Source: an optimization exercise on an open RTL-to-GDS flow (aim: small area, a short achievable clock period and few clock cycles). Production flows keep margins and buffers that such runs may drop. Function was checked by simulation only, so behaviour that the tests miss may differ from the original. Not every run is shown, and edits may drop behaviour that the tests do not exercise.

**flow/run.sh**
```bash
#!/bin/bash
# synth_recipe.tcl (not shown) runs the flow's synth.tcl, then flattens the netlist and writes it again
# the make line also repeats each setting of config.mk as NAME=value (left out here)
make -C /OpenROAD-flow-scripts/flow DESIGN_CONFIG=/design/flow/config.mk WORK_HOME=/design/flow/orfs CLKGATE_MAP_FILE= SYNTH_SCRIPT=/design/flow/synth_recipe.tcl finish
```
**flow/config.mk**
```make
export PLATFORM = sky130hd
export DESIGN_NAME = mips
export DESIGN_NICKNAME = mips
export VERILOG_FILES = /design/flow/design.v
export SDC_FILE = /design/flow/constraint.sdc
export NUM_CORES = 4
export LEC_CHECK = 0
export CAP_MARGIN = 20
export CORE_MARGIN = 2
export CORE_UTILIZATION = 40
export PLACE_DENSITY = 0.6
export SLEW_MARGIN = 20
```
**flow/constraint.sdc**
```tcl
create_clock -name core_clock -period 110.0 [get_ports {clk}]
set_input_delay 22.0000 -clock core_clock [delete_from_list [all_inputs] [get_ports {clk}]]
set_output_delay 22.0000 -clock core_clock [all_outputs]
set_load 0.01 [all_outputs]
```
**flow/design.v**
```verilog
`timescale 1ns / 1ps
module mux2_32(
	 input [31:0] In1,
	 input [31:0] In2,
	 input Op,
	 output [31:0] Out
	 );
	 assign Out=(Op==0)? In1 :In2;
endmodule
module mux3_5(
	 input [4:0] In1,
	 input [4:0] In2,
	 input [4:0] In3,
	 input [1:0] Op,
	 output [4:0] Out
	 );
	 assign Out=(Op==0)? In1 :
					(Op==1)? In2 : In3;
endmodule
module mux3_32(
	 input [31:0] In1,
	 input [31:0] In2,
	 input [31:0] In3,
	 input [1:0] Op,
	 output [31:0] Out
	 );
	 assign Out=(Op==0)? In1 :
					(Op==1)? In2 : In3;
endmodule
module mux4_32(
	 input [31:0] In1,
	 input [31:0] In2,
	 input [31:0] In3,
	 input [31:0] In4,
	 input [1:0] Op,
	 output [31:0] Out
	 );
	 assign Out=(Op==0)? In1 :
					(Op==1)? In2 :
					(Op==2)? In3 : In4;
endmodule
module mux5_32(
	 input [31:0] In1,
	 input [31:0] In2,
	 input [31:0] In3,
	 input [31:0] In4,
	 input [31:0] In5,
	 input [2:0] Op,
	 output [31:0] Out
	 );
	 assign Out=(Op==0)? In1 :
					(Op==1)? In2 :
					(Op==2)? In3 :
					(Op==3)? In4 : In5;
endmodule
`timescale 1ns / 1ps
module ext(
	 input [15:0] In,
    input SignOp,
    output [31:0] Out
    );
	 assign Out = (SignOp==1'b0) ? {{16{1'b0}},In}:{{16{In[15]}},In};
endmodule
`timescale 1ns / 1ps
module ext_dm(
    input [1:0] Addrlow,
    input [31:0] Din,
    input [2:0] LDsel,
    output [31:0] Dout
    );
	 wire [7:0] Byte;
	 wire [15:0] Half;
	 assign Byte= (Addrlow==2'b11) ? Din[31:24] :
					  (Addrlow==2'b10) ? Din[23:16] :
					  (Addrlow==2'b01) ? Din[15:8]  :
					  Din[7:0];
	 assign Half= (Addrlow==2'b10) ? Din[31:16] : Din[15:0];
	 assign Dout= (LDsel==3'b100) ? {{16{Half[15]}},Half} :
					  (LDsel==3'b011) ? {16'b0,Half} :
					  (LDsel==3'b010) ? {{24{Byte[7]}},Byte} :
					  (LDsel==3'b001) ? {24'b0,Byte} :
					  Din;
endmodule
`timescale 1ns / 1ps
module alu(
    input [31:0] A,
    input [31:0] B,
    input [3:0] ALUOp,
    output reg [31:0] C
    );
	 always @(*) begin
		 case(ALUOp)
			4'b0000: C = A + B;
			4'b0001: C = A - B;
			4'b0010: C = A & B;
			4'b0011: C = A | B;
			4'b0100: C = A ^ B;
			4'b0101: C = ~(A | B);
			4'b0110: C = B << 32'd16;
			4'b0111: C = B << A[4:0];
			4'b1000: C = B >> A[4:0];
			4'b1001: C = $signed(B) >>> A[4:0];
			4'b1010: C = $signed(A)<$signed(B) ? 32'b1 : 32'b0;
			4'b1011: C = A < B ? 32'b1 : 32'b0;
			default: C = 32'b0;
		 endcase
	 end
endmodule
`timescale 1ns / 1ps
module cmp(
    input [31:0] Instr,
    input [31:0] Data1,
    input [31:0] Data2,
    output reg cmpout
    );
	 wire [5:0]op;
	 assign op = Instr[31:26];
	 always @(*) begin 
		case(op)
			6'b000100: cmpout <= Data1==Data2; 
			6'b000101: cmpout <= Data1!=Data2;
			6'b000110: cmpout <= (Data1[31]==1'b1 || Data1==32'b0);
			6'b000111: cmpout <= (Data1[31]==1'b0 &&  Data1!=32'b0);
			6'b000001: begin
				case(Instr[20:16])
					5'b10001: cmpout <= Data1[31]==1'b0;
					5'b00001: cmpout <= Data1[31]==1'b0;
					5'b00000: cmpout <= Data1[31]==1'b1;
					default: cmpout <=0;
				endcase
			end
			6'b000000:begin
				case(Instr[5:0])
					6'b001010: cmpout <= Data2==32'b0;
					default: cmpout <= 0;
				endcase
			end
			default: cmpout <= 0;
		endcase
	 end	
endmodule
`timescale 1ns / 1ps
module npc(
    input [31:0] Instr,
    input [31:0] PC4,
    input NPCsel,
	 input cmpout,
    output [31:0] npcout
    );
	 assign npcout = (NPCsel==1)? {{PC4[31:28]},Instr[25:0],2'b00}:
						  (cmpout==1)?	(PC4 + {{14{Instr[15]}},Instr[15:0],2'b00}):
											(PC4+4); 
endmodule
`timescale 1ns / 1ps
module grf(
    input clk,
	 input reset,
	 input [31:0] PrePC,
    input [31:0] busW,
    input WE,
    input [4:0] RA,
    input [4:0] RB,
    input [4:0] RW,
    output [31:0] busA,
    output [31:0] busB
    );
	 reg [31:0] rf[31:0];
	 integer i;
	 assign busA = rf[RA];
	 assign busB = rf[RB];
	 always @(posedge clk) begin
		if (reset) begin
			for(i=0;i<=31;i=i+1) begin
				rf[i]<=0;
			end
		end
		else if (WE && RW!=5'b0) begin
			rf[RW] <= busW;
		end
	 end
endmodule
`timescale 1ns / 1ps
module mdpart(
	 input clk,
	 input reset,
	 input [31:0] A,
	 input [31:0] B,
	 input Start,
	 input [2:0] MDOp,
	 output Busy,
	 output reg [31:0] hi,
	 output reg [31:0] lo
    );
	 reg [3:0] state;
	 assign Busy= state > 0;
	 always @(posedge clk) begin
		if(reset) begin 
			hi <= 32'b0;
			lo <= 32'b0;
			state <= 4'b0;
		end
		else if (Start) begin 
			case(MDOp)
				3'b000:begin
					state <= 4'd5;
					{hi,lo} <= A * B;
				end
				3'b001:begin
					state <= 4'd5;
					{hi,lo} <= $signed(A) * $signed(B);
				end
				3'b010:begin
					state <=4'd10;
					if(B!=32'b0) {hi,lo} <= {A % B,A / B};
				end
				3'b011:begin
					state <=4'd10;
					if(B!=32'b0) {hi,lo} <= {$signed(A)%$signed(B),$signed(A)/$signed(B)};
				end
				3'b110:begin
					state <=4'd5;
					{hi,lo} <= $signed({hi,lo}) + $signed(A) * $signed(B);
				end
				default: {hi,lo} <= 64'b0;
			endcase
		end
		else if (MDOp==3'b100) hi <= A;
		else if (MDOp==3'b101) lo <= A;
		else if (Busy) state <= state -4'b0001;
	 end
endmodule
`timescale 1ns / 1ps
module dmport(
    input MemWrite,
    input [1:0] SDsel,
    input [31:0] Address,
    input [31:0] Din,
    output [31:0] m_addr,
    output reg [3:0] m_be,
    output reg [31:0] m_wdata
    );
    assign m_addr = Address;
    always @(*) begin
        m_be = 4'b0000;
        m_wdata = Din;
        if (MemWrite) begin
            if (SDsel == 2'b10) begin
                case (Address[1:0])
                    2'b00: begin m_be = 4'b0011; m_wdata = {2{Din[15:0]}}; end
                    2'b10: begin m_be = 4'b1100; m_wdata = {2{Din[15:0]}}; end
                    default: begin m_be = 4'b1111; m_wdata = 32'b0; end
                endcase
            end
            else if (SDsel == 2'b01) begin
                m_wdata = {4{Din[7:0]}};
                case (Address[1:0])
                    2'b00: m_be = 4'b0001;
                    2'b01: m_be = 4'b0010;
                    2'b10: m_be = 4'b0100;
                    default: m_be = 4'b1000;
                endcase
            end
            else begin
                m_be = 4'b1111;
                m_wdata = Din;
            end
        end
    end
endmodule
`timescale 1ns / 1ps
module ifu(
    input clk,
    input reset,
	 input Branch,
    input [31:0] nextPC,
	 input Stall,
	 input NPCsel,
	 input CMPout,
    output [31:0] Instr,
    output [31:0] ADD4,
    output [31:0] i_addr,
    input [31:0] i_data
    );
	 reg [31:0] PC;
	 assign i_addr = PC;
	 assign Instr = i_data;
	 assign ADD4 = PC+4;
	 always @(posedge clk) begin
		if(reset) begin
			PC <= 32'h00003000;
		end
		else if(Stall) PC <= PC;
		else if(Branch) begin
			if(NPCsel==1'b0 && CMPout==1'b0) begin
				PC <= PC+4;
			end
			else begin 
				PC <= nextPC;
			end
		end
		else PC <= PC+4;
	 end
endmodule
`timescale 1ns / 1ps
module D_pipe(
    input clk,
	 input reset,
    input [31:0] Instr,
    input [31:0] ADD4,
	 input Stall,
    output reg [31:0] IR_D,
    output reg [31:0] PC4_D,
    output reg [31:0] PC8_D
    );
	 always @(posedge clk) begin
		if(reset) begin
			IR_D <= 32'b0;
			PC4_D <= 32'b0;
			PC8_D <= 32'b0;
		 end
		else if(Stall) begin
			IR_D <= IR_D;
			PC4_D <= PC4_D;
			PC8_D <= PC8_D;
		end
		else begin 
			IR_D <= Instr;
			PC4_D <= ADD4;
			PC8_D <= ADD4+4;
		end
	 end
endmodule
`timescale 1ns / 1ps
module E_pipe(
    input clk,
	 input reset,
    input [31:0] IR_D,
    input [31:0] PC4_D,
    input [31:0] PC8_D,
	 input [4:0] A3_D,
    input [31:0] RF_RD1,
    input [31:0] RF_RD2,
    input [31:0] EXT,
	 input RegWrite_D,
	 input MemWrite_D,
	 input cmpout,
	 input Stall,
    output reg [31:0] IR_E,
    output reg [31:0] PC4_E,
    output reg [31:0] PC8_E,
	 output reg [4:0] A3_E,
    output reg [31:0] RS_E,
    output reg [31:0] RT_E,
    output reg [31:0] EXT_E,
	 output reg RegWrite_E,
	 output reg MemWrite_E	 
    );
	 always @(posedge clk) begin
		if (reset) begin
			IR_E <= 32'b0;
			PC4_E <= 32'b0;
			PC8_E <= 32'b0;
			A3_E <= 5'b0;
			RS_E <= 32'b0;
			RT_E <= 32'b0;
			EXT_E <= 32'b0;
			RegWrite_E <= 1'b0;
			MemWrite_E <= 1'b0;
		end
		else if (Stall) begin
			IR_E <= 32'b0;
			PC4_E <= 32'b0;
			PC8_E <= 32'b0;
			A3_E <= 5'b0;
			RS_E <= 32'b0;
			RT_E <= 32'b0;
			EXT_E <= 32'b0;
			RegWrite_E <= 1'b0;
			MemWrite_E <= 1'b0;
		end
		else begin
			IR_E <= IR_D;
			PC4_E <= PC4_D;
			if(IR_D[31:26]==6'b000000 && IR_D[5:0]==6'b001010 && cmpout==1)begin 
				PC8_E <= RF_RD1;
			end
			else PC8_E <= PC8_D;
			if((IR_D[31:26]==6'b000000 && IR_D[5:0]==6'b001010) && cmpout==0) begin 
				A3_E <= 5'b0;
				RegWrite_E <= 1'b0;
			end
			else begin
				A3_E <= A3_D;
				RegWrite_E <= RegWrite_D;
			end
			RS_E <= RF_RD1;
			RT_E <= RF_RD2;
			EXT_E <= EXT;
			MemWrite_E <= MemWrite_D;
		end
	 end
endmodule
`timescale 1ns / 1ps
module M_pipe(
    input clk,
	 input reset,
    input [31:0] IR_E,
    input [31:0] PC4_E,
    input [31:0] PC8_E,
	 input [4:0] A3_E,
    input [31:0] AO,
	 input [31:0] HI,
	 input [31:0] LO,
    input [31:0] RT_E,
	 input RegWrite_E,
	 input MemWrite_E,
    output reg [31:0] IR_M,
    output reg [31:0] PC4_M,
    output reg [31:0] PC8_M,
	 output reg [4:0] A3_M,
    output reg [31:0] AO_M,
    output reg [31:0] RT_M,
	 output reg RegWrite_M,
	 output reg MemWrite_M	 
    );
	 always @(posedge clk) begin
		 if(reset) begin
			IR_M <= 32'b0;
			PC4_M <= 32'b0;
			PC8_M <= 32'b0;
			A3_M <= 5'b0;
			AO_M <= 32'b0;
			RT_M <= 32'b0;
			RegWrite_M <= 1'b0;
			MemWrite_M <= 1'b0;
		 end
		 else begin
			IR_M <= IR_E;
			PC4_M <= PC4_E;
			PC8_M <= PC8_E;
			A3_M <= A3_E;
			if(IR_E[31:26]==6'b000000 && IR_E[5:0]==6'b010000) AO_M <= HI;
			else if(IR_E[31:26]==6'b000000 && IR_E[5:0]==6'b010010) AO_M <= LO;
			else AO_M <= AO;
			RT_M <= RT_E;
			RegWrite_M <= RegWrite_E;
			MemWrite_M <= MemWrite_E;
		 end
	 end
endmodule
`timescale 1ns / 1ps
module W_pipe(
    input clk,
	 input reset,
    input [31:0] IR_M,
    input [31:0] PC4_M,
    input [31:0] PC8_M,
	 input [4:0] A3_M,
    input [31:0] AO_M,
    input [31:0] DM,
	 input RegWrite_M,
    output reg [31:0] IR_W,
    output reg [31:0] PC4_W,
    output reg [31:0] PC8_W,
	 output reg [4:0] A3_W,
    output reg [31:0] AO_W,
    output reg [31:0] DM_W,
	 output reg RegWrite_W
    );
	 always @(posedge clk) begin
		if (reset) begin
			IR_W <= 32'b0;
			PC4_W <= 32'b0;
			PC8_W <= 32'b0;
			A3_W <= 5'b0;
			AO_W <= 32'b0;
			DM_W <= 32'b0;
			RegWrite_W <= 1'b0;
		end
		else begin 
			IR_W <= IR_M;
			PC4_W <= PC4_M;
			PC8_W <= PC8_M;
			A3_W <= A3_M;
			AO_W <= AO_M;
			DM_W <= DM;
			RegWrite_W <= RegWrite_M;
		end
	 end
endmodule
`timescale 1ns / 1ps
module decoder(
	 input [31:0]Instr,
	 output Tuse_rs0,
	 output Tuse_rs1,
	 output Tuse_rt0,
	 output Tuse_rt1,
	 output Tuse_rt2,
	 output reg [1:0]res,
	 output [4:0]A1,
	 output [4:0]A2,
	 output mdFlag 
    );
	 wire [5:0]Op;
	 wire [5:0]Func;
	 wire Add,Addu,Sub,Subu,And,Or,Xor,Nor;
	 wire Mult,Multu,Div,Divu,Mfhi,Mflo,Mthi,Mtlo,Madd;
	 wire Sll,Srl,Sra,Sllv,Srlv,Srav;
	 wire Slt,Sltu;
	 wire Jr,Jalr;
	 wire Movz;
	 wire Addi,Addiu,Andi,Ori,Xori,Lui;
	 wire Slti,Sltiu;
	 wire Lw,Lb,Lbu,Lh,Lhu,Sw,Sb,Sh;
	 wire Beq,Bne,Blez,Bgtz;
	 wire Bgezal,Bltz,Bgez;
	 wire J,Jal;
	 assign Op=Instr[31:26];
	 assign Func=Instr[5:0];
	 assign Add= Op==6'b000000 && Func==6'b100000;
	 assign Addu= Op==6'b000000 && Func==6'b100001;
	 assign Sub= Op==6'b000000 && Func==6'b100010;
	 assign Subu= Op==6'b000000 && Func==6'b100011;
	 assign And= Op==6'b000000 && Func==6'b100100;
	 assign Or= Op==6'b000000 && Func==6'b100101;
	 assign Xor= Op==6'b000000 && Func==6'b100110;
	 assign Nor= Op==6'b000000 && Func==6'b100111;
	 assign Mult= Op==6'b000000 && Func==6'b011000;
	 assign Multu= Op==6'b000000 && Func==6'b011001;
	 assign Div= Op==6'b000000 && Func==6'b011010;
	 assign Divu= Op==6'b000000 && Func==6'b011011;
	 assign Mfhi= Op==6'b000000 && Func==6'b010000;
	 assign Mflo= Op==6'b000000 && Func==6'b010010;
	 assign Mthi= Op==6'b000000 && Func==6'b010001;
	 assign Mtlo= Op==6'b000000 && Func==6'b010011;
	 assign Madd= Op==6'b011100 && Func==6'b000000;
	 assign Sll= Op==6'b000000 && Func==6'b000000;
	 assign Srl= Op==6'b000000 && Func==6'b000010;
	 assign Sra= Op==6'b000000 && Func==6'b000011;
	 assign Sllv= Op==6'b000000 && Func==6'b000100;
	 assign Srlv= Op==6'b000000 && Func==6'b000110;
	 assign Srav= Op==6'b000000 && Func==6'b000111;
	 assign Slt= Op==6'b000000 && Func==6'b101010;
	 assign Sltu= Op==6'b000000 && Func==6'b101011;
	 assign Addi= Op==6'b001000;
	 assign Addiu= Op==6'b001001;
	 assign Andi= Op==6'b001100;
	 assign Ori= Op==6'b001101;
	 assign Xori= Op==6'b001110;
	 assign Lui= Op==6'b001111;
	 assign Slti= Op==6'b001010;
	 assign Sltiu= Op==6'b001011;
	 assign Beq= Op==6'b000100;
	 assign Bne= Op==6'b000101;
	 assign Blez= Op==6'b000110;
	 assign Bgtz= Op==6'b000111;
	 assign Bgezal= Op==6'b000001 && Instr[20:16]==5'b10001;
	 assign Bgez= Op==6'b000001 && Instr[20:16]==5'b00001;
	 assign Bltz= Op==6'b000001 && Instr[20:16]==5'b00000;
	 assign J= Op==6'b000010;
	 assign Jal= Op==6'b000011;
	 assign Jr= Op==6'b000000 && Func==6'b001000;
	 assign Jalr= Op==6'b000000 && Func==6'b001001;
	 assign Lw= Op==6'b100011;
	 assign Lb= Op==6'b100000;
	 assign Lbu= Op==6'b100100;
	 assign Lh= Op==6'b100001;
	 assign Lhu= Op==6'b100101;
	 assign Sw= Op==6'b101011;
	 assign Sb= Op==6'b101000;
	 assign Sh= Op==6'b101001;
	 assign Movz= Op==6'b000000 && Func==6'b001010;
	 assign Tuse_rs0= Beq || Jr || Jalr || Bgezal || Movz || Bltz || Bne || Blez || Bgtz || Bgez || Bltz;
	 assign Tuse_rs1= Addu || Subu || Ori || Lw || Sw || Slt || Sltu || Sb || Sh || Mult || Multu || Div || Divu || Mthi || Mtlo ||
							Sllv || Srlv || Srav || Add || Sub || And || Or || Xor || Nor || Addi || Addiu || Andi || Xori || Slti || Sltiu||
							Lb || Lbu || Lh || Lhu || Madd;
	 assign Tuse_rt0= Beq || Movz || Bne;
	 assign Tuse_rt1= Addu || Subu || Slt || Sltu || Mult || Multu || Div || Divu || Sll || Srl || Sra || Sllv || Srlv || Srav ||
							Add || Sub || And || Or || Xor || Nor || Madd;
	 assign Tuse_rt2= Sw || Sb || Sh;
	 assign mdFlag= Mult || Multu || Div || Divu || Mthi || Mtlo || Mfhi || Mflo || Madd;
	 assign A1=Instr[25:21];
	 assign A2=Instr[20:16];
	 always @(*) begin
		 case(Op)
			6'b000000: begin
				case(Func)
					6'b100000: res <= 2'b01;
					6'b100001: res <= 2'b01;
					6'b100010: res <= 2'b01;
					6'b100011: res <= 2'b01;
					6'b100100: res <= 2'b01;
					6'b100101: res <= 2'b01;
					6'b100110: res <= 2'b01;
					6'b100111: res <= 2'b01;
					6'b000000: res <= 2'b01;
					6'b000010: res <= 2'b01;
					6'b000011: res <= 2'b01;
					6'b000100: res <= 2'b01;
					6'b000110: res <= 2'b01;
					6'b000111: res <= 2'b01;
					6'b001001: res <= 2'b11;
					6'b001010: res <= 2'b11;
					6'b101010: res <= 2'b01;
					6'b101011: res <= 2'b01;
					6'b010000: res <= 2'b01;
					6'b010010: res <= 2'b01;
					default: res <= 2'b00;
				endcase
			end
			6'b000001: begin
				case(Instr[20:16])
					5'b10001: res <= 2'b11;
					default: res <= 2'b00;
				endcase
			end
			6'b001000: res <= 2'b01;
			6'b001001: res <= 2'b01;
			6'b001100: res <= 2'b01;
			6'b001110: res <= 2'b01;
			6'b001101: res <= 2'b01;
			6'b100011: res <= 2'b10;
			6'b000011: res <= 2'b11;
			6'b001111: res <= 2'b01;
			6'b100000: res <= 2'b10;
			6'b100100: res <= 2'b10;
			6'b100001: res <= 2'b10;
			6'b100101: res <= 2'b10;
			6'b001010: res <= 2'b01;
			6'b001011: res <= 2'b01;
			default: res <= 2'b00;
		 endcase
	 end
endmodule
`timescale 1ns / 1ps
module controller(
	 input [31:0] Instr,
	 output RegWrite,
	 output [1:0] RFAsel,
	 output [1:0] RFWDsel,
	 output MemWrite,
	 output Branch,
	 output NPCsel,
	 output Branchsel,
	 output EXTOp,
	 output ALUasel,
	 output ALUbsel,
	 output reg [3:0] ALUOp,
	 output [2:0] LDsel,
	 output [1:0] SDsel,
	 output Start,
	 output [2:0] MDOp
    );
	 wire [5:0]Op;
	 wire [5:0]Func;
	 wire Add,Addu,Sub,Subu,And,Or,Xor,Nor;
	 wire Mult,Multu,Div,Divu,Mfhi,Mflo,Mthi,Mtlo,Madd;
	 wire Sll,Srl,Sra,Sllv,Srlv,Srav;
	 wire Slt,Sltu;
	 wire Jr,Jalr;
	 wire Movz;
	 wire Addi,Addiu,Andi,Ori,Xori,Lui;
	 wire Slti,Sltiu;
	 wire Lw,Lb,Lbu,Lh,Lhu,Sw,Sb,Sh;
	 wire Beq,Bne,Blez,Bgtz;
	 wire Bgezal,Bltz,Bgez;
	 wire J,Jal;
	 assign Op=Instr[31:26];
	 assign Func=Instr[5:0];
	 assign Add= Op==6'b000000 && Func==6'b100000;
	 assign Addu= Op==6'b000000 && Func==6'b100001;
	 assign Sub= Op==6'b000000 && Func==6'b100010;
	 assign Subu= Op==6'b000000 && Func==6'b100011;
	 assign And= Op==6'b000000 && Func==6'b100100;
	 assign Or= Op==6'b000000 && Func==6'b100101;
	 assign Xor= Op==6'b000000 && Func==6'b100110;
	 assign Nor= Op==6'b000000 && Func==6'b100111;
	 assign Mult= Op==6'b000000 && Func==6'b011000;
	 assign Multu= Op==6'b000000 && Func==6'b011001;
	 assign Div= Op==6'b000000 && Func==6'b011010;
	 assign Divu= Op==6'b000000 && Func==6'b011011;
	 assign Mfhi= Op==6'b000000 && Func==6'b010000;
	 assign Mflo= Op==6'b000000 && Func==6'b010010;
	 assign Mthi= Op==6'b000000 && Func==6'b010001;
	 assign Mtlo= Op==6'b000000 && Func==6'b010011;
	 assign Madd= Op==6'b011100 && Func==6'b000000;
	 assign Sll= Op==6'b000000 && Func==6'b000000;
	 assign Srl= Op==6'b000000 && Func==6'b000010;
	 assign Sra= Op==6'b000000 && Func==6'b000011;
	 assign Sllv= Op==6'b000000 && Func==6'b000100;
	 assign Srlv= Op==6'b000000 && Func==6'b000110;
	 assign Srav= Op==6'b000000 && Func==6'b000111;
	 assign Slt= Op==6'b000000 && Func==6'b101010;
	 assign Sltu= Op==6'b000000 && Func==6'b101011;
	 assign Addi= Op==6'b001000;
	 assign Addiu= Op==6'b001001;
	 assign Andi= Op==6'b001100;
	 assign Ori= Op==6'b001101;
	 assign Xori= Op==6'b001110;
	 assign Lui= Op==6'b001111;
	 assign Slti= Op==6'b001010;
	 assign Sltiu= Op==6'b001011; 
	 assign Beq= Op==6'b000100;
	 assign Bne= Op==6'b000101;
	 assign Blez= Op==6'b000110;
	 assign Bgtz= Op==6'b000111;
	 assign Bgezal= Op==6'b000001 && Instr[20:16]==5'b10001;
	 assign Bgez= Op==6'b000001 && Instr[20:16]==5'b00001;
	 assign Bltz= Op==6'b000001 && Instr[20:16]==5'b00000;
	 assign J= Op==6'b000010;
	 assign Jal= Op==6'b000011;
	 assign Jr= Op==6'b000000 && Func==6'b001000;
	 assign Jalr= Op==6'b000000 && Func==6'b001001;
	 assign Lw= Op==6'b100011;
	 assign Lb= Op==6'b100000;
	 assign Lbu= Op==6'b100100;
	 assign Lh= Op==6'b100001;
	 assign Lhu= Op==6'b100101;
	 assign Sw= Op==6'b101011;
	 assign Sb= Op==6'b101000;
	 assign Sh= Op==6'b101001;
	 assign Movz= Op==6'b000000 && Func==6'b001010;
	 assign RegWrite= Addu || Subu || Ori || Lw || Lui || Jal || Jalr || Bgezal || Movz || Mfhi || Mflo || 
							Sll || Srl || Sra || Sllv || Srlv || Srav || Add || Sub || And  || Or || Xor || Nor || Addi ||
							Addiu || Andi || Xori || Slt || Sltu || Slti || Sltiu || Lb || Lbu || Lh || Lhu;
	 assign RFAsel= (Jal | Bgezal) ? 2'b10 : 
						 (Addu | Subu | Jalr | Movz | Mfhi | Mflo | Sll | Srl | Sra | Sllv | Srlv | Srav |
						  Add | Sub | And | Or | Xor | Nor | Slt | Sltu) ? 2'b01 : 
						 2'b00; 
	 assign RFWDsel= (Jal | Jalr | Bgezal) ? 2'b10 : 
						  (Lw | Lb | Lbu | Lh | Lhu) ? 2'b01: 
						  2'b00; 
	 assign MemWrite= Sw || Sb || Sh;
	 assign Branch= Beq || J || Jal || Jr || Jalr || Bgezal || Bne || Blez || Bgtz || Bgez || Bltz;
	 assign NPCsel= J || Jal || Jr || Jalr;
	 assign Branchsel= Jr || Jalr;
	 assign EXTOp= Lw || Sw || Beq || Bgezal || Lb || Lbu || Lh || Lhu || Sb || Sh || Addi || Addiu || Slti || Sltiu ||
						Bne || Blez || Bgtz || Bgez || Bltz;
	 assign ALUasel= Sll || Srl || Sra;
	 assign ALUbsel= Ori || Lw || Sw || Lui || Lb || Lbu || Lh || Lhu || Sb || Sh || Addi || Addiu || Andi || Xori || Slti || Sltiu;
	 assign LDsel= Lh ? 3'b100 :
						Lhu? 3'b011 :
						Lb ? 3'b010 :
						Lbu? 3'b001 :
						3'b000; 
	 assign SDsel= Sh ? 2'b10 :
						Sb ? 2'b01 : 
						2'b00; 
    assign Start= Mult || Multu || Div || Divu || Madd;
	 assign MDOp= Madd ? 3'b110 :
					  Mtlo ? 3'b101 :
					  Mthi ? 3'b100 :
					  Div  ? 3'b011 :
					  Divu ? 3'b010 :
					  Mult ? 3'b001 : 
					  3'b000; 
	 always @(*) begin
		 case(Op)
			6'b000000: begin
				case(Func)
					6'b100000: ALUOp <= 4'b0000;
					6'b100001: ALUOp <= 4'b0000;
					6'b100010: ALUOp <= 4'b0001;
					6'b100011: ALUOp <= 4'b0001;
					6'b100100: ALUOp <= 4'b0010;
					6'b100101: ALUOp <= 4'b0011;
					6'b100110: ALUOp <= 4'b0100;
					6'b100111: ALUOp <= 4'b0101;
					6'b001000: ALUOp <=4'b0000;
					6'b000000: ALUOp <= 4'b0111;
					6'b000010: ALUOp <= 4'b1000;
					6'b000011: ALUOp <= 4'b1001;
					6'b000100: ALUOp <= 4'b0111;
					6'b000110: ALUOp <= 4'b1000;
					6'b000111: ALUOp <= 4'b1001;
					6'b101010: ALUOp <= 4'b1010;
					6'b101011: ALUOp <= 4'b1011;
					default: ALUOp <=4'b0000;
				endcase
			end
			6'b001000: ALUOp <= 4'b0000;
			6'b001001: ALUOp <= 4'b0000;
			6'b001100: ALUOp <= 4'b0010;
			6'b001110: ALUOp <= 4'b0100;
			6'b001101: ALUOp <= 4'b0011;
			6'b001111: ALUOp <= 4'b0110;
			6'b001010: ALUOp <= 4'b1010;
			6'b001011: ALUOp <= 4'b1011;
			default: ALUOp <=4'b0000;
		 endcase
	 end
endmodule
`timescale 1ns / 1ps
module hazardunit(
	 input [31:0] InstrD,
	 input [31:0] InstrE,
	 input [31:0] InstrM,
	 input [31:0] InstrW,
	 input [4:0] A3_M,
	 input [4:0] A3_E,
	 input [4:0] A3_W,
	 input StartE,
	 input Busy,
	 output Stall,
	 output [2:0] ForwardRSD,
	 output [2:0] ForwardRTD,
	 output [1:0] ForwardRSE,
	 output [1:0] ForwardRTE,
	 output ForwardRTM
    );
	 wire DTuse_rs0,DTuse_rs1,DTuse_rt0,DTuse_rt1,DTuse_rt2;
	 wire Stall_rs0_E1,Stall_rs0_E2,Stall_rs1_E2,Stall_rs0_M1,Stall_rs,Stall_rt0_E1, Stall_rt0_E2,Stall_rt1_E2,Stall_rt0_M1, Stall_rt;
	 wire Stall_md,mdFlagD;
	 wire [1:0]res_E,res_M,res_W;
	 wire [4:0]A1_D,A2_D;
	 wire [4:0]A1_E,A2_E;
	 wire [4:0]A2_M;
	 decoder u_decoderD(.Instr(InstrD), .Tuse_rs0(DTuse_rs0), .Tuse_rs1(DTuse_rs1), .Tuse_rt0(DTuse_rt0), .Tuse_rt1(DTuse_rt1),.Tuse_rt2(DTuse_rt2),
							  .A1(A1_D), .A2(A2_D), .mdFlag(mdFlagD));
	 decoder u_decoderE(.Instr(InstrE), .res(res_E), .A1(A1_E), .A2(A2_E));
	 decoder u_decoderM(.Instr(InstrM), .res(res_M), .A2(A2_M));
	 decoder u_decoderW(.Instr(InstrW), .res(res_W));
	 assign Stall_rs0_E1=DTuse_rs0 & (res_E==2'b01) & (A1_D!=5'b0) & (A1_D==A3_E);
	 assign Stall_rs0_E2=DTuse_rs0 & (res_E==2'b10)  & (A1_D!=5'b0) & (A1_D==A3_E);
	 assign Stall_rs1_E2=DTuse_rs1 & (res_E==2'b10)  & (A1_D!=5'b0) & (A1_D==A3_E);
	 assign Stall_rs0_M1=DTuse_rs0 & (res_M==2'b10)  & (A1_D!=5'b0) & (A1_D==A3_M);
	 assign Stall_rs=Stall_rs0_E1 | Stall_rs0_E2 | Stall_rs1_E2 | Stall_rs0_M1;
	 assign Stall_rt0_E1=DTuse_rt0 & (res_E==2'b01) & (A2_D!=5'b0) & (A2_D==A3_E);
	 assign Stall_rt0_E2=DTuse_rt0 & (res_E==2'b10)  & (A2_D!=5'b0) & (A2_D==A3_E);
	 assign Stall_rt1_E2=DTuse_rt1 & (res_E==2'b10)  & (A2_D!=5'b0) & (A2_D==A3_E);
	 assign Stall_rt0_M1=DTuse_rt0 & (res_M==2'b10)  & (A2_D!=5'b0) & (A2_D==A3_M);
	 assign Stall_rt=Stall_rt0_E1 | Stall_rt0_E2 | Stall_rt1_E2 | Stall_rt0_M1;
	 assign Stall_md=(StartE || Busy) && (mdFlagD);
	 assign Stall= Stall_rs | Stall_rt | Stall_md;
	 assign ForwardRSD= ((A1_D!=5'b0) & (A1_D==A3_E) & (res_E==2'b11))  ? 3'b100 :
							  ((A1_D!=5'b0) & (A1_D==A3_M) & (res_M==2'b11))  ? 3'b011 :
							  ((A1_D!=5'b0) & (A1_D==A3_M) & (res_M==2'b01)) ? 3'b010 :
							  ((A1_D!=5'b0) & (A1_D==A3_W) & (res_W==2'b11))  ? 3'b001 :
							  ((A1_D!=5'b0) & (A1_D==A3_W) & (res_W==2'b10))  ? 3'b001 :
							  ((A1_D!=5'b0) & (A1_D==A3_W) & (res_W==2'b01)) ? 3'b001 : 3'b000;
	 assign ForwardRTD= ((A2_D!=5'b0) & (A2_D==A3_E) & (res_E==2'b11))  ? 3'b100 :
							  ((A2_D!=5'b0) & (A2_D==A3_M) & (res_M==2'b11))  ? 3'b011 :
							  ((A2_D!=5'b0) & (A2_D==A3_M) & (res_M==2'b01)) ? 3'b010 :
							  ((A2_D!=5'b0) & (A2_D==A3_W) & (res_W==2'b11))  ? 3'b001 :
							  ((A2_D!=5'b0) & (A2_D==A3_W) & (res_W==2'b10))  ? 3'b001 :
							  ((A2_D!=5'b0) & (A2_D==A3_W) & (res_W==2'b01)) ? 3'b001 : 3'b000;
	 assign ForwardRSE= ((A1_E!=5'b0) & (A1_E==A3_M) & (res_M==2'b11))  ? 2'b11 :
							  ((A1_E!=5'b0) & (A1_E==A3_M) & (res_M==2'b01)) ? 2'b10 :
							  ((A1_E!=5'b0) & (A1_E==A3_W) & (res_W==2'b11))  ? 2'b01 :
							  ((A1_E!=5'b0) & (A1_E==A3_W) & (res_W==2'b10))  ? 2'b01 :
							  ((A1_E!=5'b0) & (A1_E==A3_W) & (res_W==2'b01)) ? 2'b01 : 2'b00;
	 assign ForwardRTE= ((A2_E!=5'b0) & (A2_E==A3_M) & (res_M==2'b11))  ? 2'b11 :
							  ((A2_E!=5'b0) & (A2_E==A3_M) & (res_M==2'b01)) ? 2'b10 :
							  ((A2_E!=5'b0) & (A2_E==A3_W) & (res_W==2'b11))  ? 2'b01 :
							  ((A2_E!=5'b0) & (A2_E==A3_W) & (res_W==2'b10))  ? 2'b01 :
							  ((A2_E!=5'b0) & (A2_E==A3_W) & (res_W==2'b01)) ? 2'b01 : 2'b00;
    assign ForwardRTM= ((A2_M!=5'b0) & (A2_M==A3_W) & (res_W==2'b11))  ? 1'b1 :
							  ((A2_M!=5'b0) & (A2_M==A3_W) & (res_W==2'b10))  ? 1'b1 :
							  ((A2_M!=5'b0) & (A2_M==A3_W) & (res_W==2'b01)) ? 1'b1 : 1'b0;
endmodule
`timescale 1ns / 1ps
module controlunit(
	 input [31:0]InstrD,
	 input [31:0]InstrE,
	 input [31:0]InstrM,
	 input [31:0]InstrW,
	 input [4:0] A3_M,
	 input [4:0] A3_E,
	 input [4:0] A3_W,
	 input Busy,
	 output RegWriteD,
	 output [1:0] RFAselD,
	 output [1:0] RFWDselW,
	 output MemWriteD,
	 output BranchD,
	 output NPCselD,
	 output BranchselD,
	 output EXTOpD,
	 output ALUaselE,
	 output ALUbselE,
	 output [3:0] ALUOpE,
	 output [2:0] LDselW,
	 output [1:0] SDselM,
	 output StartE,
	 output [2:0] MDOpE,
	 output Stall,
	 output [2:0] ForwardRSD,
	 output [2:0] ForwardRTD,
	 output [1:0] ForwardRSE,
	 output [1:0] ForwardRTE,
	 output ForwardRTM
    );
	 controller u_controller_D(.Instr(InstrD),
										.RegWrite(RegWriteD),
										.RFAsel(RFAselD),
										.MemWrite(MemWriteD),
										.Branch(BranchD),
										.NPCsel(NPCselD),
										.Branchsel(BranchselD),
										.EXTOp(EXTOpD)
										);
	 controller u_controller_E(.Instr(InstrE),
										.ALUasel(ALUaselE),
										.ALUbsel(ALUbselE),
										.ALUOp(ALUOpE),
										.Start(StartE),
										.MDOp(MDOpE)
										);
	 controller u_controller_M(.Instr(InstrM),
										.SDsel(SDselM)
										);
	 controller u_controller_W(.Instr(InstrW),
										.RFWDsel(RFWDselW),
										.LDsel(LDselW)
										);
	 hazardunit u_hazardunit(.InstrD(InstrD),
									 .InstrE(InstrE),
									 .InstrM(InstrM),
									 .InstrW(InstrW),
									 .A3_E(A3_E),
									 .A3_M(A3_M),
									 .A3_W(A3_W),
									 .StartE(StartE),
									 .Busy(Busy),
									 .Stall(Stall),
									 .ForwardRSD(ForwardRSD),
									 .ForwardRTD(ForwardRTD),
									 .ForwardRSE(ForwardRSE),
									 .ForwardRTE(ForwardRTE),
									 .ForwardRTM(ForwardRTM)
									 );
endmodule
`timescale 1ns / 1ps
module datapath(
	 input clk,
	 input reset,
	 input RegWriteD,
	 input [1:0] RFAselD,
	 input [1:0] RFWDselW,
	 input MemWriteD,
	 input BranchD,
	 input NPCselD,
	 input BranchselD,
	 input EXTOpD,
	 input ALUaselE,
	 input ALUbselE,
	 input [3:0]ALUOpE,
	 input [2:0]LDselW,
	 input [1:0]SDselM,
	 input StartE, 
	 input [2:0]MDOpE,
	 input Stall,
	 input [2:0] ForwardRSD,
	 input [2:0] ForwardRTD,
	 input [1:0] ForwardRSE,
	 input [1:0] ForwardRTE,
	 input ForwardRTM,
	 output [31:0] IR_D,
	 output [31:0] IR_E,
	 output [31:0] IR_M,
	 output [31:0] IR_W,
	 output [4:0] A3_M,
	 output [4:0] A3_E,
	 output [4:0] A3_W,
	 output [31:0] i_addr,
	 input [31:0] i_data,
	 output [31:0] m_addr,
	 output [3:0] m_be,
	 output [31:0] m_wdata,
	 input [31:0] m_rdata,
	 output w_we,
	 output [4:0] w_addr,
	 output [31:0] w_data,
	 output [31:0] w_pc,
	 output Busy
    );
	 wire CMPout;
	 wire [31:0]IR_D_in,ADD4,nextPC,PC4_D,PC8_D;
	 wire [31:0]PC4_E,PC8_E,RS_E,RT_E,EXT_E,HI,LO;
	 wire [31:0]PC4_M,PC8_M,AO_M,RT_M,DMdata;
	 wire [31:0]PC4_W,PC8_W,AO_W,DM_W,DM_EXT;
	 wire [31:0]WD,RF_RD1,RF_RD2,EXTout,NPCout,ALUout;
	 wire [31:0]RFWD,ALUb,ALUa;
	 wire [31:0]MFRSD,MFRTD,MFRSE,MFRTE,MFRTM;
	 wire [4:0]RFA;
	 wire RegWrite_E,RegWrite_M,RegWrite_W;
	 wire MemWrite_E,MemWrite_M;
	 mux2_32 u_mux2_32_Branchsel(.In1(NPCout),
										  .In2(MFRSD),
										  .Op(BranchselD),
										  .Out(nextPC)
										  );
	 ifu u_ifu(.clk(clk), 
				  .reset(reset), 
				  .Branch(BranchD), 
				  .nextPC(nextPC),  
				  .Stall(Stall),
				  .NPCsel(NPCselD),
				  .CMPout(CMPout),
				  .Instr(IR_D_in), 
				  .ADD4(ADD4),
				  .i_addr(i_addr),
				  .i_data(i_data)
				  );
	 D_pipe u_D_pipe(.clk(clk), 
						  .reset(reset),
						  .Instr(IR_D_in),
						  .ADD4(ADD4),
						  .Stall(Stall),
						  .IR_D(IR_D),
						  .PC4_D(PC4_D),
						  .PC8_D(PC8_D)
						  );
	 grf u_grf(.clk(clk),
				  .reset(reset),
				  .PrePC(PC4_W-4),
				  .busW(RFWD), 
				  .WE(RegWrite_W),
				  .RA(IR_D[25:21]),
				  .RB(IR_D[20:16]),
				  .RW(A3_W),
				  .busA(RF_RD1),
				  .busB(RF_RD2)
				  );
	 ext u_ext(.In(IR_D[15:0]),
				  .SignOp(EXTOpD),
				  .Out(EXTout)
				  );
	 mux5_32 u_mux5_32_ForwardRSD(.In1(RF_RD1),
										 .In2(RFWD),
										 .In3(AO_M),
										 .In4(PC8_M),
										 .In5(PC8_E),
										 .Op(ForwardRSD),
										 .Out(MFRSD)
										 );
	 mux5_32 u_mux5_32_ForwardRTD(.In1(RF_RD2),
										 .In2(RFWD),
										 .In3(AO_M),
										 .In4(PC8_M),
										 .In5(PC8_E),
										 .Op(ForwardRTD),
										 .Out(MFRTD)
										 );
	 cmp u_cmp(.Instr(IR_D),
				  .Data1(MFRSD),  
				  .Data2(MFRTD),  
				  .cmpout(CMPout)
				  );
	 npc u_npc(.Instr(IR_D),
				  .PC4(PC4_D),
				  .NPCsel(NPCselD),
				  .cmpout(CMPout),
				  .npcout(NPCout)
				  );
	 mux3_5 u_mux3_5_RFAsel(.In1(IR_D[20:16]),
									.In2(IR_D[15:11]),
									.In3(5'b11111),
									.Op(RFAselD),
									.Out(RFA)
									);
	 E_pipe u_E_pipe(.clk(clk),
						  .reset(reset),
						  .IR_D(IR_D),
						  .PC4_D(PC4_D),
						  .PC8_D(PC8_D),
						  .A3_D(RFA),
						  .RF_RD1(MFRSD),
						  .RF_RD2(MFRTD),
						  .EXT(EXTout),
						  .RegWrite_D(RegWriteD),
						  .MemWrite_D(MemWriteD),
						  .cmpout(CMPout),
						  .Stall(Stall),
						  .IR_E(IR_E),
						  .PC4_E(PC4_E),
						  .PC8_E(PC8_E),
						  .A3_E(A3_E),
						  .RS_E(RS_E),
						  .RT_E(RT_E),
						  .EXT_E(EXT_E),
						  .RegWrite_E(RegWrite_E),
						  .MemWrite_E(MemWrite_E)
						  );
	 mux4_32 u_mux4_32_ForwardRSE(.In1(RS_E),
										 .In2(RFWD),
										 .In3(AO_M),
										 .In4(PC8_M),
										 .Op(ForwardRSE),
										 .Out(MFRSE)
										 ); 
	 mux4_32 u_mux4_32_ForwardRTE(.In1(RT_E),
										 .In2(RFWD),
										 .In3(AO_M),
										 .In4(PC8_M),
										 .Op(ForwardRTE),
										 .Out(MFRTE)
										 ); 
	 mux2_32 u_mux2_32_ALUasel(.In1(MFRSE),
										.In2({{27'b0},IR_E[10:6]}),
										.Op(ALUaselE),
										.Out(ALUa)
										);
	 mux2_32 u_mux2_32_ALUbsel(.In1(MFRTE), 
										.In2(EXT_E),
										.Op(ALUbselE),
										.Out(ALUb)
										);
	 alu u_alu(.A(ALUa), 
				  .B(ALUb), 
				  .ALUOp(ALUOpE),
				  .C(ALUout)
				  );
	 mdpart u_mdpart(.clk(clk),
						  .reset(reset),
						  .A(MFRSE),
						  .B(MFRTE),
						  .Start(StartE),
						  .MDOp(MDOpE),
			           .Busy(Busy),
						  .hi(HI),
						  .lo(LO)
						  );
	 M_pipe u_M_pipe(.clk(clk),
						  .reset(reset),
						  .IR_E(IR_E),
						  .PC4_E(PC4_E),
						  .PC8_E(PC8_E),
						  .A3_E(A3_E),
						  .AO(ALUout),
						  .HI(HI),
						  .LO(LO),
						  .RT_E(MFRTE),
						  .RegWrite_E(RegWrite_E),
						  .MemWrite_E(MemWrite_E),
						  .IR_M(IR_M),
						  .PC4_M(PC4_M),
						  .PC8_M(PC8_M),
						  .A3_M(A3_M),
						  .AO_M(AO_M),
						  .RT_M(RT_M),
						  .RegWrite_M(RegWrite_M),
						  .MemWrite_M(MemWrite_M)
						  );
	 mux2_32 u_mux2_32_ForwardRTM(.In1(RT_M),
											.In2(RFWD),
											.Op(ForwardRTM),
											.Out(MFRTM)
											);
	 dmport u_dmport(.MemWrite(MemWrite_M),
				.SDsel(SDselM),
				.Address(AO_M),
				.Din(MFRTM),
				.m_addr(m_addr),
				.m_be(m_be),
				.m_wdata(m_wdata)
				);
	 assign DMdata = m_rdata;
	 W_pipe u_W_pipe(.clk(clk),
						  .reset(reset),
						  .IR_M(IR_M),
						  .PC4_M(PC4_M),
						  .PC8_M(PC8_M),
						  .A3_M(A3_M),
						  .AO_M(AO_M),
						  .DM(DMdata),
						  .RegWrite_M(RegWrite_M),
						  .IR_W(IR_W),
						  .PC4_W(PC4_W),
						  .PC8_W(PC8_W),
						  .A3_W(A3_W),
						  .AO_W(AO_W),
						  .DM_W(DM_W),
						  .RegWrite_W(RegWrite_W)
						  );
	 ext_dm u_ext_dm(.Addrlow(AO_W[1:0]),
						  .Din(DM_W),
						  .LDsel(LDselW),
						  .Dout(DM_EXT)
						  );
	 mux3_32 u_mux3_32_RFWDsel(.In1(AO_W),
										.In2(DM_EXT),
										.In3(PC8_W),
										.Op(RFWDselW),
										.Out(RFWD)
										);
	 assign w_we = RegWrite_W && (A3_W != 5'b0);
	 assign w_addr = A3_W;
	 assign w_data = RFWD;
	 assign w_pc = PC4_W - 32'd4;
endmodule
`timescale 1ns / 1ps
module mips(
    input clk,
    input reset,
    output [31:0] i_addr,
    input [31:0] i_data,
    output [31:0] m_addr,
    output [3:0] m_be,
    output [31:0] m_wdata,
    input [31:0] m_rdata,
    output w_we,
    output [4:0] w_addr,
    output [31:0] w_data,
    output [31:0] w_pc
    );
	 wire [31:0]InstrD,InstrE,InstrM,InstrW;
	 wire [4:0]A3_E,A3_M,A3_W;
	 wire [3:0]ALUOpE;
	 wire [2:0]ForwardRSD,ForwardRTD,LDselW,MDOpE;
	 wire [1:0]RFAselD,RFWDselW,ForwardRSE,ForwardRTE,SDselM;
	 wire RegWriteD,MemWriteD,BranchD,NPCselD,BranchselD,ALUaselE,ALUbselE,EXTOpD,Stall,ForwardRTM,StartE,Busy;
	 controlunit u_controlunit(.InstrD(InstrD),
										.InstrE(InstrE),
										.InstrM(InstrM),
										.InstrW(InstrW),
										.A3_E(A3_E),
										.A3_M(A3_M),
										.A3_W(A3_W),
										.Busy(Busy),
										.RegWriteD(RegWriteD),
										.RFAselD(RFAselD),
										.RFWDselW(RFWDselW),
										.MemWriteD(MemWriteD),
										.BranchD(BranchD),
										.NPCselD(NPCselD),
										.BranchselD(BranchselD),
										.EXTOpD(EXTOpD),
										.ALUaselE(ALUaselE),
										.ALUbselE(ALUbselE),
										.ALUOpE(ALUOpE),
										.LDselW(LDselW),
										.SDselM(SDselM),
										.StartE(StartE),
										.MDOpE(MDOpE),
										.Stall(Stall),
										.ForwardRSD(ForwardRSD),
										.ForwardRTD(ForwardRTD),
										.ForwardRSE(ForwardRSE),
										.ForwardRTE(ForwardRTE),
										.ForwardRTM(ForwardRTM)
										);
	 datapath u_datapath(.clk(clk),
								.reset(reset),					
								.RegWriteD(RegWriteD),
								.RFAselD(RFAselD),
								.RFWDselW(RFWDselW),
								.MemWriteD(MemWriteD),
								.BranchD(BranchD),
								.NPCselD(NPCselD),
								.BranchselD(BranchselD),
								.EXTOpD(EXTOpD),
								.ALUaselE(ALUaselE),
								.ALUbselE(ALUbselE),
								.ALUOpE(ALUOpE),
								.LDselW(LDselW),
								.SDselM(SDselM),
								.StartE(StartE),
								.MDOpE(MDOpE),
								.Stall(Stall),
								.ForwardRSD(ForwardRSD),
								.ForwardRTD(ForwardRTD),
								.ForwardRSE(ForwardRSE),
								.ForwardRTE(ForwardRTE),
								.ForwardRTM(ForwardRTM),
								.IR_D(InstrD),
								.IR_E(InstrE),
								.IR_M(InstrM),
								.IR_W(InstrW),
								.A3_E(A3_E),
								.A3_M(A3_M),
								.A3_W(A3_W),
								.Busy(Busy),
								.i_addr(i_addr),
								.i_data(i_data),
								.m_addr(m_addr),
								.m_be(m_be),
								.m_wdata(m_wdata),
								.m_rdata(m_rdata),
								.w_we(w_we),
								.w_addr(w_addr),
								.w_data(w_data),
								.w_pc(w_pc)
								);
endmodule
```
**Run 1: the metal 1 layer**

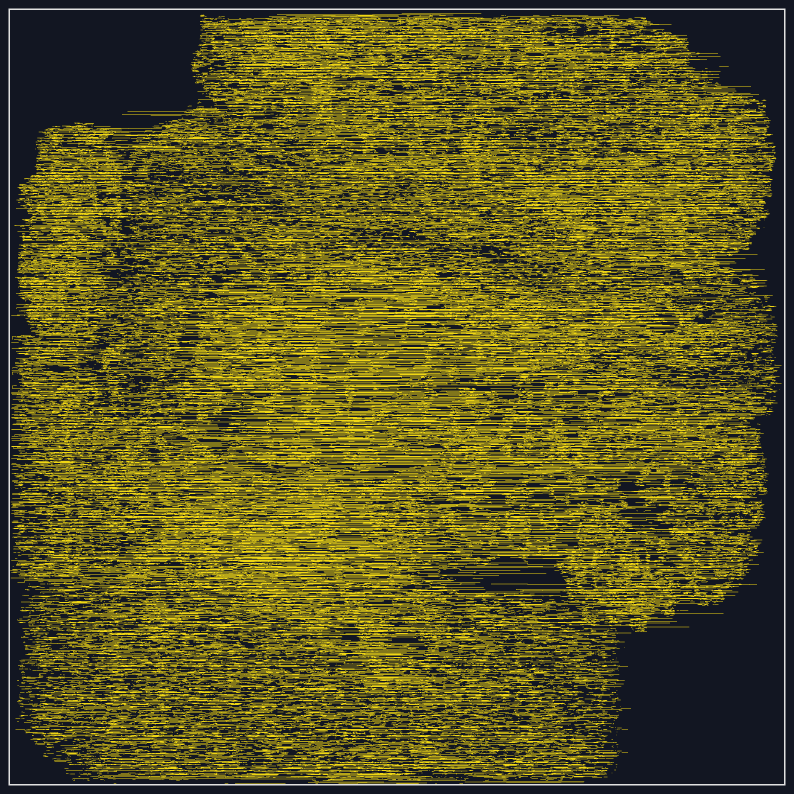
longest straight run: 155 um
nets with wire on the layer: 27065
wire length on this layer: 429 mm
main direction: horizontal

**Run 1: routed metal, one colour a layer**

Only two layers are drawn.
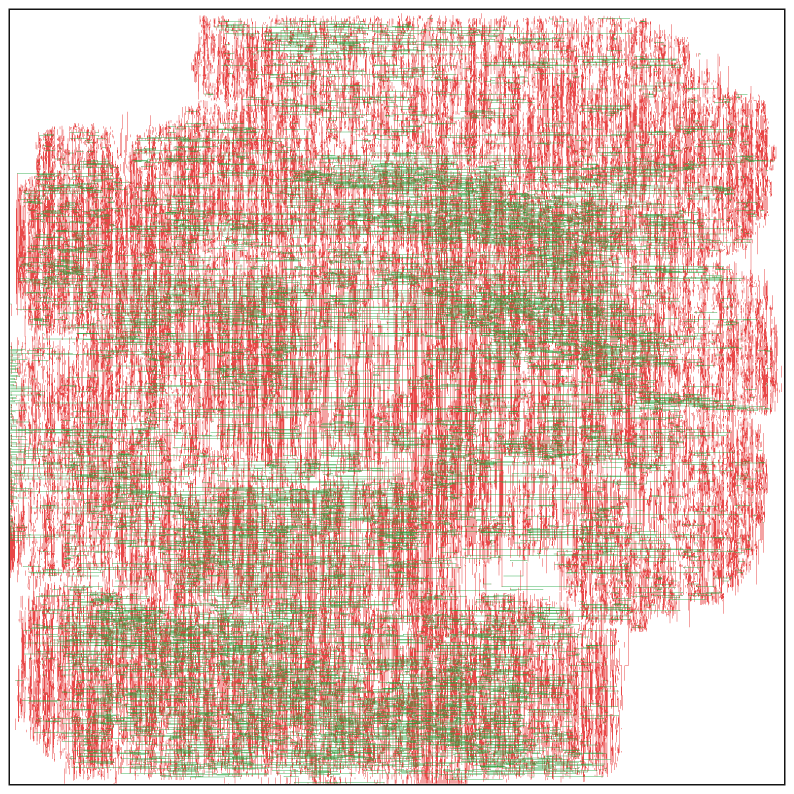
| layer | colour | wire length |
|---|---|---|
| M2 | red | 428 mm |
| M3 | green | 149 mm |

**Run 1: cell classes on the final placement**

The bar under the picture is 200 um long. Fill, decap, tap and diode cells in grey.
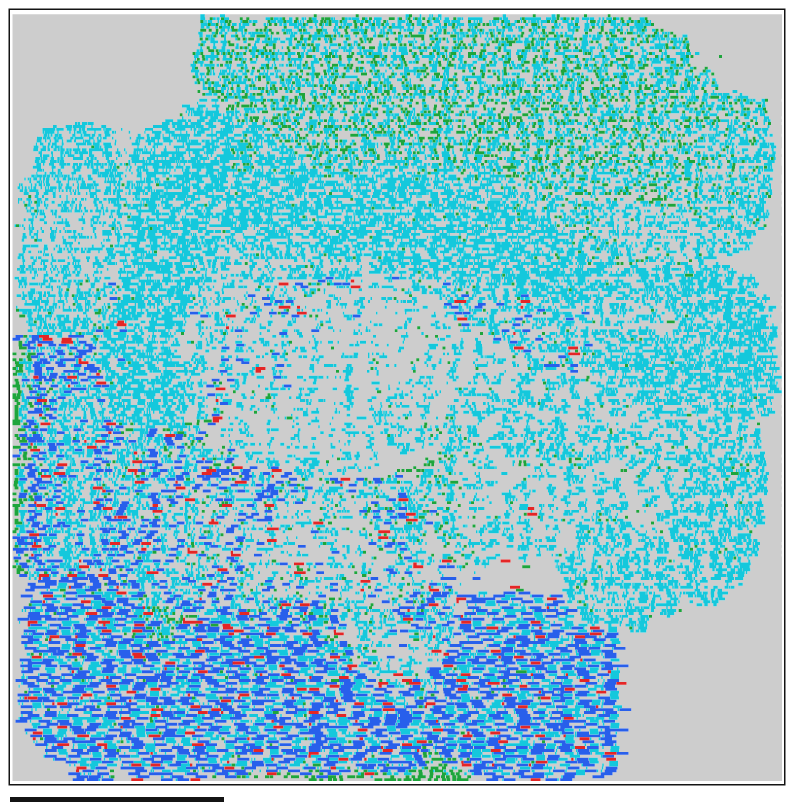
| class | colour | cells |
|---|---|---|
| clock drivers and dummy loads | red | 340 |
| remaining buffers and delay cells | green | 2657 |
| remaining logic cells | cyan | 20662 |
| registers | blue | 1709 |

==> impl_metrics.ini, run 1 <==
[setup_path]
worst_ep_required_time_ns = 110.83
end_kind = register
crit_type = reg2reg
r2r-start = u_datapath.u_M_pipe.A3_M[4]
crit_path_start_kind = register
path_depth = 500
r2r_cells = 500

[cts]
cts-root-buf = clkbuf_16
cts_max_path_buffers = 4

[sta]
hold_viol_final = 0
slew_violations = 0
period_minus_slack_ns = 104.33
worstMarginPinSlew_ns = 1.43

[global_routing]
grt_antenna_before_repair = 130
grt_pass1_wl_um = 1500000
grt-busiest-layer = met2
grt_util_met2_pct = 56.0
gr-usage-all-layers_pct = 40.5
grtUsageMet1_pct = 54.7

[route]
dr_wl_met2_um = 428000
wire_per_inst_um = 33.8
dr_wl_met3_um = 149000
drc = 0
vias = 203000

[synth]
synth_top_area_cell = edfxtp_1
synthArstFlopShare_pct = 0
synth_compound_area_share_pct = 15.8
synth_edf_count = 1024
synth_common_cells = nor2_1, nand2_1, inv_1
synth_area_leaders = edfxtp_1, fa_1, ha_1
synthCells = 23600

[floorplan]
die_y_um = 722
initial_core_util_pct = 40.2
pin_count = 236
coreArea_um2 = 513000

[layout]
final_net_count = 28400
multi_input_area_um2 = 152000
n_fill_cell = 49700
stdcell_area_um2 = 240000
drive_above_1_share_pct = 16.7

[worst_hold_path]
hold_end = u_datapath.u_W_pipe.PC4_W[23]
whs_path_depth = 1

[run]
drv_cap = 0

[placed_design]
portBuffers = 235
gp_congestion = 1.09

[run_status]
status = complete, no violations

[power_and_ir_drop]
Testbench counts for the RTL of run 1, summed over its fixed seeds: cycles 22,616.
## run 1: worst max path at each step
stage | slack [ns] | endpoint
after floorplan | 11.12 | u_datapath.u_mdpart.hi[26]
after global placement | 1.22 | u_datapath.u_mdpart.hi[21]
after detailed placement | 2.33 | u_datapath.u_mdpart.hi[26]
## run 1: layout make-up
type                    instances  share of cell area (%)
inverters                    2017                    3.17
clock buffers                 236                    2.09
flip-flops and latches       1709                    18.6
diodes                         87                  0.0909
well taps                    6757                    3.53
clock inverters               104                   0.506
multi-input cells           18600                    63.2
repair buffers               2657                    8.80
## run 1: cell usage in the layout (no fill, tap or decap), types with 60 or more instances in the layout
cell type	count
a211oi_1	233
a21boi_0	60
a21o_1	355
a21oi_1	1329
a221oi_1	104
a31oi_1	179
and2_1	178
and3_1	110
buf_4	2364
clkbuf_16	189
clkdlybuf4s50_1	234
dfxtp_1	667
diode_2	87
edfxtp_1	1024
fa_1	1477
ha_1	1650
inv_1	1960
mux2_2	189
mux2i_1	249
mux4_2	648
nand2_1	2364
nand2b_1	163
nand3_1	347
nand4_1	186
nor2_1	3089
nor2b_1	419
nor3_1	598
nor4_1	94
o211ai_1	163
o21a_1	418
o21ai_0	1052
o21bai_1	93
o22ai_1	77
o31ai_1	99
or2_2	141
or3_1	195
xnor2_1	637
xor2_1	419
## run 1: sequential cells by signal, indices dropped and copies added, names as in the netlist, 30 cells and up, named ones only
signal and cells:
u_datapath.u_grf.rf 1024, u_datapath.u_D_pipe.IR_D 32, u_datapath.u_D_pipe.PC8_D 32, u_datapath.u_E_pipe.PC4_E 32, u_datapath.u_E_pipe.PC8_E 32, u_datapath.u_E_pipe.RS_E 32, u_datapath.u_E_pipe.RT_E 32, u_datapath.u_M_pipe.AO_M 32
u_datapath.u_M_pipe.PC4_M 32, u_datapath.u_M_pipe.PC8_M 32, u_datapath.u_M_pipe.RT_M 32, u_datapath.u_W_pipe.AO_W 32, u_datapath.u_W_pipe.DM_W 32, u_datapath.u_W_pipe.PC4_W 32, u_datapath.u_W_pipe.PC8_W 32, u_datapath.u_ifu.PC 32
u_datapath.u_mdpart.hi 32, u_datapath.u_mdpart.lo 32, u_datapath.u_D_pipe.PC4_D 30
## run 1: what timing repair did
action                     CTS  global route
gates resized for setup      0           177
hold buffers                 0             0
setup endpoints to repair    0            64
buffers inserted             0            49
==> run 2: a larger rewrite; changed files in full <==
removed: flow/run.sh
==> flow/design.v <==
`timescale 1ns / 1ps
module mdpart(
    input clk,
    input reset,
    input start,
    input [2:0] kind,       
    input wr_hi,
    input wr_lo,
    input [31:0] a,
    input [31:0] b,
    output busy,
    output reg [31:0] hi,
    output reg [31:0] lo
    );
  reg        run;           
  reg        prep;          
  reg        dv;            
  reg        sg;            
  reg        ma;            
  reg        qn, rn;        
  reg [4:0]  cnt;
  reg [34:0] H;             
  reg [32:0] M;             
  assign busy = run;
  wire k_div = kind[1] & ~kind[2];
  wire k_sgn = kind[0] | kind[2];             
  wire a_neg = k_sgn & a[31];
  wire b_neg = k_sgn & b[31];
  wire a_z = a == 32'd0;
  wire b_z = b == 32'd0;
  wire last = cnt == 5'd0;
  wire [3:0] ch = lo[3:0];
  wire [38:0] Ms = {{6{M[32]}}, M};
  wire [38:0] pp0 = ch[0] ? Ms : 39'd0;
  wire [38:0] pp1 = ch[1] ? {Ms[37:0], 1'b0} : 39'd0;
  wire [38:0] pp2 = ch[2] ? {Ms[36:0], 2'b0} : 39'd0;
  wire neg3 = sg & last & ch[3];              
  wire [38:0] pp3 = ch[3] ? ({Ms[35:0], 3'b0} ^ {39{neg3}}) : 39'd0;
  wire [38:0] hx = {{4{H[34]}}, H};
  wire [38:0] hadd = (ma & last) ? {3'b0, hi, 4'b0} : 39'd0;
  wire [38:0] s1, c1, s2, c2, s3, c3, s4, c4;
  csa #(39) u_c1(.x(hx), .y(pp0), .z(pp1), .s(s1), .c(c1));
  csa #(39) u_c2(.x(pp2), .y(pp3), .z(hadd), .s(s2), .c(c2));
  csa #(39) u_c3(.x(s1), .y({c1[37:0], 1'b0}), .z(s2), .s(s3), .c(c3));
  csa #(39) u_c4(.x(s3), .y({c3[37:0], 1'b0}), .z({c2[37:0], 1'b0}), .s(s4), .c(c4));
  wire [38:0] msum;
  wire mco;
  rca #(39) u_ma(.x(s4), .y({c4[37:0], 1'b0}), .ci(neg3), .s(msum), .co(mco));
  wire [32:0] r2 = {H[31:0], lo[31]};
  wire [32:0] dsub;
  wire dco;
  rca #(33) u_ds(.x(r2), .y(~M), .ci(1'b1), .s(dsub), .co(dco));
  wire qb = dco;                               
  wire [32:0] rnext = qb ? dsub : r2;
  wire [31:0] qnext = {lo[30:0], qb};
  wire [31:0] nM = ~M[31:0];
  wire ge32, ge24, ge16, ge8;                  
  cmpge #(32) u_g32(.x(lo), .ny(nM), .ge(ge32));
  cmpge #(24) u_g24(.x(lo[31:8]), .ny(nM[23:0]), .ge(ge24));
  cmpge #(16) u_g16(.x(lo[31:16]), .ny(nM[15:0]), .ge(ge16));
  cmpge #(8)  u_g8 (.x(lo[31:24]), .ny(nM[7:0]), .ge(ge8));
  wire lt32 = ~ge32;
  wire lt24 = (M[31:24] != 8'd0) | ~ge24;
  wire lt16 = (M[31:16] != 16'd0) | ~ge16;
  wire lt8  = (M[31:8] != 24'd0) | ~ge8;
  wire [31:0] n1_in = start ? a : prep ? lo : rnext[31:0];
  wire [31:0] n2_in = start ? b : qnext;
  wire n1_neg = start ? a_neg : rn;
  wire n2_neg = start ? b_neg : qn;
  wire [31:0] n1_out, n2_out;
  cneg u_n1(.x(n1_in), .n(n1_neg), .y(n1_out));
  cneg u_n2(.x(n2_in), .n(n2_neg), .y(n2_out));
  always @(posedge clk) begin
    if (reset) begin
      run <= 1'b0;
      hi <= 32'd0;
      lo <= 32'd0;
    end else if (start) begin
      dv <= k_div;
      sg <= k_sgn;
      ma <= kind[2];
      qn <= a_neg ^ b_neg;
      rn <= a_neg;
      prep <= k_div;
      cnt <= 5'd7;
      if (k_div) begin
        M <= {1'b0, n2_out};
        H <= 35'd0;
        if (!b_z) begin
          lo <= n1_out;
          run <= 1'b1;
        end
      end else begin
        M <= {k_sgn & a[31], a};
        H <= kind[2] ? {3'b0, lo} : 35'd0;
        if (a_z | b_z) begin
          if (!kind[2]) begin
            hi <= 32'd0;
            lo <= 32'd0;
          end
        end else begin
          lo <= b;
          run <= 1'b1;
        end
      end
    end else if (run) begin
      if (prep) begin
        prep <= 1'b0;
        if (lt32) begin
          hi <= n1_out;
          lo <= 32'd0;
          run <= 1'b0;
        end else if (lt24) begin
          H <= {11'd0, lo[31:8]};
          lo <= {lo[7:0], 24'd0};
          cnt <= 5'd7;
        end else if (lt16) begin
          H <= {19'd0, lo[31:16]};
          lo <= {lo[15:0], 16'd0};
          cnt <= 5'd15;
        end else if (lt8) begin
          H <= {27'd0, lo[31:24]};
          lo <= {lo[23:0], 8'd0};
          cnt <= 5'd23;
        end else
          cnt <= 5'd31;
      end else begin
        cnt <= cnt - 5'd1;
        if (last) run <= 1'b0;
        if (dv) begin
          H <= {2'b0, rnext};
          if (last) begin
            hi <= n1_out;
            lo <= n2_out;
          end else
            lo <= qnext;
        end else begin
          H <= msum[38:4];
          lo <= {msum[3:0], lo[31:4]};
          if (last) hi <= msum[35:4];
        end
      end
    end else begin
      if (wr_hi) hi <= a;
      if (wr_lo) lo <= a;
    end
  end
endmodule
module csa #(parameter W = 8) (
    input [W-1:0] x,
    input [W-1:0] y,
    input [W-1:0] z,
    output [W-1:0] s,
    output [W-1:0] c
    );
  assign s = x ^ y ^ z;
  assign c = (x & y) | (x & z) | (y & z);
endmodule
module rca #(parameter W = 8) (
    input [W-1:0] x,
    input [W-1:0] y,
    input ci,
    output [W-1:0] s,
    output co
    );
  wire [W:0] c;
  assign c[0] = ci;
  genvar i;
  generate
    for (i = 0; i < W; i = i + 1) begin : b
      wire p = x[i] ^ y[i];
      assign s[i] = p ^ c[i];
      assign c[i+1] = (x[i] & y[i]) | (p & c[i]);
    end
  endgenerate
  assign co = c[W];
endmodule
module cmpge #(parameter W = 8) (
    input [W-1:0] x,
    input [W-1:0] ny,
    output ge
    );
  wire [W:0] c;
  assign c[0] = 1'b1;
  genvar i;
  generate
    for (i = 0; i < W; i = i + 1) begin : b
      assign c[i+1] = (x[i] & ny[i]) | ((x[i] | ny[i]) & c[i]);
    end
  endgenerate
  assign ge = c[W];
endmodule
module cneg (
    input [31:0] x,
    input n,
    output [31:0] y
    );
  assign y[0] = x[0];
  genvar i;
  generate
    for (i = 1; i < 32; i = i + 1) begin : b
      assign y[i] = x[i] ^ (n & (|x[i-1:0]));
    end
  endgenerate
endmodule
`timescale 1ns / 1ps
module mips(
    input clk,
    input reset,
    output [31:0] i_addr,
    input [31:0] i_data,
    output [31:0] m_addr,
    output [3:0] m_be,
    output [31:0] m_wdata,
    input [31:0] m_rdata,
    output w_we,
    output [4:0] w_addr,
    output [31:0] w_data,
    output [31:0] w_pc
    );
  reg [31:0] pcF;                  
  reg        vX;                   
  reg [31:0] irX, pcX;
  reg        weM, ldM;             
  reg [4:0]  dM;
  reg [2:0]  lsM;                  
  reg [31:0] resM, pcM;
  reg [3:0]  beM;
  reg [31:0] wdM;
  reg        weW;
  reg [4:0]  dW;
  reg [31:0] valW, pcW;
  reg        rstq;                 
  wire [32*32-1:0] rfv;            
  wire [5:0] op = irX[31:26];
  wire [5:0] fn = irX[5:0];
  wire [4:0] rs = irX[25:21];
  wire [4:0] rt = irX[20:16];
  wire [4:0] rd = irX[15:11];
  wire special = op == 6'h00;
  wire regimm  = op == 6'h01;
  wire r_alu   = special & (fn[5:3] == 3'b100);           
  wire r_shift = special & (fn[5:3] == 3'b000) & (fn[1:0] != 2'b01);
  wire r_slt   = special & (fn[5:1] == 5'b10101);         
  wire i_jr    = special & (fn == 6'h08);
  wire i_jalr  = special & (fn == 6'h09);
  wire i_movz  = special & (fn == 6'h0a);
  wire i_mfhi  = special & (fn == 6'h10);
  wire i_mthi  = special & (fn == 6'h11);
  wire i_mflo  = special & (fn == 6'h12);
  wire i_mtlo  = special & (fn == 6'h13);
  wire i_muldiv= special & (fn[5:2] == 4'b0110);          
  wire i_madd  = (op == 6'h1c) & (fn == 6'h00);
  wire i_bltz  = regimm & (rt == 5'b00000);
  wire i_bgez  = regimm & (rt == 5'b00001);
  wire i_bgezal= regimm & (rt == 5'b10001);
  wire i_j     = op == 6'h02;
  wire i_jal   = op == 6'h03;
  wire i_beq   = op == 6'h04;
  wire i_bne   = op == 6'h05;
  wire i_blez  = op == 6'h06;
  wire i_bgtz  = op == 6'h07;
  wire i_arith = (op[5:1] == 5'b00100);                   
  wire i_slti  = (op[5:1] == 5'b00101);                   
  wire i_logic = (op[5:2] == 4'b0011) & (op[1:0] != 2'b11);  
  wire i_lui   = op == 6'h0f;
  wire i_load  = (op == 6'h23) | (op == 6'h20) | (op == 6'h24) | (op == 6'h21) | (op == 6'h25);
  wire i_store = (op == 6'h2b) | (op == 6'h28) | (op == 6'h29);
  wire md_op   = i_muldiv | i_madd | i_mfhi | i_mflo | i_mthi | i_mtlo;
  wire uses_rs = ~(i_j | i_jal);
  wire uses_rt = special | i_beq | i_bne | i_store | (op == 6'h1c);
  reg [31:0] rf_rs, rf_rt;
  integer k;
  always @(*) begin
    rf_rs = 32'd0;
    rf_rt = 32'd0;
    for (k = 1; k < 32; k = k + 1) begin
      rf_rs = rf_rs | (rfv[k*32 +: 32] & {32{rs == k}});
      rf_rt = rf_rt | (rfv[k*32 +: 32] & {32{rt == k}});
    end
  end
  wire fwdM_rs = weM & (dM == rs);
  wire fwdM_rt = weM & (dM == rt);
  wire fwdW_rs = weW & (dW == rs);
  wire fwdW_rt = weW & (dW == rt);
  wire [31:0] a = fwdM_rs ? resM : fwdW_rs ? valW : rf_rs;
  wire [31:0] b = fwdM_rt ? resM : fwdW_rt ? valW : rf_rt;
  wire md_busy;
  wire [31:0] hi, lo;
  wire stall = vX & ((ldM & ((fwdM_rs & uses_rs) | (fwdM_rt & uses_rt))) |
                     (md_op & md_busy));
  wire go = vX & ~stall;
  wire [31:0] imm_s = {{16{irX[15]}}, irX[15:0]};
  wire [31:0] imm_z = {16'b0, irX[15:0]};
  wire use_imm = i_arith | i_slti | i_load | i_store;
  wire [31:0] opb = use_imm ? imm_s : i_logic ? imm_z : b;
  wire is_sub = (r_alu & fn[1]) | r_slt | i_slti;
  wire [31:0] sum;
  wire sum_co;
  rca #(32) u_alu_add(.x(a), .y(opb ^ {32{is_sub}}), .ci(is_sub), .s(sum), .co(sum_co));
  wire lt_s = (a[31] ^ opb[31]) ? a[31] : sum[31];
  wire lt_u = ~sum_co;
  wire slt_unsigned = r_slt ? fn[0] : op[0];
  wire [31:0] slt_res = {31'd0, slt_unsigned ? lt_u : lt_s};
  wire [1:0] lsel = r_alu ? fn[1:0] : op[1:0];            
  reg [31:0] log_res;
  always @(*) begin
    case (lsel)
      2'd0: log_res = a & opb;
      2'd1: log_res = a | opb;
      2'd2: log_res = a ^ opb;
      default: log_res = ~(a | opb);
    endcase
  end
  wire [4:0] shamt = fn[2] ? a[4:0] : irX[10:6];
  wire sh_left = ~fn[1];
  wire [31:0] b_rev, sh_r, sh_res;
  genvar gi;
  generate
    for (gi = 0; gi < 32; gi = gi + 1) begin : rev
      assign b_rev[gi] = b[31 - gi];
      assign sh_res[gi] = sh_left ? sh_r[31 - gi] : sh_r[gi];
    end
  endgenerate
  wire [31:0] sh_in = sh_left ? b_rev : b;
  wire sh_fill = fn[0] & b[31];                           
  wire [63:0] sh_ext = {{32{sh_fill}}, sh_in} >> shamt;
  assign sh_r = sh_ext[31:0];
  wire [29:0] pcX_inc;                                    
  inc #(30) u_incx(.x(pcX[31:2]), .s(pcX_inc));
  wire [28:0] pcX_inc8;                                   
  inc #(29) u_incx8(.x(pcX[31:3]), .s(pcX_inc8));
  wire [31:0] pc4X = {pcX_inc, pcX[1:0]};
  wire [31:0] pc8X = {pcX_inc8, pcX[2:0]};
  wire [29:0] pcF_inc;
  inc #(30) u_incf(.x(pcF[31:2]), .s(pcF_inc));
  wire [31:0] pc4F = {pcF_inc, pcF[1:0]};
  wire link = i_jal | i_jalr | i_bgezal;
  reg [31:0] resX;
  always @(*) begin
    if (link) resX = pc8X;
    else if (i_movz) resX = a;
    else if (i_mfhi) resX = hi;
    else if (i_mflo) resX = lo;
    else if (i_lui) resX = {irX[15:0], 16'd0};
    else if (r_shift) resX = sh_res;
    else if (r_slt | i_slti) resX = slt_res;
    else if ((r_alu & fn[2]) | i_logic) resX = log_res;
    else resX = sum;
  end
  wire b_zero = b == 32'd0;
  wire writes = r_alu | r_shift | r_slt | i_arith | i_slti | i_logic | i_lui | i_load |
                i_mfhi | i_mflo | i_jal | i_jalr | i_bgezal | (i_movz & b_zero);
  wire [4:0] dest = (i_jal | i_bgezal) ? 5'd31 :
                    (special) ? rd : rt;
  wire weX = go & writes & (dest != 5'd0);
  wire eq = a == b;
  wire a_zero = a == 32'd0;
  wire taken_b = (i_beq & eq) | (i_bne & ~eq) | (i_blez & (a[31] | a_zero)) |
                 (i_bgtz & ~a[31] & ~a_zero) | (i_bltz & a[31]) |
                 ((i_bgez | i_bgezal) & ~a[31]);
  wire [29:0] br_hi;
  wire br_co;
  rca #(30) u_br(.x(pc4X[31:2]), .y(imm_s[29:0]), .ci(1'b0), .s(br_hi), .co(br_co));
  wire [31:0] br_tgt = {br_hi, pc4X[1:0]};
  wire [31:0] npc = ~vX ? pc4F :
                    (i_jr | i_jalr) ? a :
                    (i_j | i_jal) ? {pc4X[31:28], irX[25:0], 2'b00} :
                    taken_b ? br_tgt : pc4F;
  reg [3:0] beX;
  reg [31:0] wdX;
  always @(*) begin
    beX = 4'b0000;
    wdX = b;
    if (i_store) begin
      if (op[1:0] == 2'b01) begin                        
        case (sum[1:0])
          2'b00: begin beX = 4'b0011; wdX = {2{b[15:0]}}; end
          2'b10: begin beX = 4'b1100; wdX = {2{b[15:0]}}; end
          default: begin beX = 4'b1111; wdX = 32'd0; end
        endcase
      end else if (op[1:0] == 2'b00) begin               
        wdX = {4{b[7:0]}};
        case (sum[1:0])
          2'b00: beX = 4'b0001;
          2'b01: beX = 4'b0010;
          2'b10: beX = 4'b0100;
          default: beX = 4'b1000;
        endcase
      end else beX = 4'b1111;                            
    end
  end
  wire [2:0] md_kind = i_madd ? 3'd6 : {1'b0, fn[1], ~fn[0]};   
  mdpart u_md(.clk(clk), .reset(rstq),
              .start(go & (i_muldiv | i_madd)), .kind(md_kind),
              .wr_hi(go & i_mthi), .wr_lo(go & i_mtlo),
              .a(a), .b(b), .busy(md_busy), .hi(hi), .lo(lo));
  always @(posedge clk) begin
    rstq <= reset;
    if (reset | rstq) vX <= 1'b0;
    else if (~stall) vX <= 1'b1;
    if (rstq) pcF <= 32'h00003000;
    else if (~stall) pcF <= npc;
    if (~stall) begin
      irX <= i_data;
      pcX <= pcF;
    end
  end
  always @(posedge clk) begin
    if (reset) begin
      weM <= 1'b0;
      beM <= 4'b0;
      ldM <= 1'b0;
    end else begin
      weM <= weX;
      beM <= go ? beX : 4'b0;
      ldM <= go & i_load;
    end
    dM <= dest;
    resM <= resX;
    pcM <= pcX;
    wdM <= wdX;
    lsM <= (op[2:0] == 3'b100) ? 3'd1 : (op[2:0] == 3'b000) ? 3'd2 :
           (op[2:0] == 3'b101) ? 3'd3 : (op[2:0] == 3'b001) ? 3'd4 : 3'd0;
  end
  assign i_addr = pcF;
  assign m_addr = resM;
  assign m_be = beM;
  assign m_wdata = wdM;
  wire [7:0] ld_byte = (resM[1:0] == 2'b11) ? m_rdata[31:24] :
                       (resM[1:0] == 2'b10) ? m_rdata[23:16] :
                       (resM[1:0] == 2'b01) ? m_rdata[15:8] : m_rdata[7:0];
  wire [15:0] ld_half = (resM[1:0] == 2'b10) ? m_rdata[31:16] : m_rdata[15:0];
  reg [31:0] ld_val;
  always @(*) begin
    case (lsM)
      3'd1: ld_val = {24'd0, ld_byte};
      3'd2: ld_val = {{24{ld_byte[7]}}, ld_byte};
      3'd3: ld_val = {16'd0, ld_half};
      3'd4: ld_val = {{16{ld_half[15]}}, ld_half};
      default: ld_val = m_rdata;
    endcase
  end
  always @(posedge clk) begin
    if (reset) weW <= 1'b0;
    else weW <= weM;
    dW <= dM;
    valW <= ldM ? ld_val : resM;
    pcW <= pcM;
  end
  wire [31:0] rf_wd = valW & {32{~rstq}};
  assign rfv[31:0] = 32'd0;
  genvar g;
  generate
    for (g = 1; g < 32; g = g + 1) begin : grf
      reg [31:0] r;
      always @(posedge clk)
        if (rstq | (weW & (dW == g))) r <= rf_wd;
      assign rfv[g*32 +: 32] = r;
    end
  endgenerate
  assign w_we = weW;
  assign w_addr = dW;
  assign w_data = valW;
  assign w_pc = pcW;
endmodule
module inc #(parameter W = 8) (
    input [W-1:0] x,
    output [W-1:0] s
    );
  wire [W:0] c;
  assign c[0] = 1'b1;
  genvar i;
  generate
    for (i = 0; i < W; i = i + 1) begin : b
      assign s[i] = x[i] ^ c[i];
      assign c[i+1] = x[i] & c[i];
    end
  endgenerate
endmodule
==> flow/flow/run.sh <==
#!/bin/bash
# Layout: the standard flow (standard synthesis unchanged) with two changes to
# how the layout is made:
#  - the port buffers are buf_4 cells instead of the buffer_ports default;
#  - repair_timing aims below the period that the fixed input/output delays allow,
#    so it sizes the flip-flops and buffers on the port paths.
# The constraints (SDC) and the clock period are the standard flow's, unchanged.
set -euo pipefail
bash standard.sh "BUFFER_PORTS_ARGS=-buffer_cell sky130_fd_sc_hd__buf_4" SETUP_SLACK_MARGIN=87 finish > standard_flow.log 2>&1
==> flow/standard.sh <==
#!/bin/bash
# synth_recipe.tcl (not shown) runs the flow's synth.tcl, then flattens the netlist and writes it again
# the make line also repeats each setting of config.mk as NAME=value (left out here)
make -C /OpenROAD-flow-scripts/flow DESIGN_CONFIG=/design/flow/config.mk WORK_HOME=/design/flow/orfs CLKGATE_MAP_FILE= SYNTH_SCRIPT=/design/flow/synth_recipe.tcl "${@:-finish}"
==> flow/config.mk <==
export PLATFORM = sky130hd
export DESIGN_NAME = mips
export DESIGN_NICKNAME = mips
export VERILOG_FILES = /design/flow/design.v
export SDC_FILE = /design/flow/constraint.sdc
export NUM_CORES = 4
export LEC_CHECK = 0
export CAP_MARGIN = 20
export CORE_MARGIN = 2
export CORE_UTILIZATION = 40
export CTS_CLUSTER_DIAMETER = 100
export CTS_CLUSTER_SIZE = 25
export PLACE_DENSITY = 0.6
export SLEW_MARGIN = 20
**Run 2: full-chip view from the flow's report step**

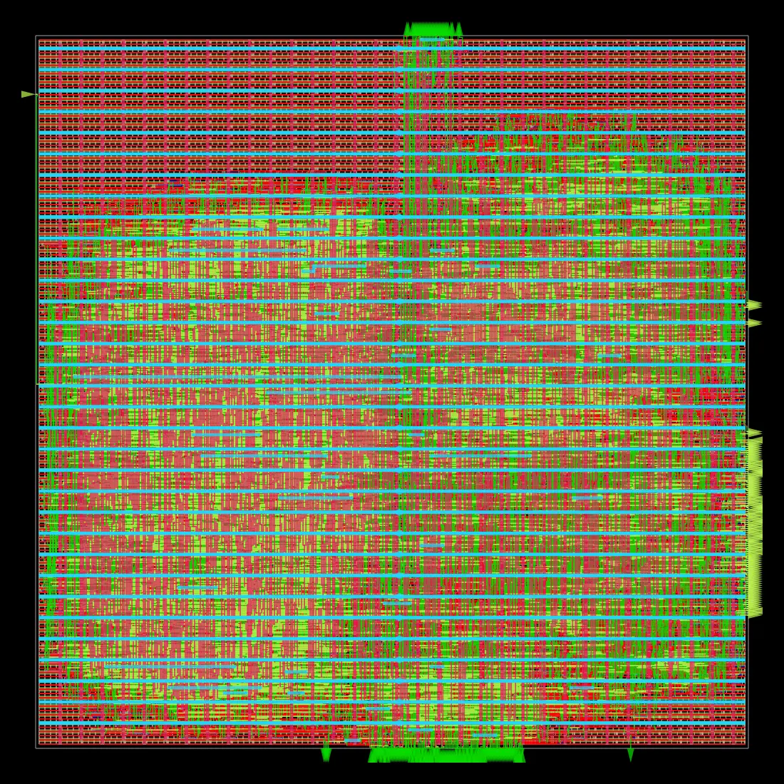
post-route insts no fill: 10800
Die W: 460 um
io pins: 236

**Run 2: cell classes on the final placement**

The bar under the picture is 100 um long. Fill, decap, tap and diode cells in grey.
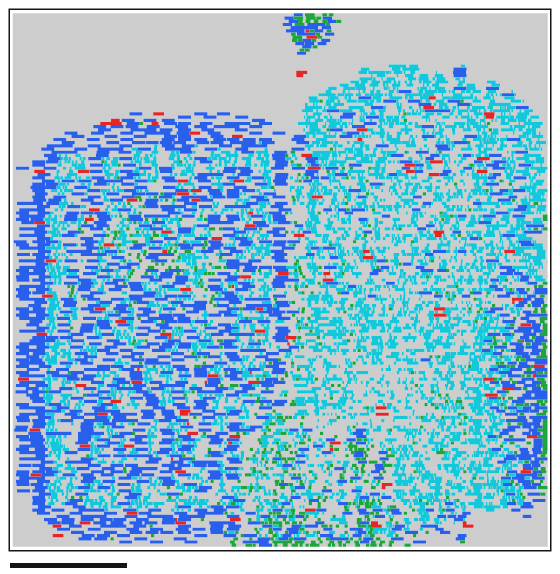
| class | colour | cells |
|---|---|---|
| remaining logic cells | cyan | 5684 |
| clock drivers and dummy loads | red | 121 |
| remaining buffers and delay cells | green | 768 |
| registers | blue | 1414 |

==> run 2 against run 1 <==
  * Highest routed layer unchanged
  * Still clean on timing, DRC and antenna
  * Register-to-register slack better by 84 ns
  * Critical endpoint is now w_data[10]
  * First-iteration DRC count decreased by 39%
==> impl_metrics.ini, run 2 <==
[run_status]
status = complete, no violations

[layout]
stdcell_area_um2 = 94600
largest_reg_flops = 992
drive_above_1_share_pct = 17.3
regMostFlops = grf.r
reg.largest.list = grf.r x992, u_md.H x35, u_md.M x33
final_net_count = 8435
most-common-layout-cells = edfxtp_1, a22oi_1, buf_4
n_fill_cell = 19100
area_growth_pct = 13.9
final_common_cell = edfxtp_1

[sta]
slew_violations = 0
hold_viol_final = 0
period_minus_slack_ns = 23.49

[synth]
synth_common_cells = edfxtp_1, a22oi_1, clkbuf_1
synth_edf_count = 1135
synthCells = 7738
synthArstFlopShare_pct = 0
synth_top_area_cell = edfxtp_1
synth_compound_area_share_pct = 18.4
synth_area_leaders = edfxtp_1, dfxtp_1, fa_1

[placed_design]
gp_congestion = 1.07
portBuffers = 235

[route]
drc = 0
wire_per_inst_um = 45.5

[cts]
cts_max_path_buffers = 3
post_cts_buffers = 89
cts_hold_buf = 0
cts_tree = done
cts-resized-gates = 373
cts-root-buf = clkbuf_16

[floorplan]
coreArea_um2 = 207000
initial_core_util_pct = 40.2

[global_routing]
grt_antenna_before_repair = 79
gr-usage-all-layers_pct = 45.0
grt_pass1_wl_um = 652000
gr-total-overflow = 0

[worst_hold_path]
hold_path_class = reg2reg
whs_path_depth = 0
hold_end = pcW[8]

[setup_path]
crit_type = reg2out
worst_ep_required_time_ns = 88.00
r2r-start = irX[23]
r2r_cells = 51
end_kind = output pin

[run]
drv_cap = 0

[power_and_ir_drop]
Testbench counts for the RTL of run 2, summed over its fixed seeds: cycles 21,046.
==> run 2: cell types whose count changed in the layout (fill, tap and decap cells not counted), moves of 606 or more <==
cell | before | now
a21oi_1 | 1329 | 316
a22oi_1 | 46 | 663
buf_4 | 2364 | 591
fa_1 | 1477 | 263
ha_1 | 1650 | 160
inv_1 | 1960 | 296
mux4_2 | 648 | 42
nand2_1 | 2364 | 457
nor2_1 | 3089 | 404
o21ai_0 | 1052 | 327
==> run 2: per-layer routing <==
metal | vias up | GRT usage, % | share of wire, %
li1 | 30100 | - | -
met4 | 72 | 40.4 | 13
met5 | - | 2.34 | 0.24
met2 | 9303 | 60.8 | 39
met1 | 39500 | 51.2 | 32
met3 | 3260 | 23.0 | 17
==> run 2: area by class of cell <==
| class | count | area [um2] | area share, % |
|---|---|---|---|
| flip-flops and latches | 1414 | 40000 | 42.3 |
| clock buffers | 89 | 1970 | 2.08 |
| clock inverters | 32 | 569 | 0.602 |
| multi-input cells | 5366 | 40800 | 43.1 |
| diodes | 105 | 263 | 0.278 |
| inverters | 318 | 1200 | 1.26 |
| well taps | 2704 | 3380 | 3.58 |
| repair buffers | 768 | 6470 | 6.84 |
==> run 2: cells by family (layout without fill, tap and decap cells) <==
logic type | Yosys count | after routing
simple gates | 2228 | 2228
xor+xnor | 225 | 225
mux | 290 | 290
other cells | 0 | 105
compound gates | 2183 | 2183
buf+inv | 958 | 1207
fa+ha+maj | 440 | 440
flops | 1414 | 1414
==> run 2: per-stage QoR <==
step	setup slack [ns]	cells	utilization, %
2_1_floorplan	86.80	7738	-
3_3_place_gp	86.16	10500	43.5
3_5_place_dp	86.15	10500	43.5
4_1_cts	86.54	10700	45.5
5_1_grt	86.52	10700	45.6
6_report	86.51	10800	45.7
==> run 2: worst max-delay path by stage <==
stage / startpoint / endpoint / cells past startpoint
6_report: valW[10] / w_data[10] / 1
5_1_grt: valW[7] / w_data[7] / 2
4_1_cts: valW[7] / w_data[7] / 2
3_5_place_dp: m_rdata[31] / valW[11] / 7
3_3_place_gp: m_rdata[31] / valW[11] / 7
2_1_floorplan: m_rdata[31] / valW[21] / 6
**Run 2: the metal 1 layer**

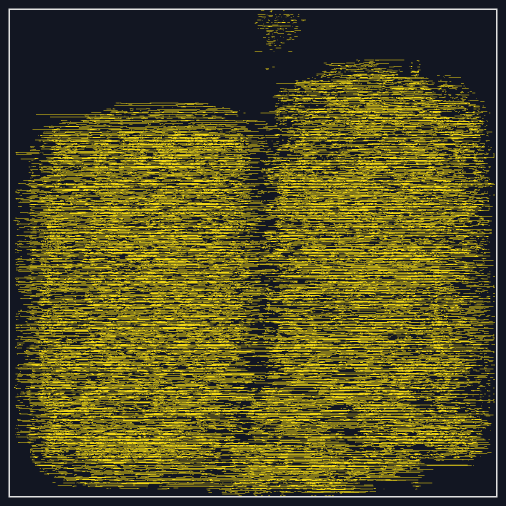

==> inputs of run 3 (changes only) <==
==> flow/flow/run.sh (replaced) <==
#!/bin/bash
# Layout: the standard flow (standard synthesis unchanged) with two changes to
# how the layout is made:
#  - the port buffers are buf_2 cells instead of the buffer_ports default;
#  - repair_timing aims below the period that the fixed input/output delays allow,
#    so it sizes the flip-flops and buffers on the port paths.
# The constraints (SDC) and the clock period are the standard flow's, unchanged.
set -euo pipefail
bash standard.sh "BUFFER_PORTS_ARGS=-buffer_cell sky130_fd_sc_hd__buf_2" SETUP_SLACK_MARGIN=87 finish > standard_flow.log 2>&1
--- a/flow/config.mk
+++ b/flow/config.mk
@@ -9,6 +9,6 @@
 export CORE_MARGIN = 2
-export CORE_UTILIZATION = 40
+export CORE_UTILIZATION = 45
 export CTS_CLUSTER_DIAMETER = 100
 export CTS_CLUSTER_SIZE = 25
-export PLACE_DENSITY = 0.6
+export PLACE_DENSITY = 0.62
 export SLEW_MARGIN = 20
**Run 3: the metal 1 layer**

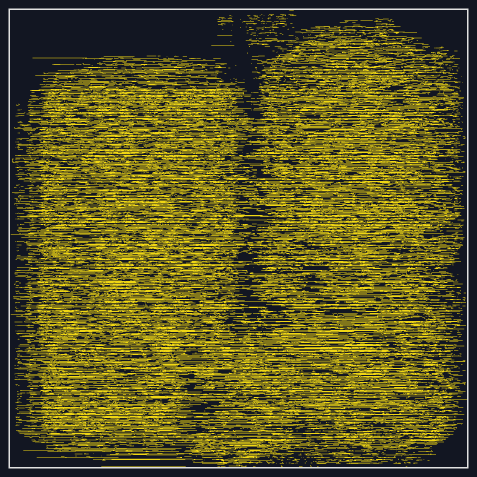
wire length on this layer: 156 mm
nets with wire on the layer: 8021

==> run 3 against run 2 <==
  * Clock skew fell by 0.015 ns
  * Register-to-register slack lost 0.16 ns
  * Sequential cell count is the same
  * Highest routed layer unchanged
==> impl_metrics.ini, run 3 <==
[run_status]
status = complete, no violations

[setup_path]
timing.rr.end = resM[31]
crit_type = reg2out
path_depth = 1
crit_path_end = w_data[7]
end_kind = output pin
r2r_cells = 52
worst_ep_required_time_ns = 88.00
r2r-start = irX[18]
crit_path_start_kind = register
startpoint = valW[7]

[sta]
worstMarginPinSlew_ns = 1.41
period_minus_slack_ns = 23.52
setup_viol = 0
slew_violations = 0
hold_viol_final = 0

[synth]
synth_edf_count = 1135
synth_common_cells = edfxtp_1, a22oi_1, clkbuf_1
synth_area_leaders = edfxtp_1, dfxtp_1, fa_1
synthCells = 7738
synthArstFlopShare_pct = 0
synth_top_area_share_pct = 41.0
synth_top_area_cell = edfxtp_1
synth_compound_area_share_pct = 18.4

[floorplan]
pin_count = 236
coreArea_um2 = 183000
row_count = 157
die_y_um = 434
initial_core_util_pct = 45.3

[layout]
n_fill_cell = 16400
stdcell_count = 10600
area_growth_pct = 13.2
reg.largest.list = grf.r x992, u_md.H x35, u_md.M x33
final_net_count = 8485
regMostFlops = grf.r
final_common_cell = edfxtp_1
most-common-layout-cells = edfxtp_1, a22oi_1, buf_4
drive_above_1_share_pct = 17.1
largest_reg_flops = 992

[cts]
cts_hold_buf = 0
clock_latency_ns = 0.86
cts-root-buf = clkbuf_16
cts_max_path_buffers = 3
cts_tree = done
clkSinkCount = 1414

[worst_hold_path]
hold_path_class = reg2reg

[route]
wire_per_inst_um = 47.3
drc = 0
vias = 83400

[placed_design]
dp_cells = 10300
portBuffers = 235
gp_congestion = 1.09

[global_routing]
gr-usage-all-layers_pct = 52.3
grt_pass1_wl_um = 666000
grt_antenna_before_repair = 96
gr-total-overflow = 0

[run]
drv_cap = 0
**Run 3: routed metal, one colour a layer**

Only two layers are drawn.
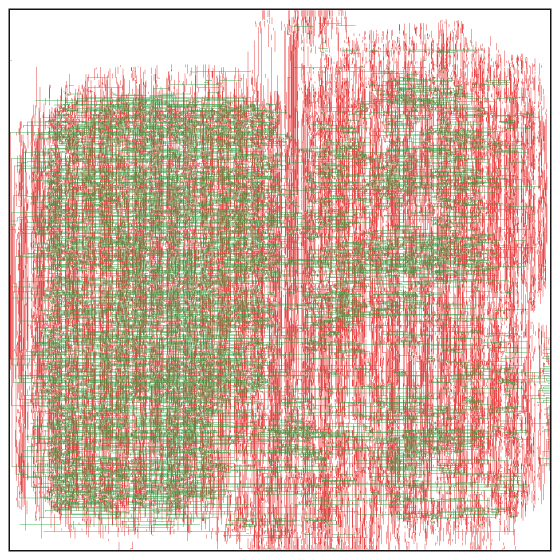
| layer | colour | wire length |
|---|---|---|
| M2 | red | 195 mm |
| M3 | green | 84.6 mm |

-- run 3: cell counts after synthesis --
No cell type changed its count.
-- run 3: what timing repair did --
item,4_1_cts,5_1_grt
pin swaps,0,0
buffers inserted,95,11
endpoints found under the hold margin,0,0
cloned,0,0
setup endpoints to repair,170,171
gates resized for setup,317,39
-- run 3: cell families after synthesis --
kind of cell,count (synthesis)
multiplexers,290
adder cells (fa/ha/maj),440
AO/OA/AOI/OAI,2183
AND/OR/NAND/NOR,2228
buffers and inverters,958
flip-flops,1414
XOR/XNOR,225
-- run 3: worst min path at each step --
stage	from	endpoint	slack, ns	cells past startpoint
after CTS	pcM[17]	pcW[17]	0.33	0
after detailed placement	pcM[27]	pcW[27]	0.31	0
after global routing	pcM[31]	pcW[31]	0.34	0
final	pcM[5]	pcW[5]	0.33	0
after global placement	pcM[31]	pcW[31]	0.31	0
after floorplan	pcM[0]	pcW[0]	0.31	0
-- run 3: stage by stage --
step	instance area [um2]	util, %	setup WS, ns
floorplan	83100	-	86.80
global placement	89300	48.7	86.23
detailed placement	89400	48.8	86.25
global route	93800	51.2	86.48
finish	94000	51.3	86.48
CTS	93400	51.0	86.54
-- run 3: per-layer routing --
layer	up-vias	wire, um	global-route usage [%]
met1	39900	156000	57.4
met5	-	1640	6.01
li1	30200	-	-
met2	9705	195000	70.9
met3	3532	84600	27.9
met4	60	65400	49.2
-- run 3: layout make-up --
cell class	count	area (um2)	area share, %
multi-input cells	5366	40700	43.3
flip-flops and latches	1414	39900	42.5
repair buffers	821	6520	6.93
well taps	2464	3080	3.28
clock buffers	87	1920	2.04
inverters	318	1200	1.27
clock inverters	27	408	0.434
diodes	117	293	0.311

-- static timing again, ports no longer ideal --
How much do the figures lean on ideal ports? The routed layouts below were timed once more, with nothing changed but the port constraints.
Step 1 (the two cells are an assumption about what drives the block):
set clk [get_ports {clk}]
set_driving_cell -lib_cell sky130_fd_sc_hd__clkbuf_16 $clk
set_driving_cell -lib_cell sky130_fd_sc_hd__buf_2 [delete_from_list [all_inputs] $clk]
Step 2 times the ports against the registers' clock, not the clock port: input delays grow and output delays shrink by t, the midpoint of the rising clock arrivals with the driver on.
Slacks: ideal ports / drivers / drivers and shift; pairs: ideal ports / drivers.
run	shift t [ns]	slack for setup (ns)	worst slew at a driven data input, ns
run 1	1.004	5.671 / 5.671 / 5.671	0.11
run 2	0.907	86.511 / 86.426 / 86.198	0.10
run 3	0.918	86.478 / 86.379 / 86.178	0.07
After both steps every run listed still meets setup and hold. The setup slack of run 2, which loses most, moves by -0.085 ns with the drivers and by -0.313 ns with both steps.
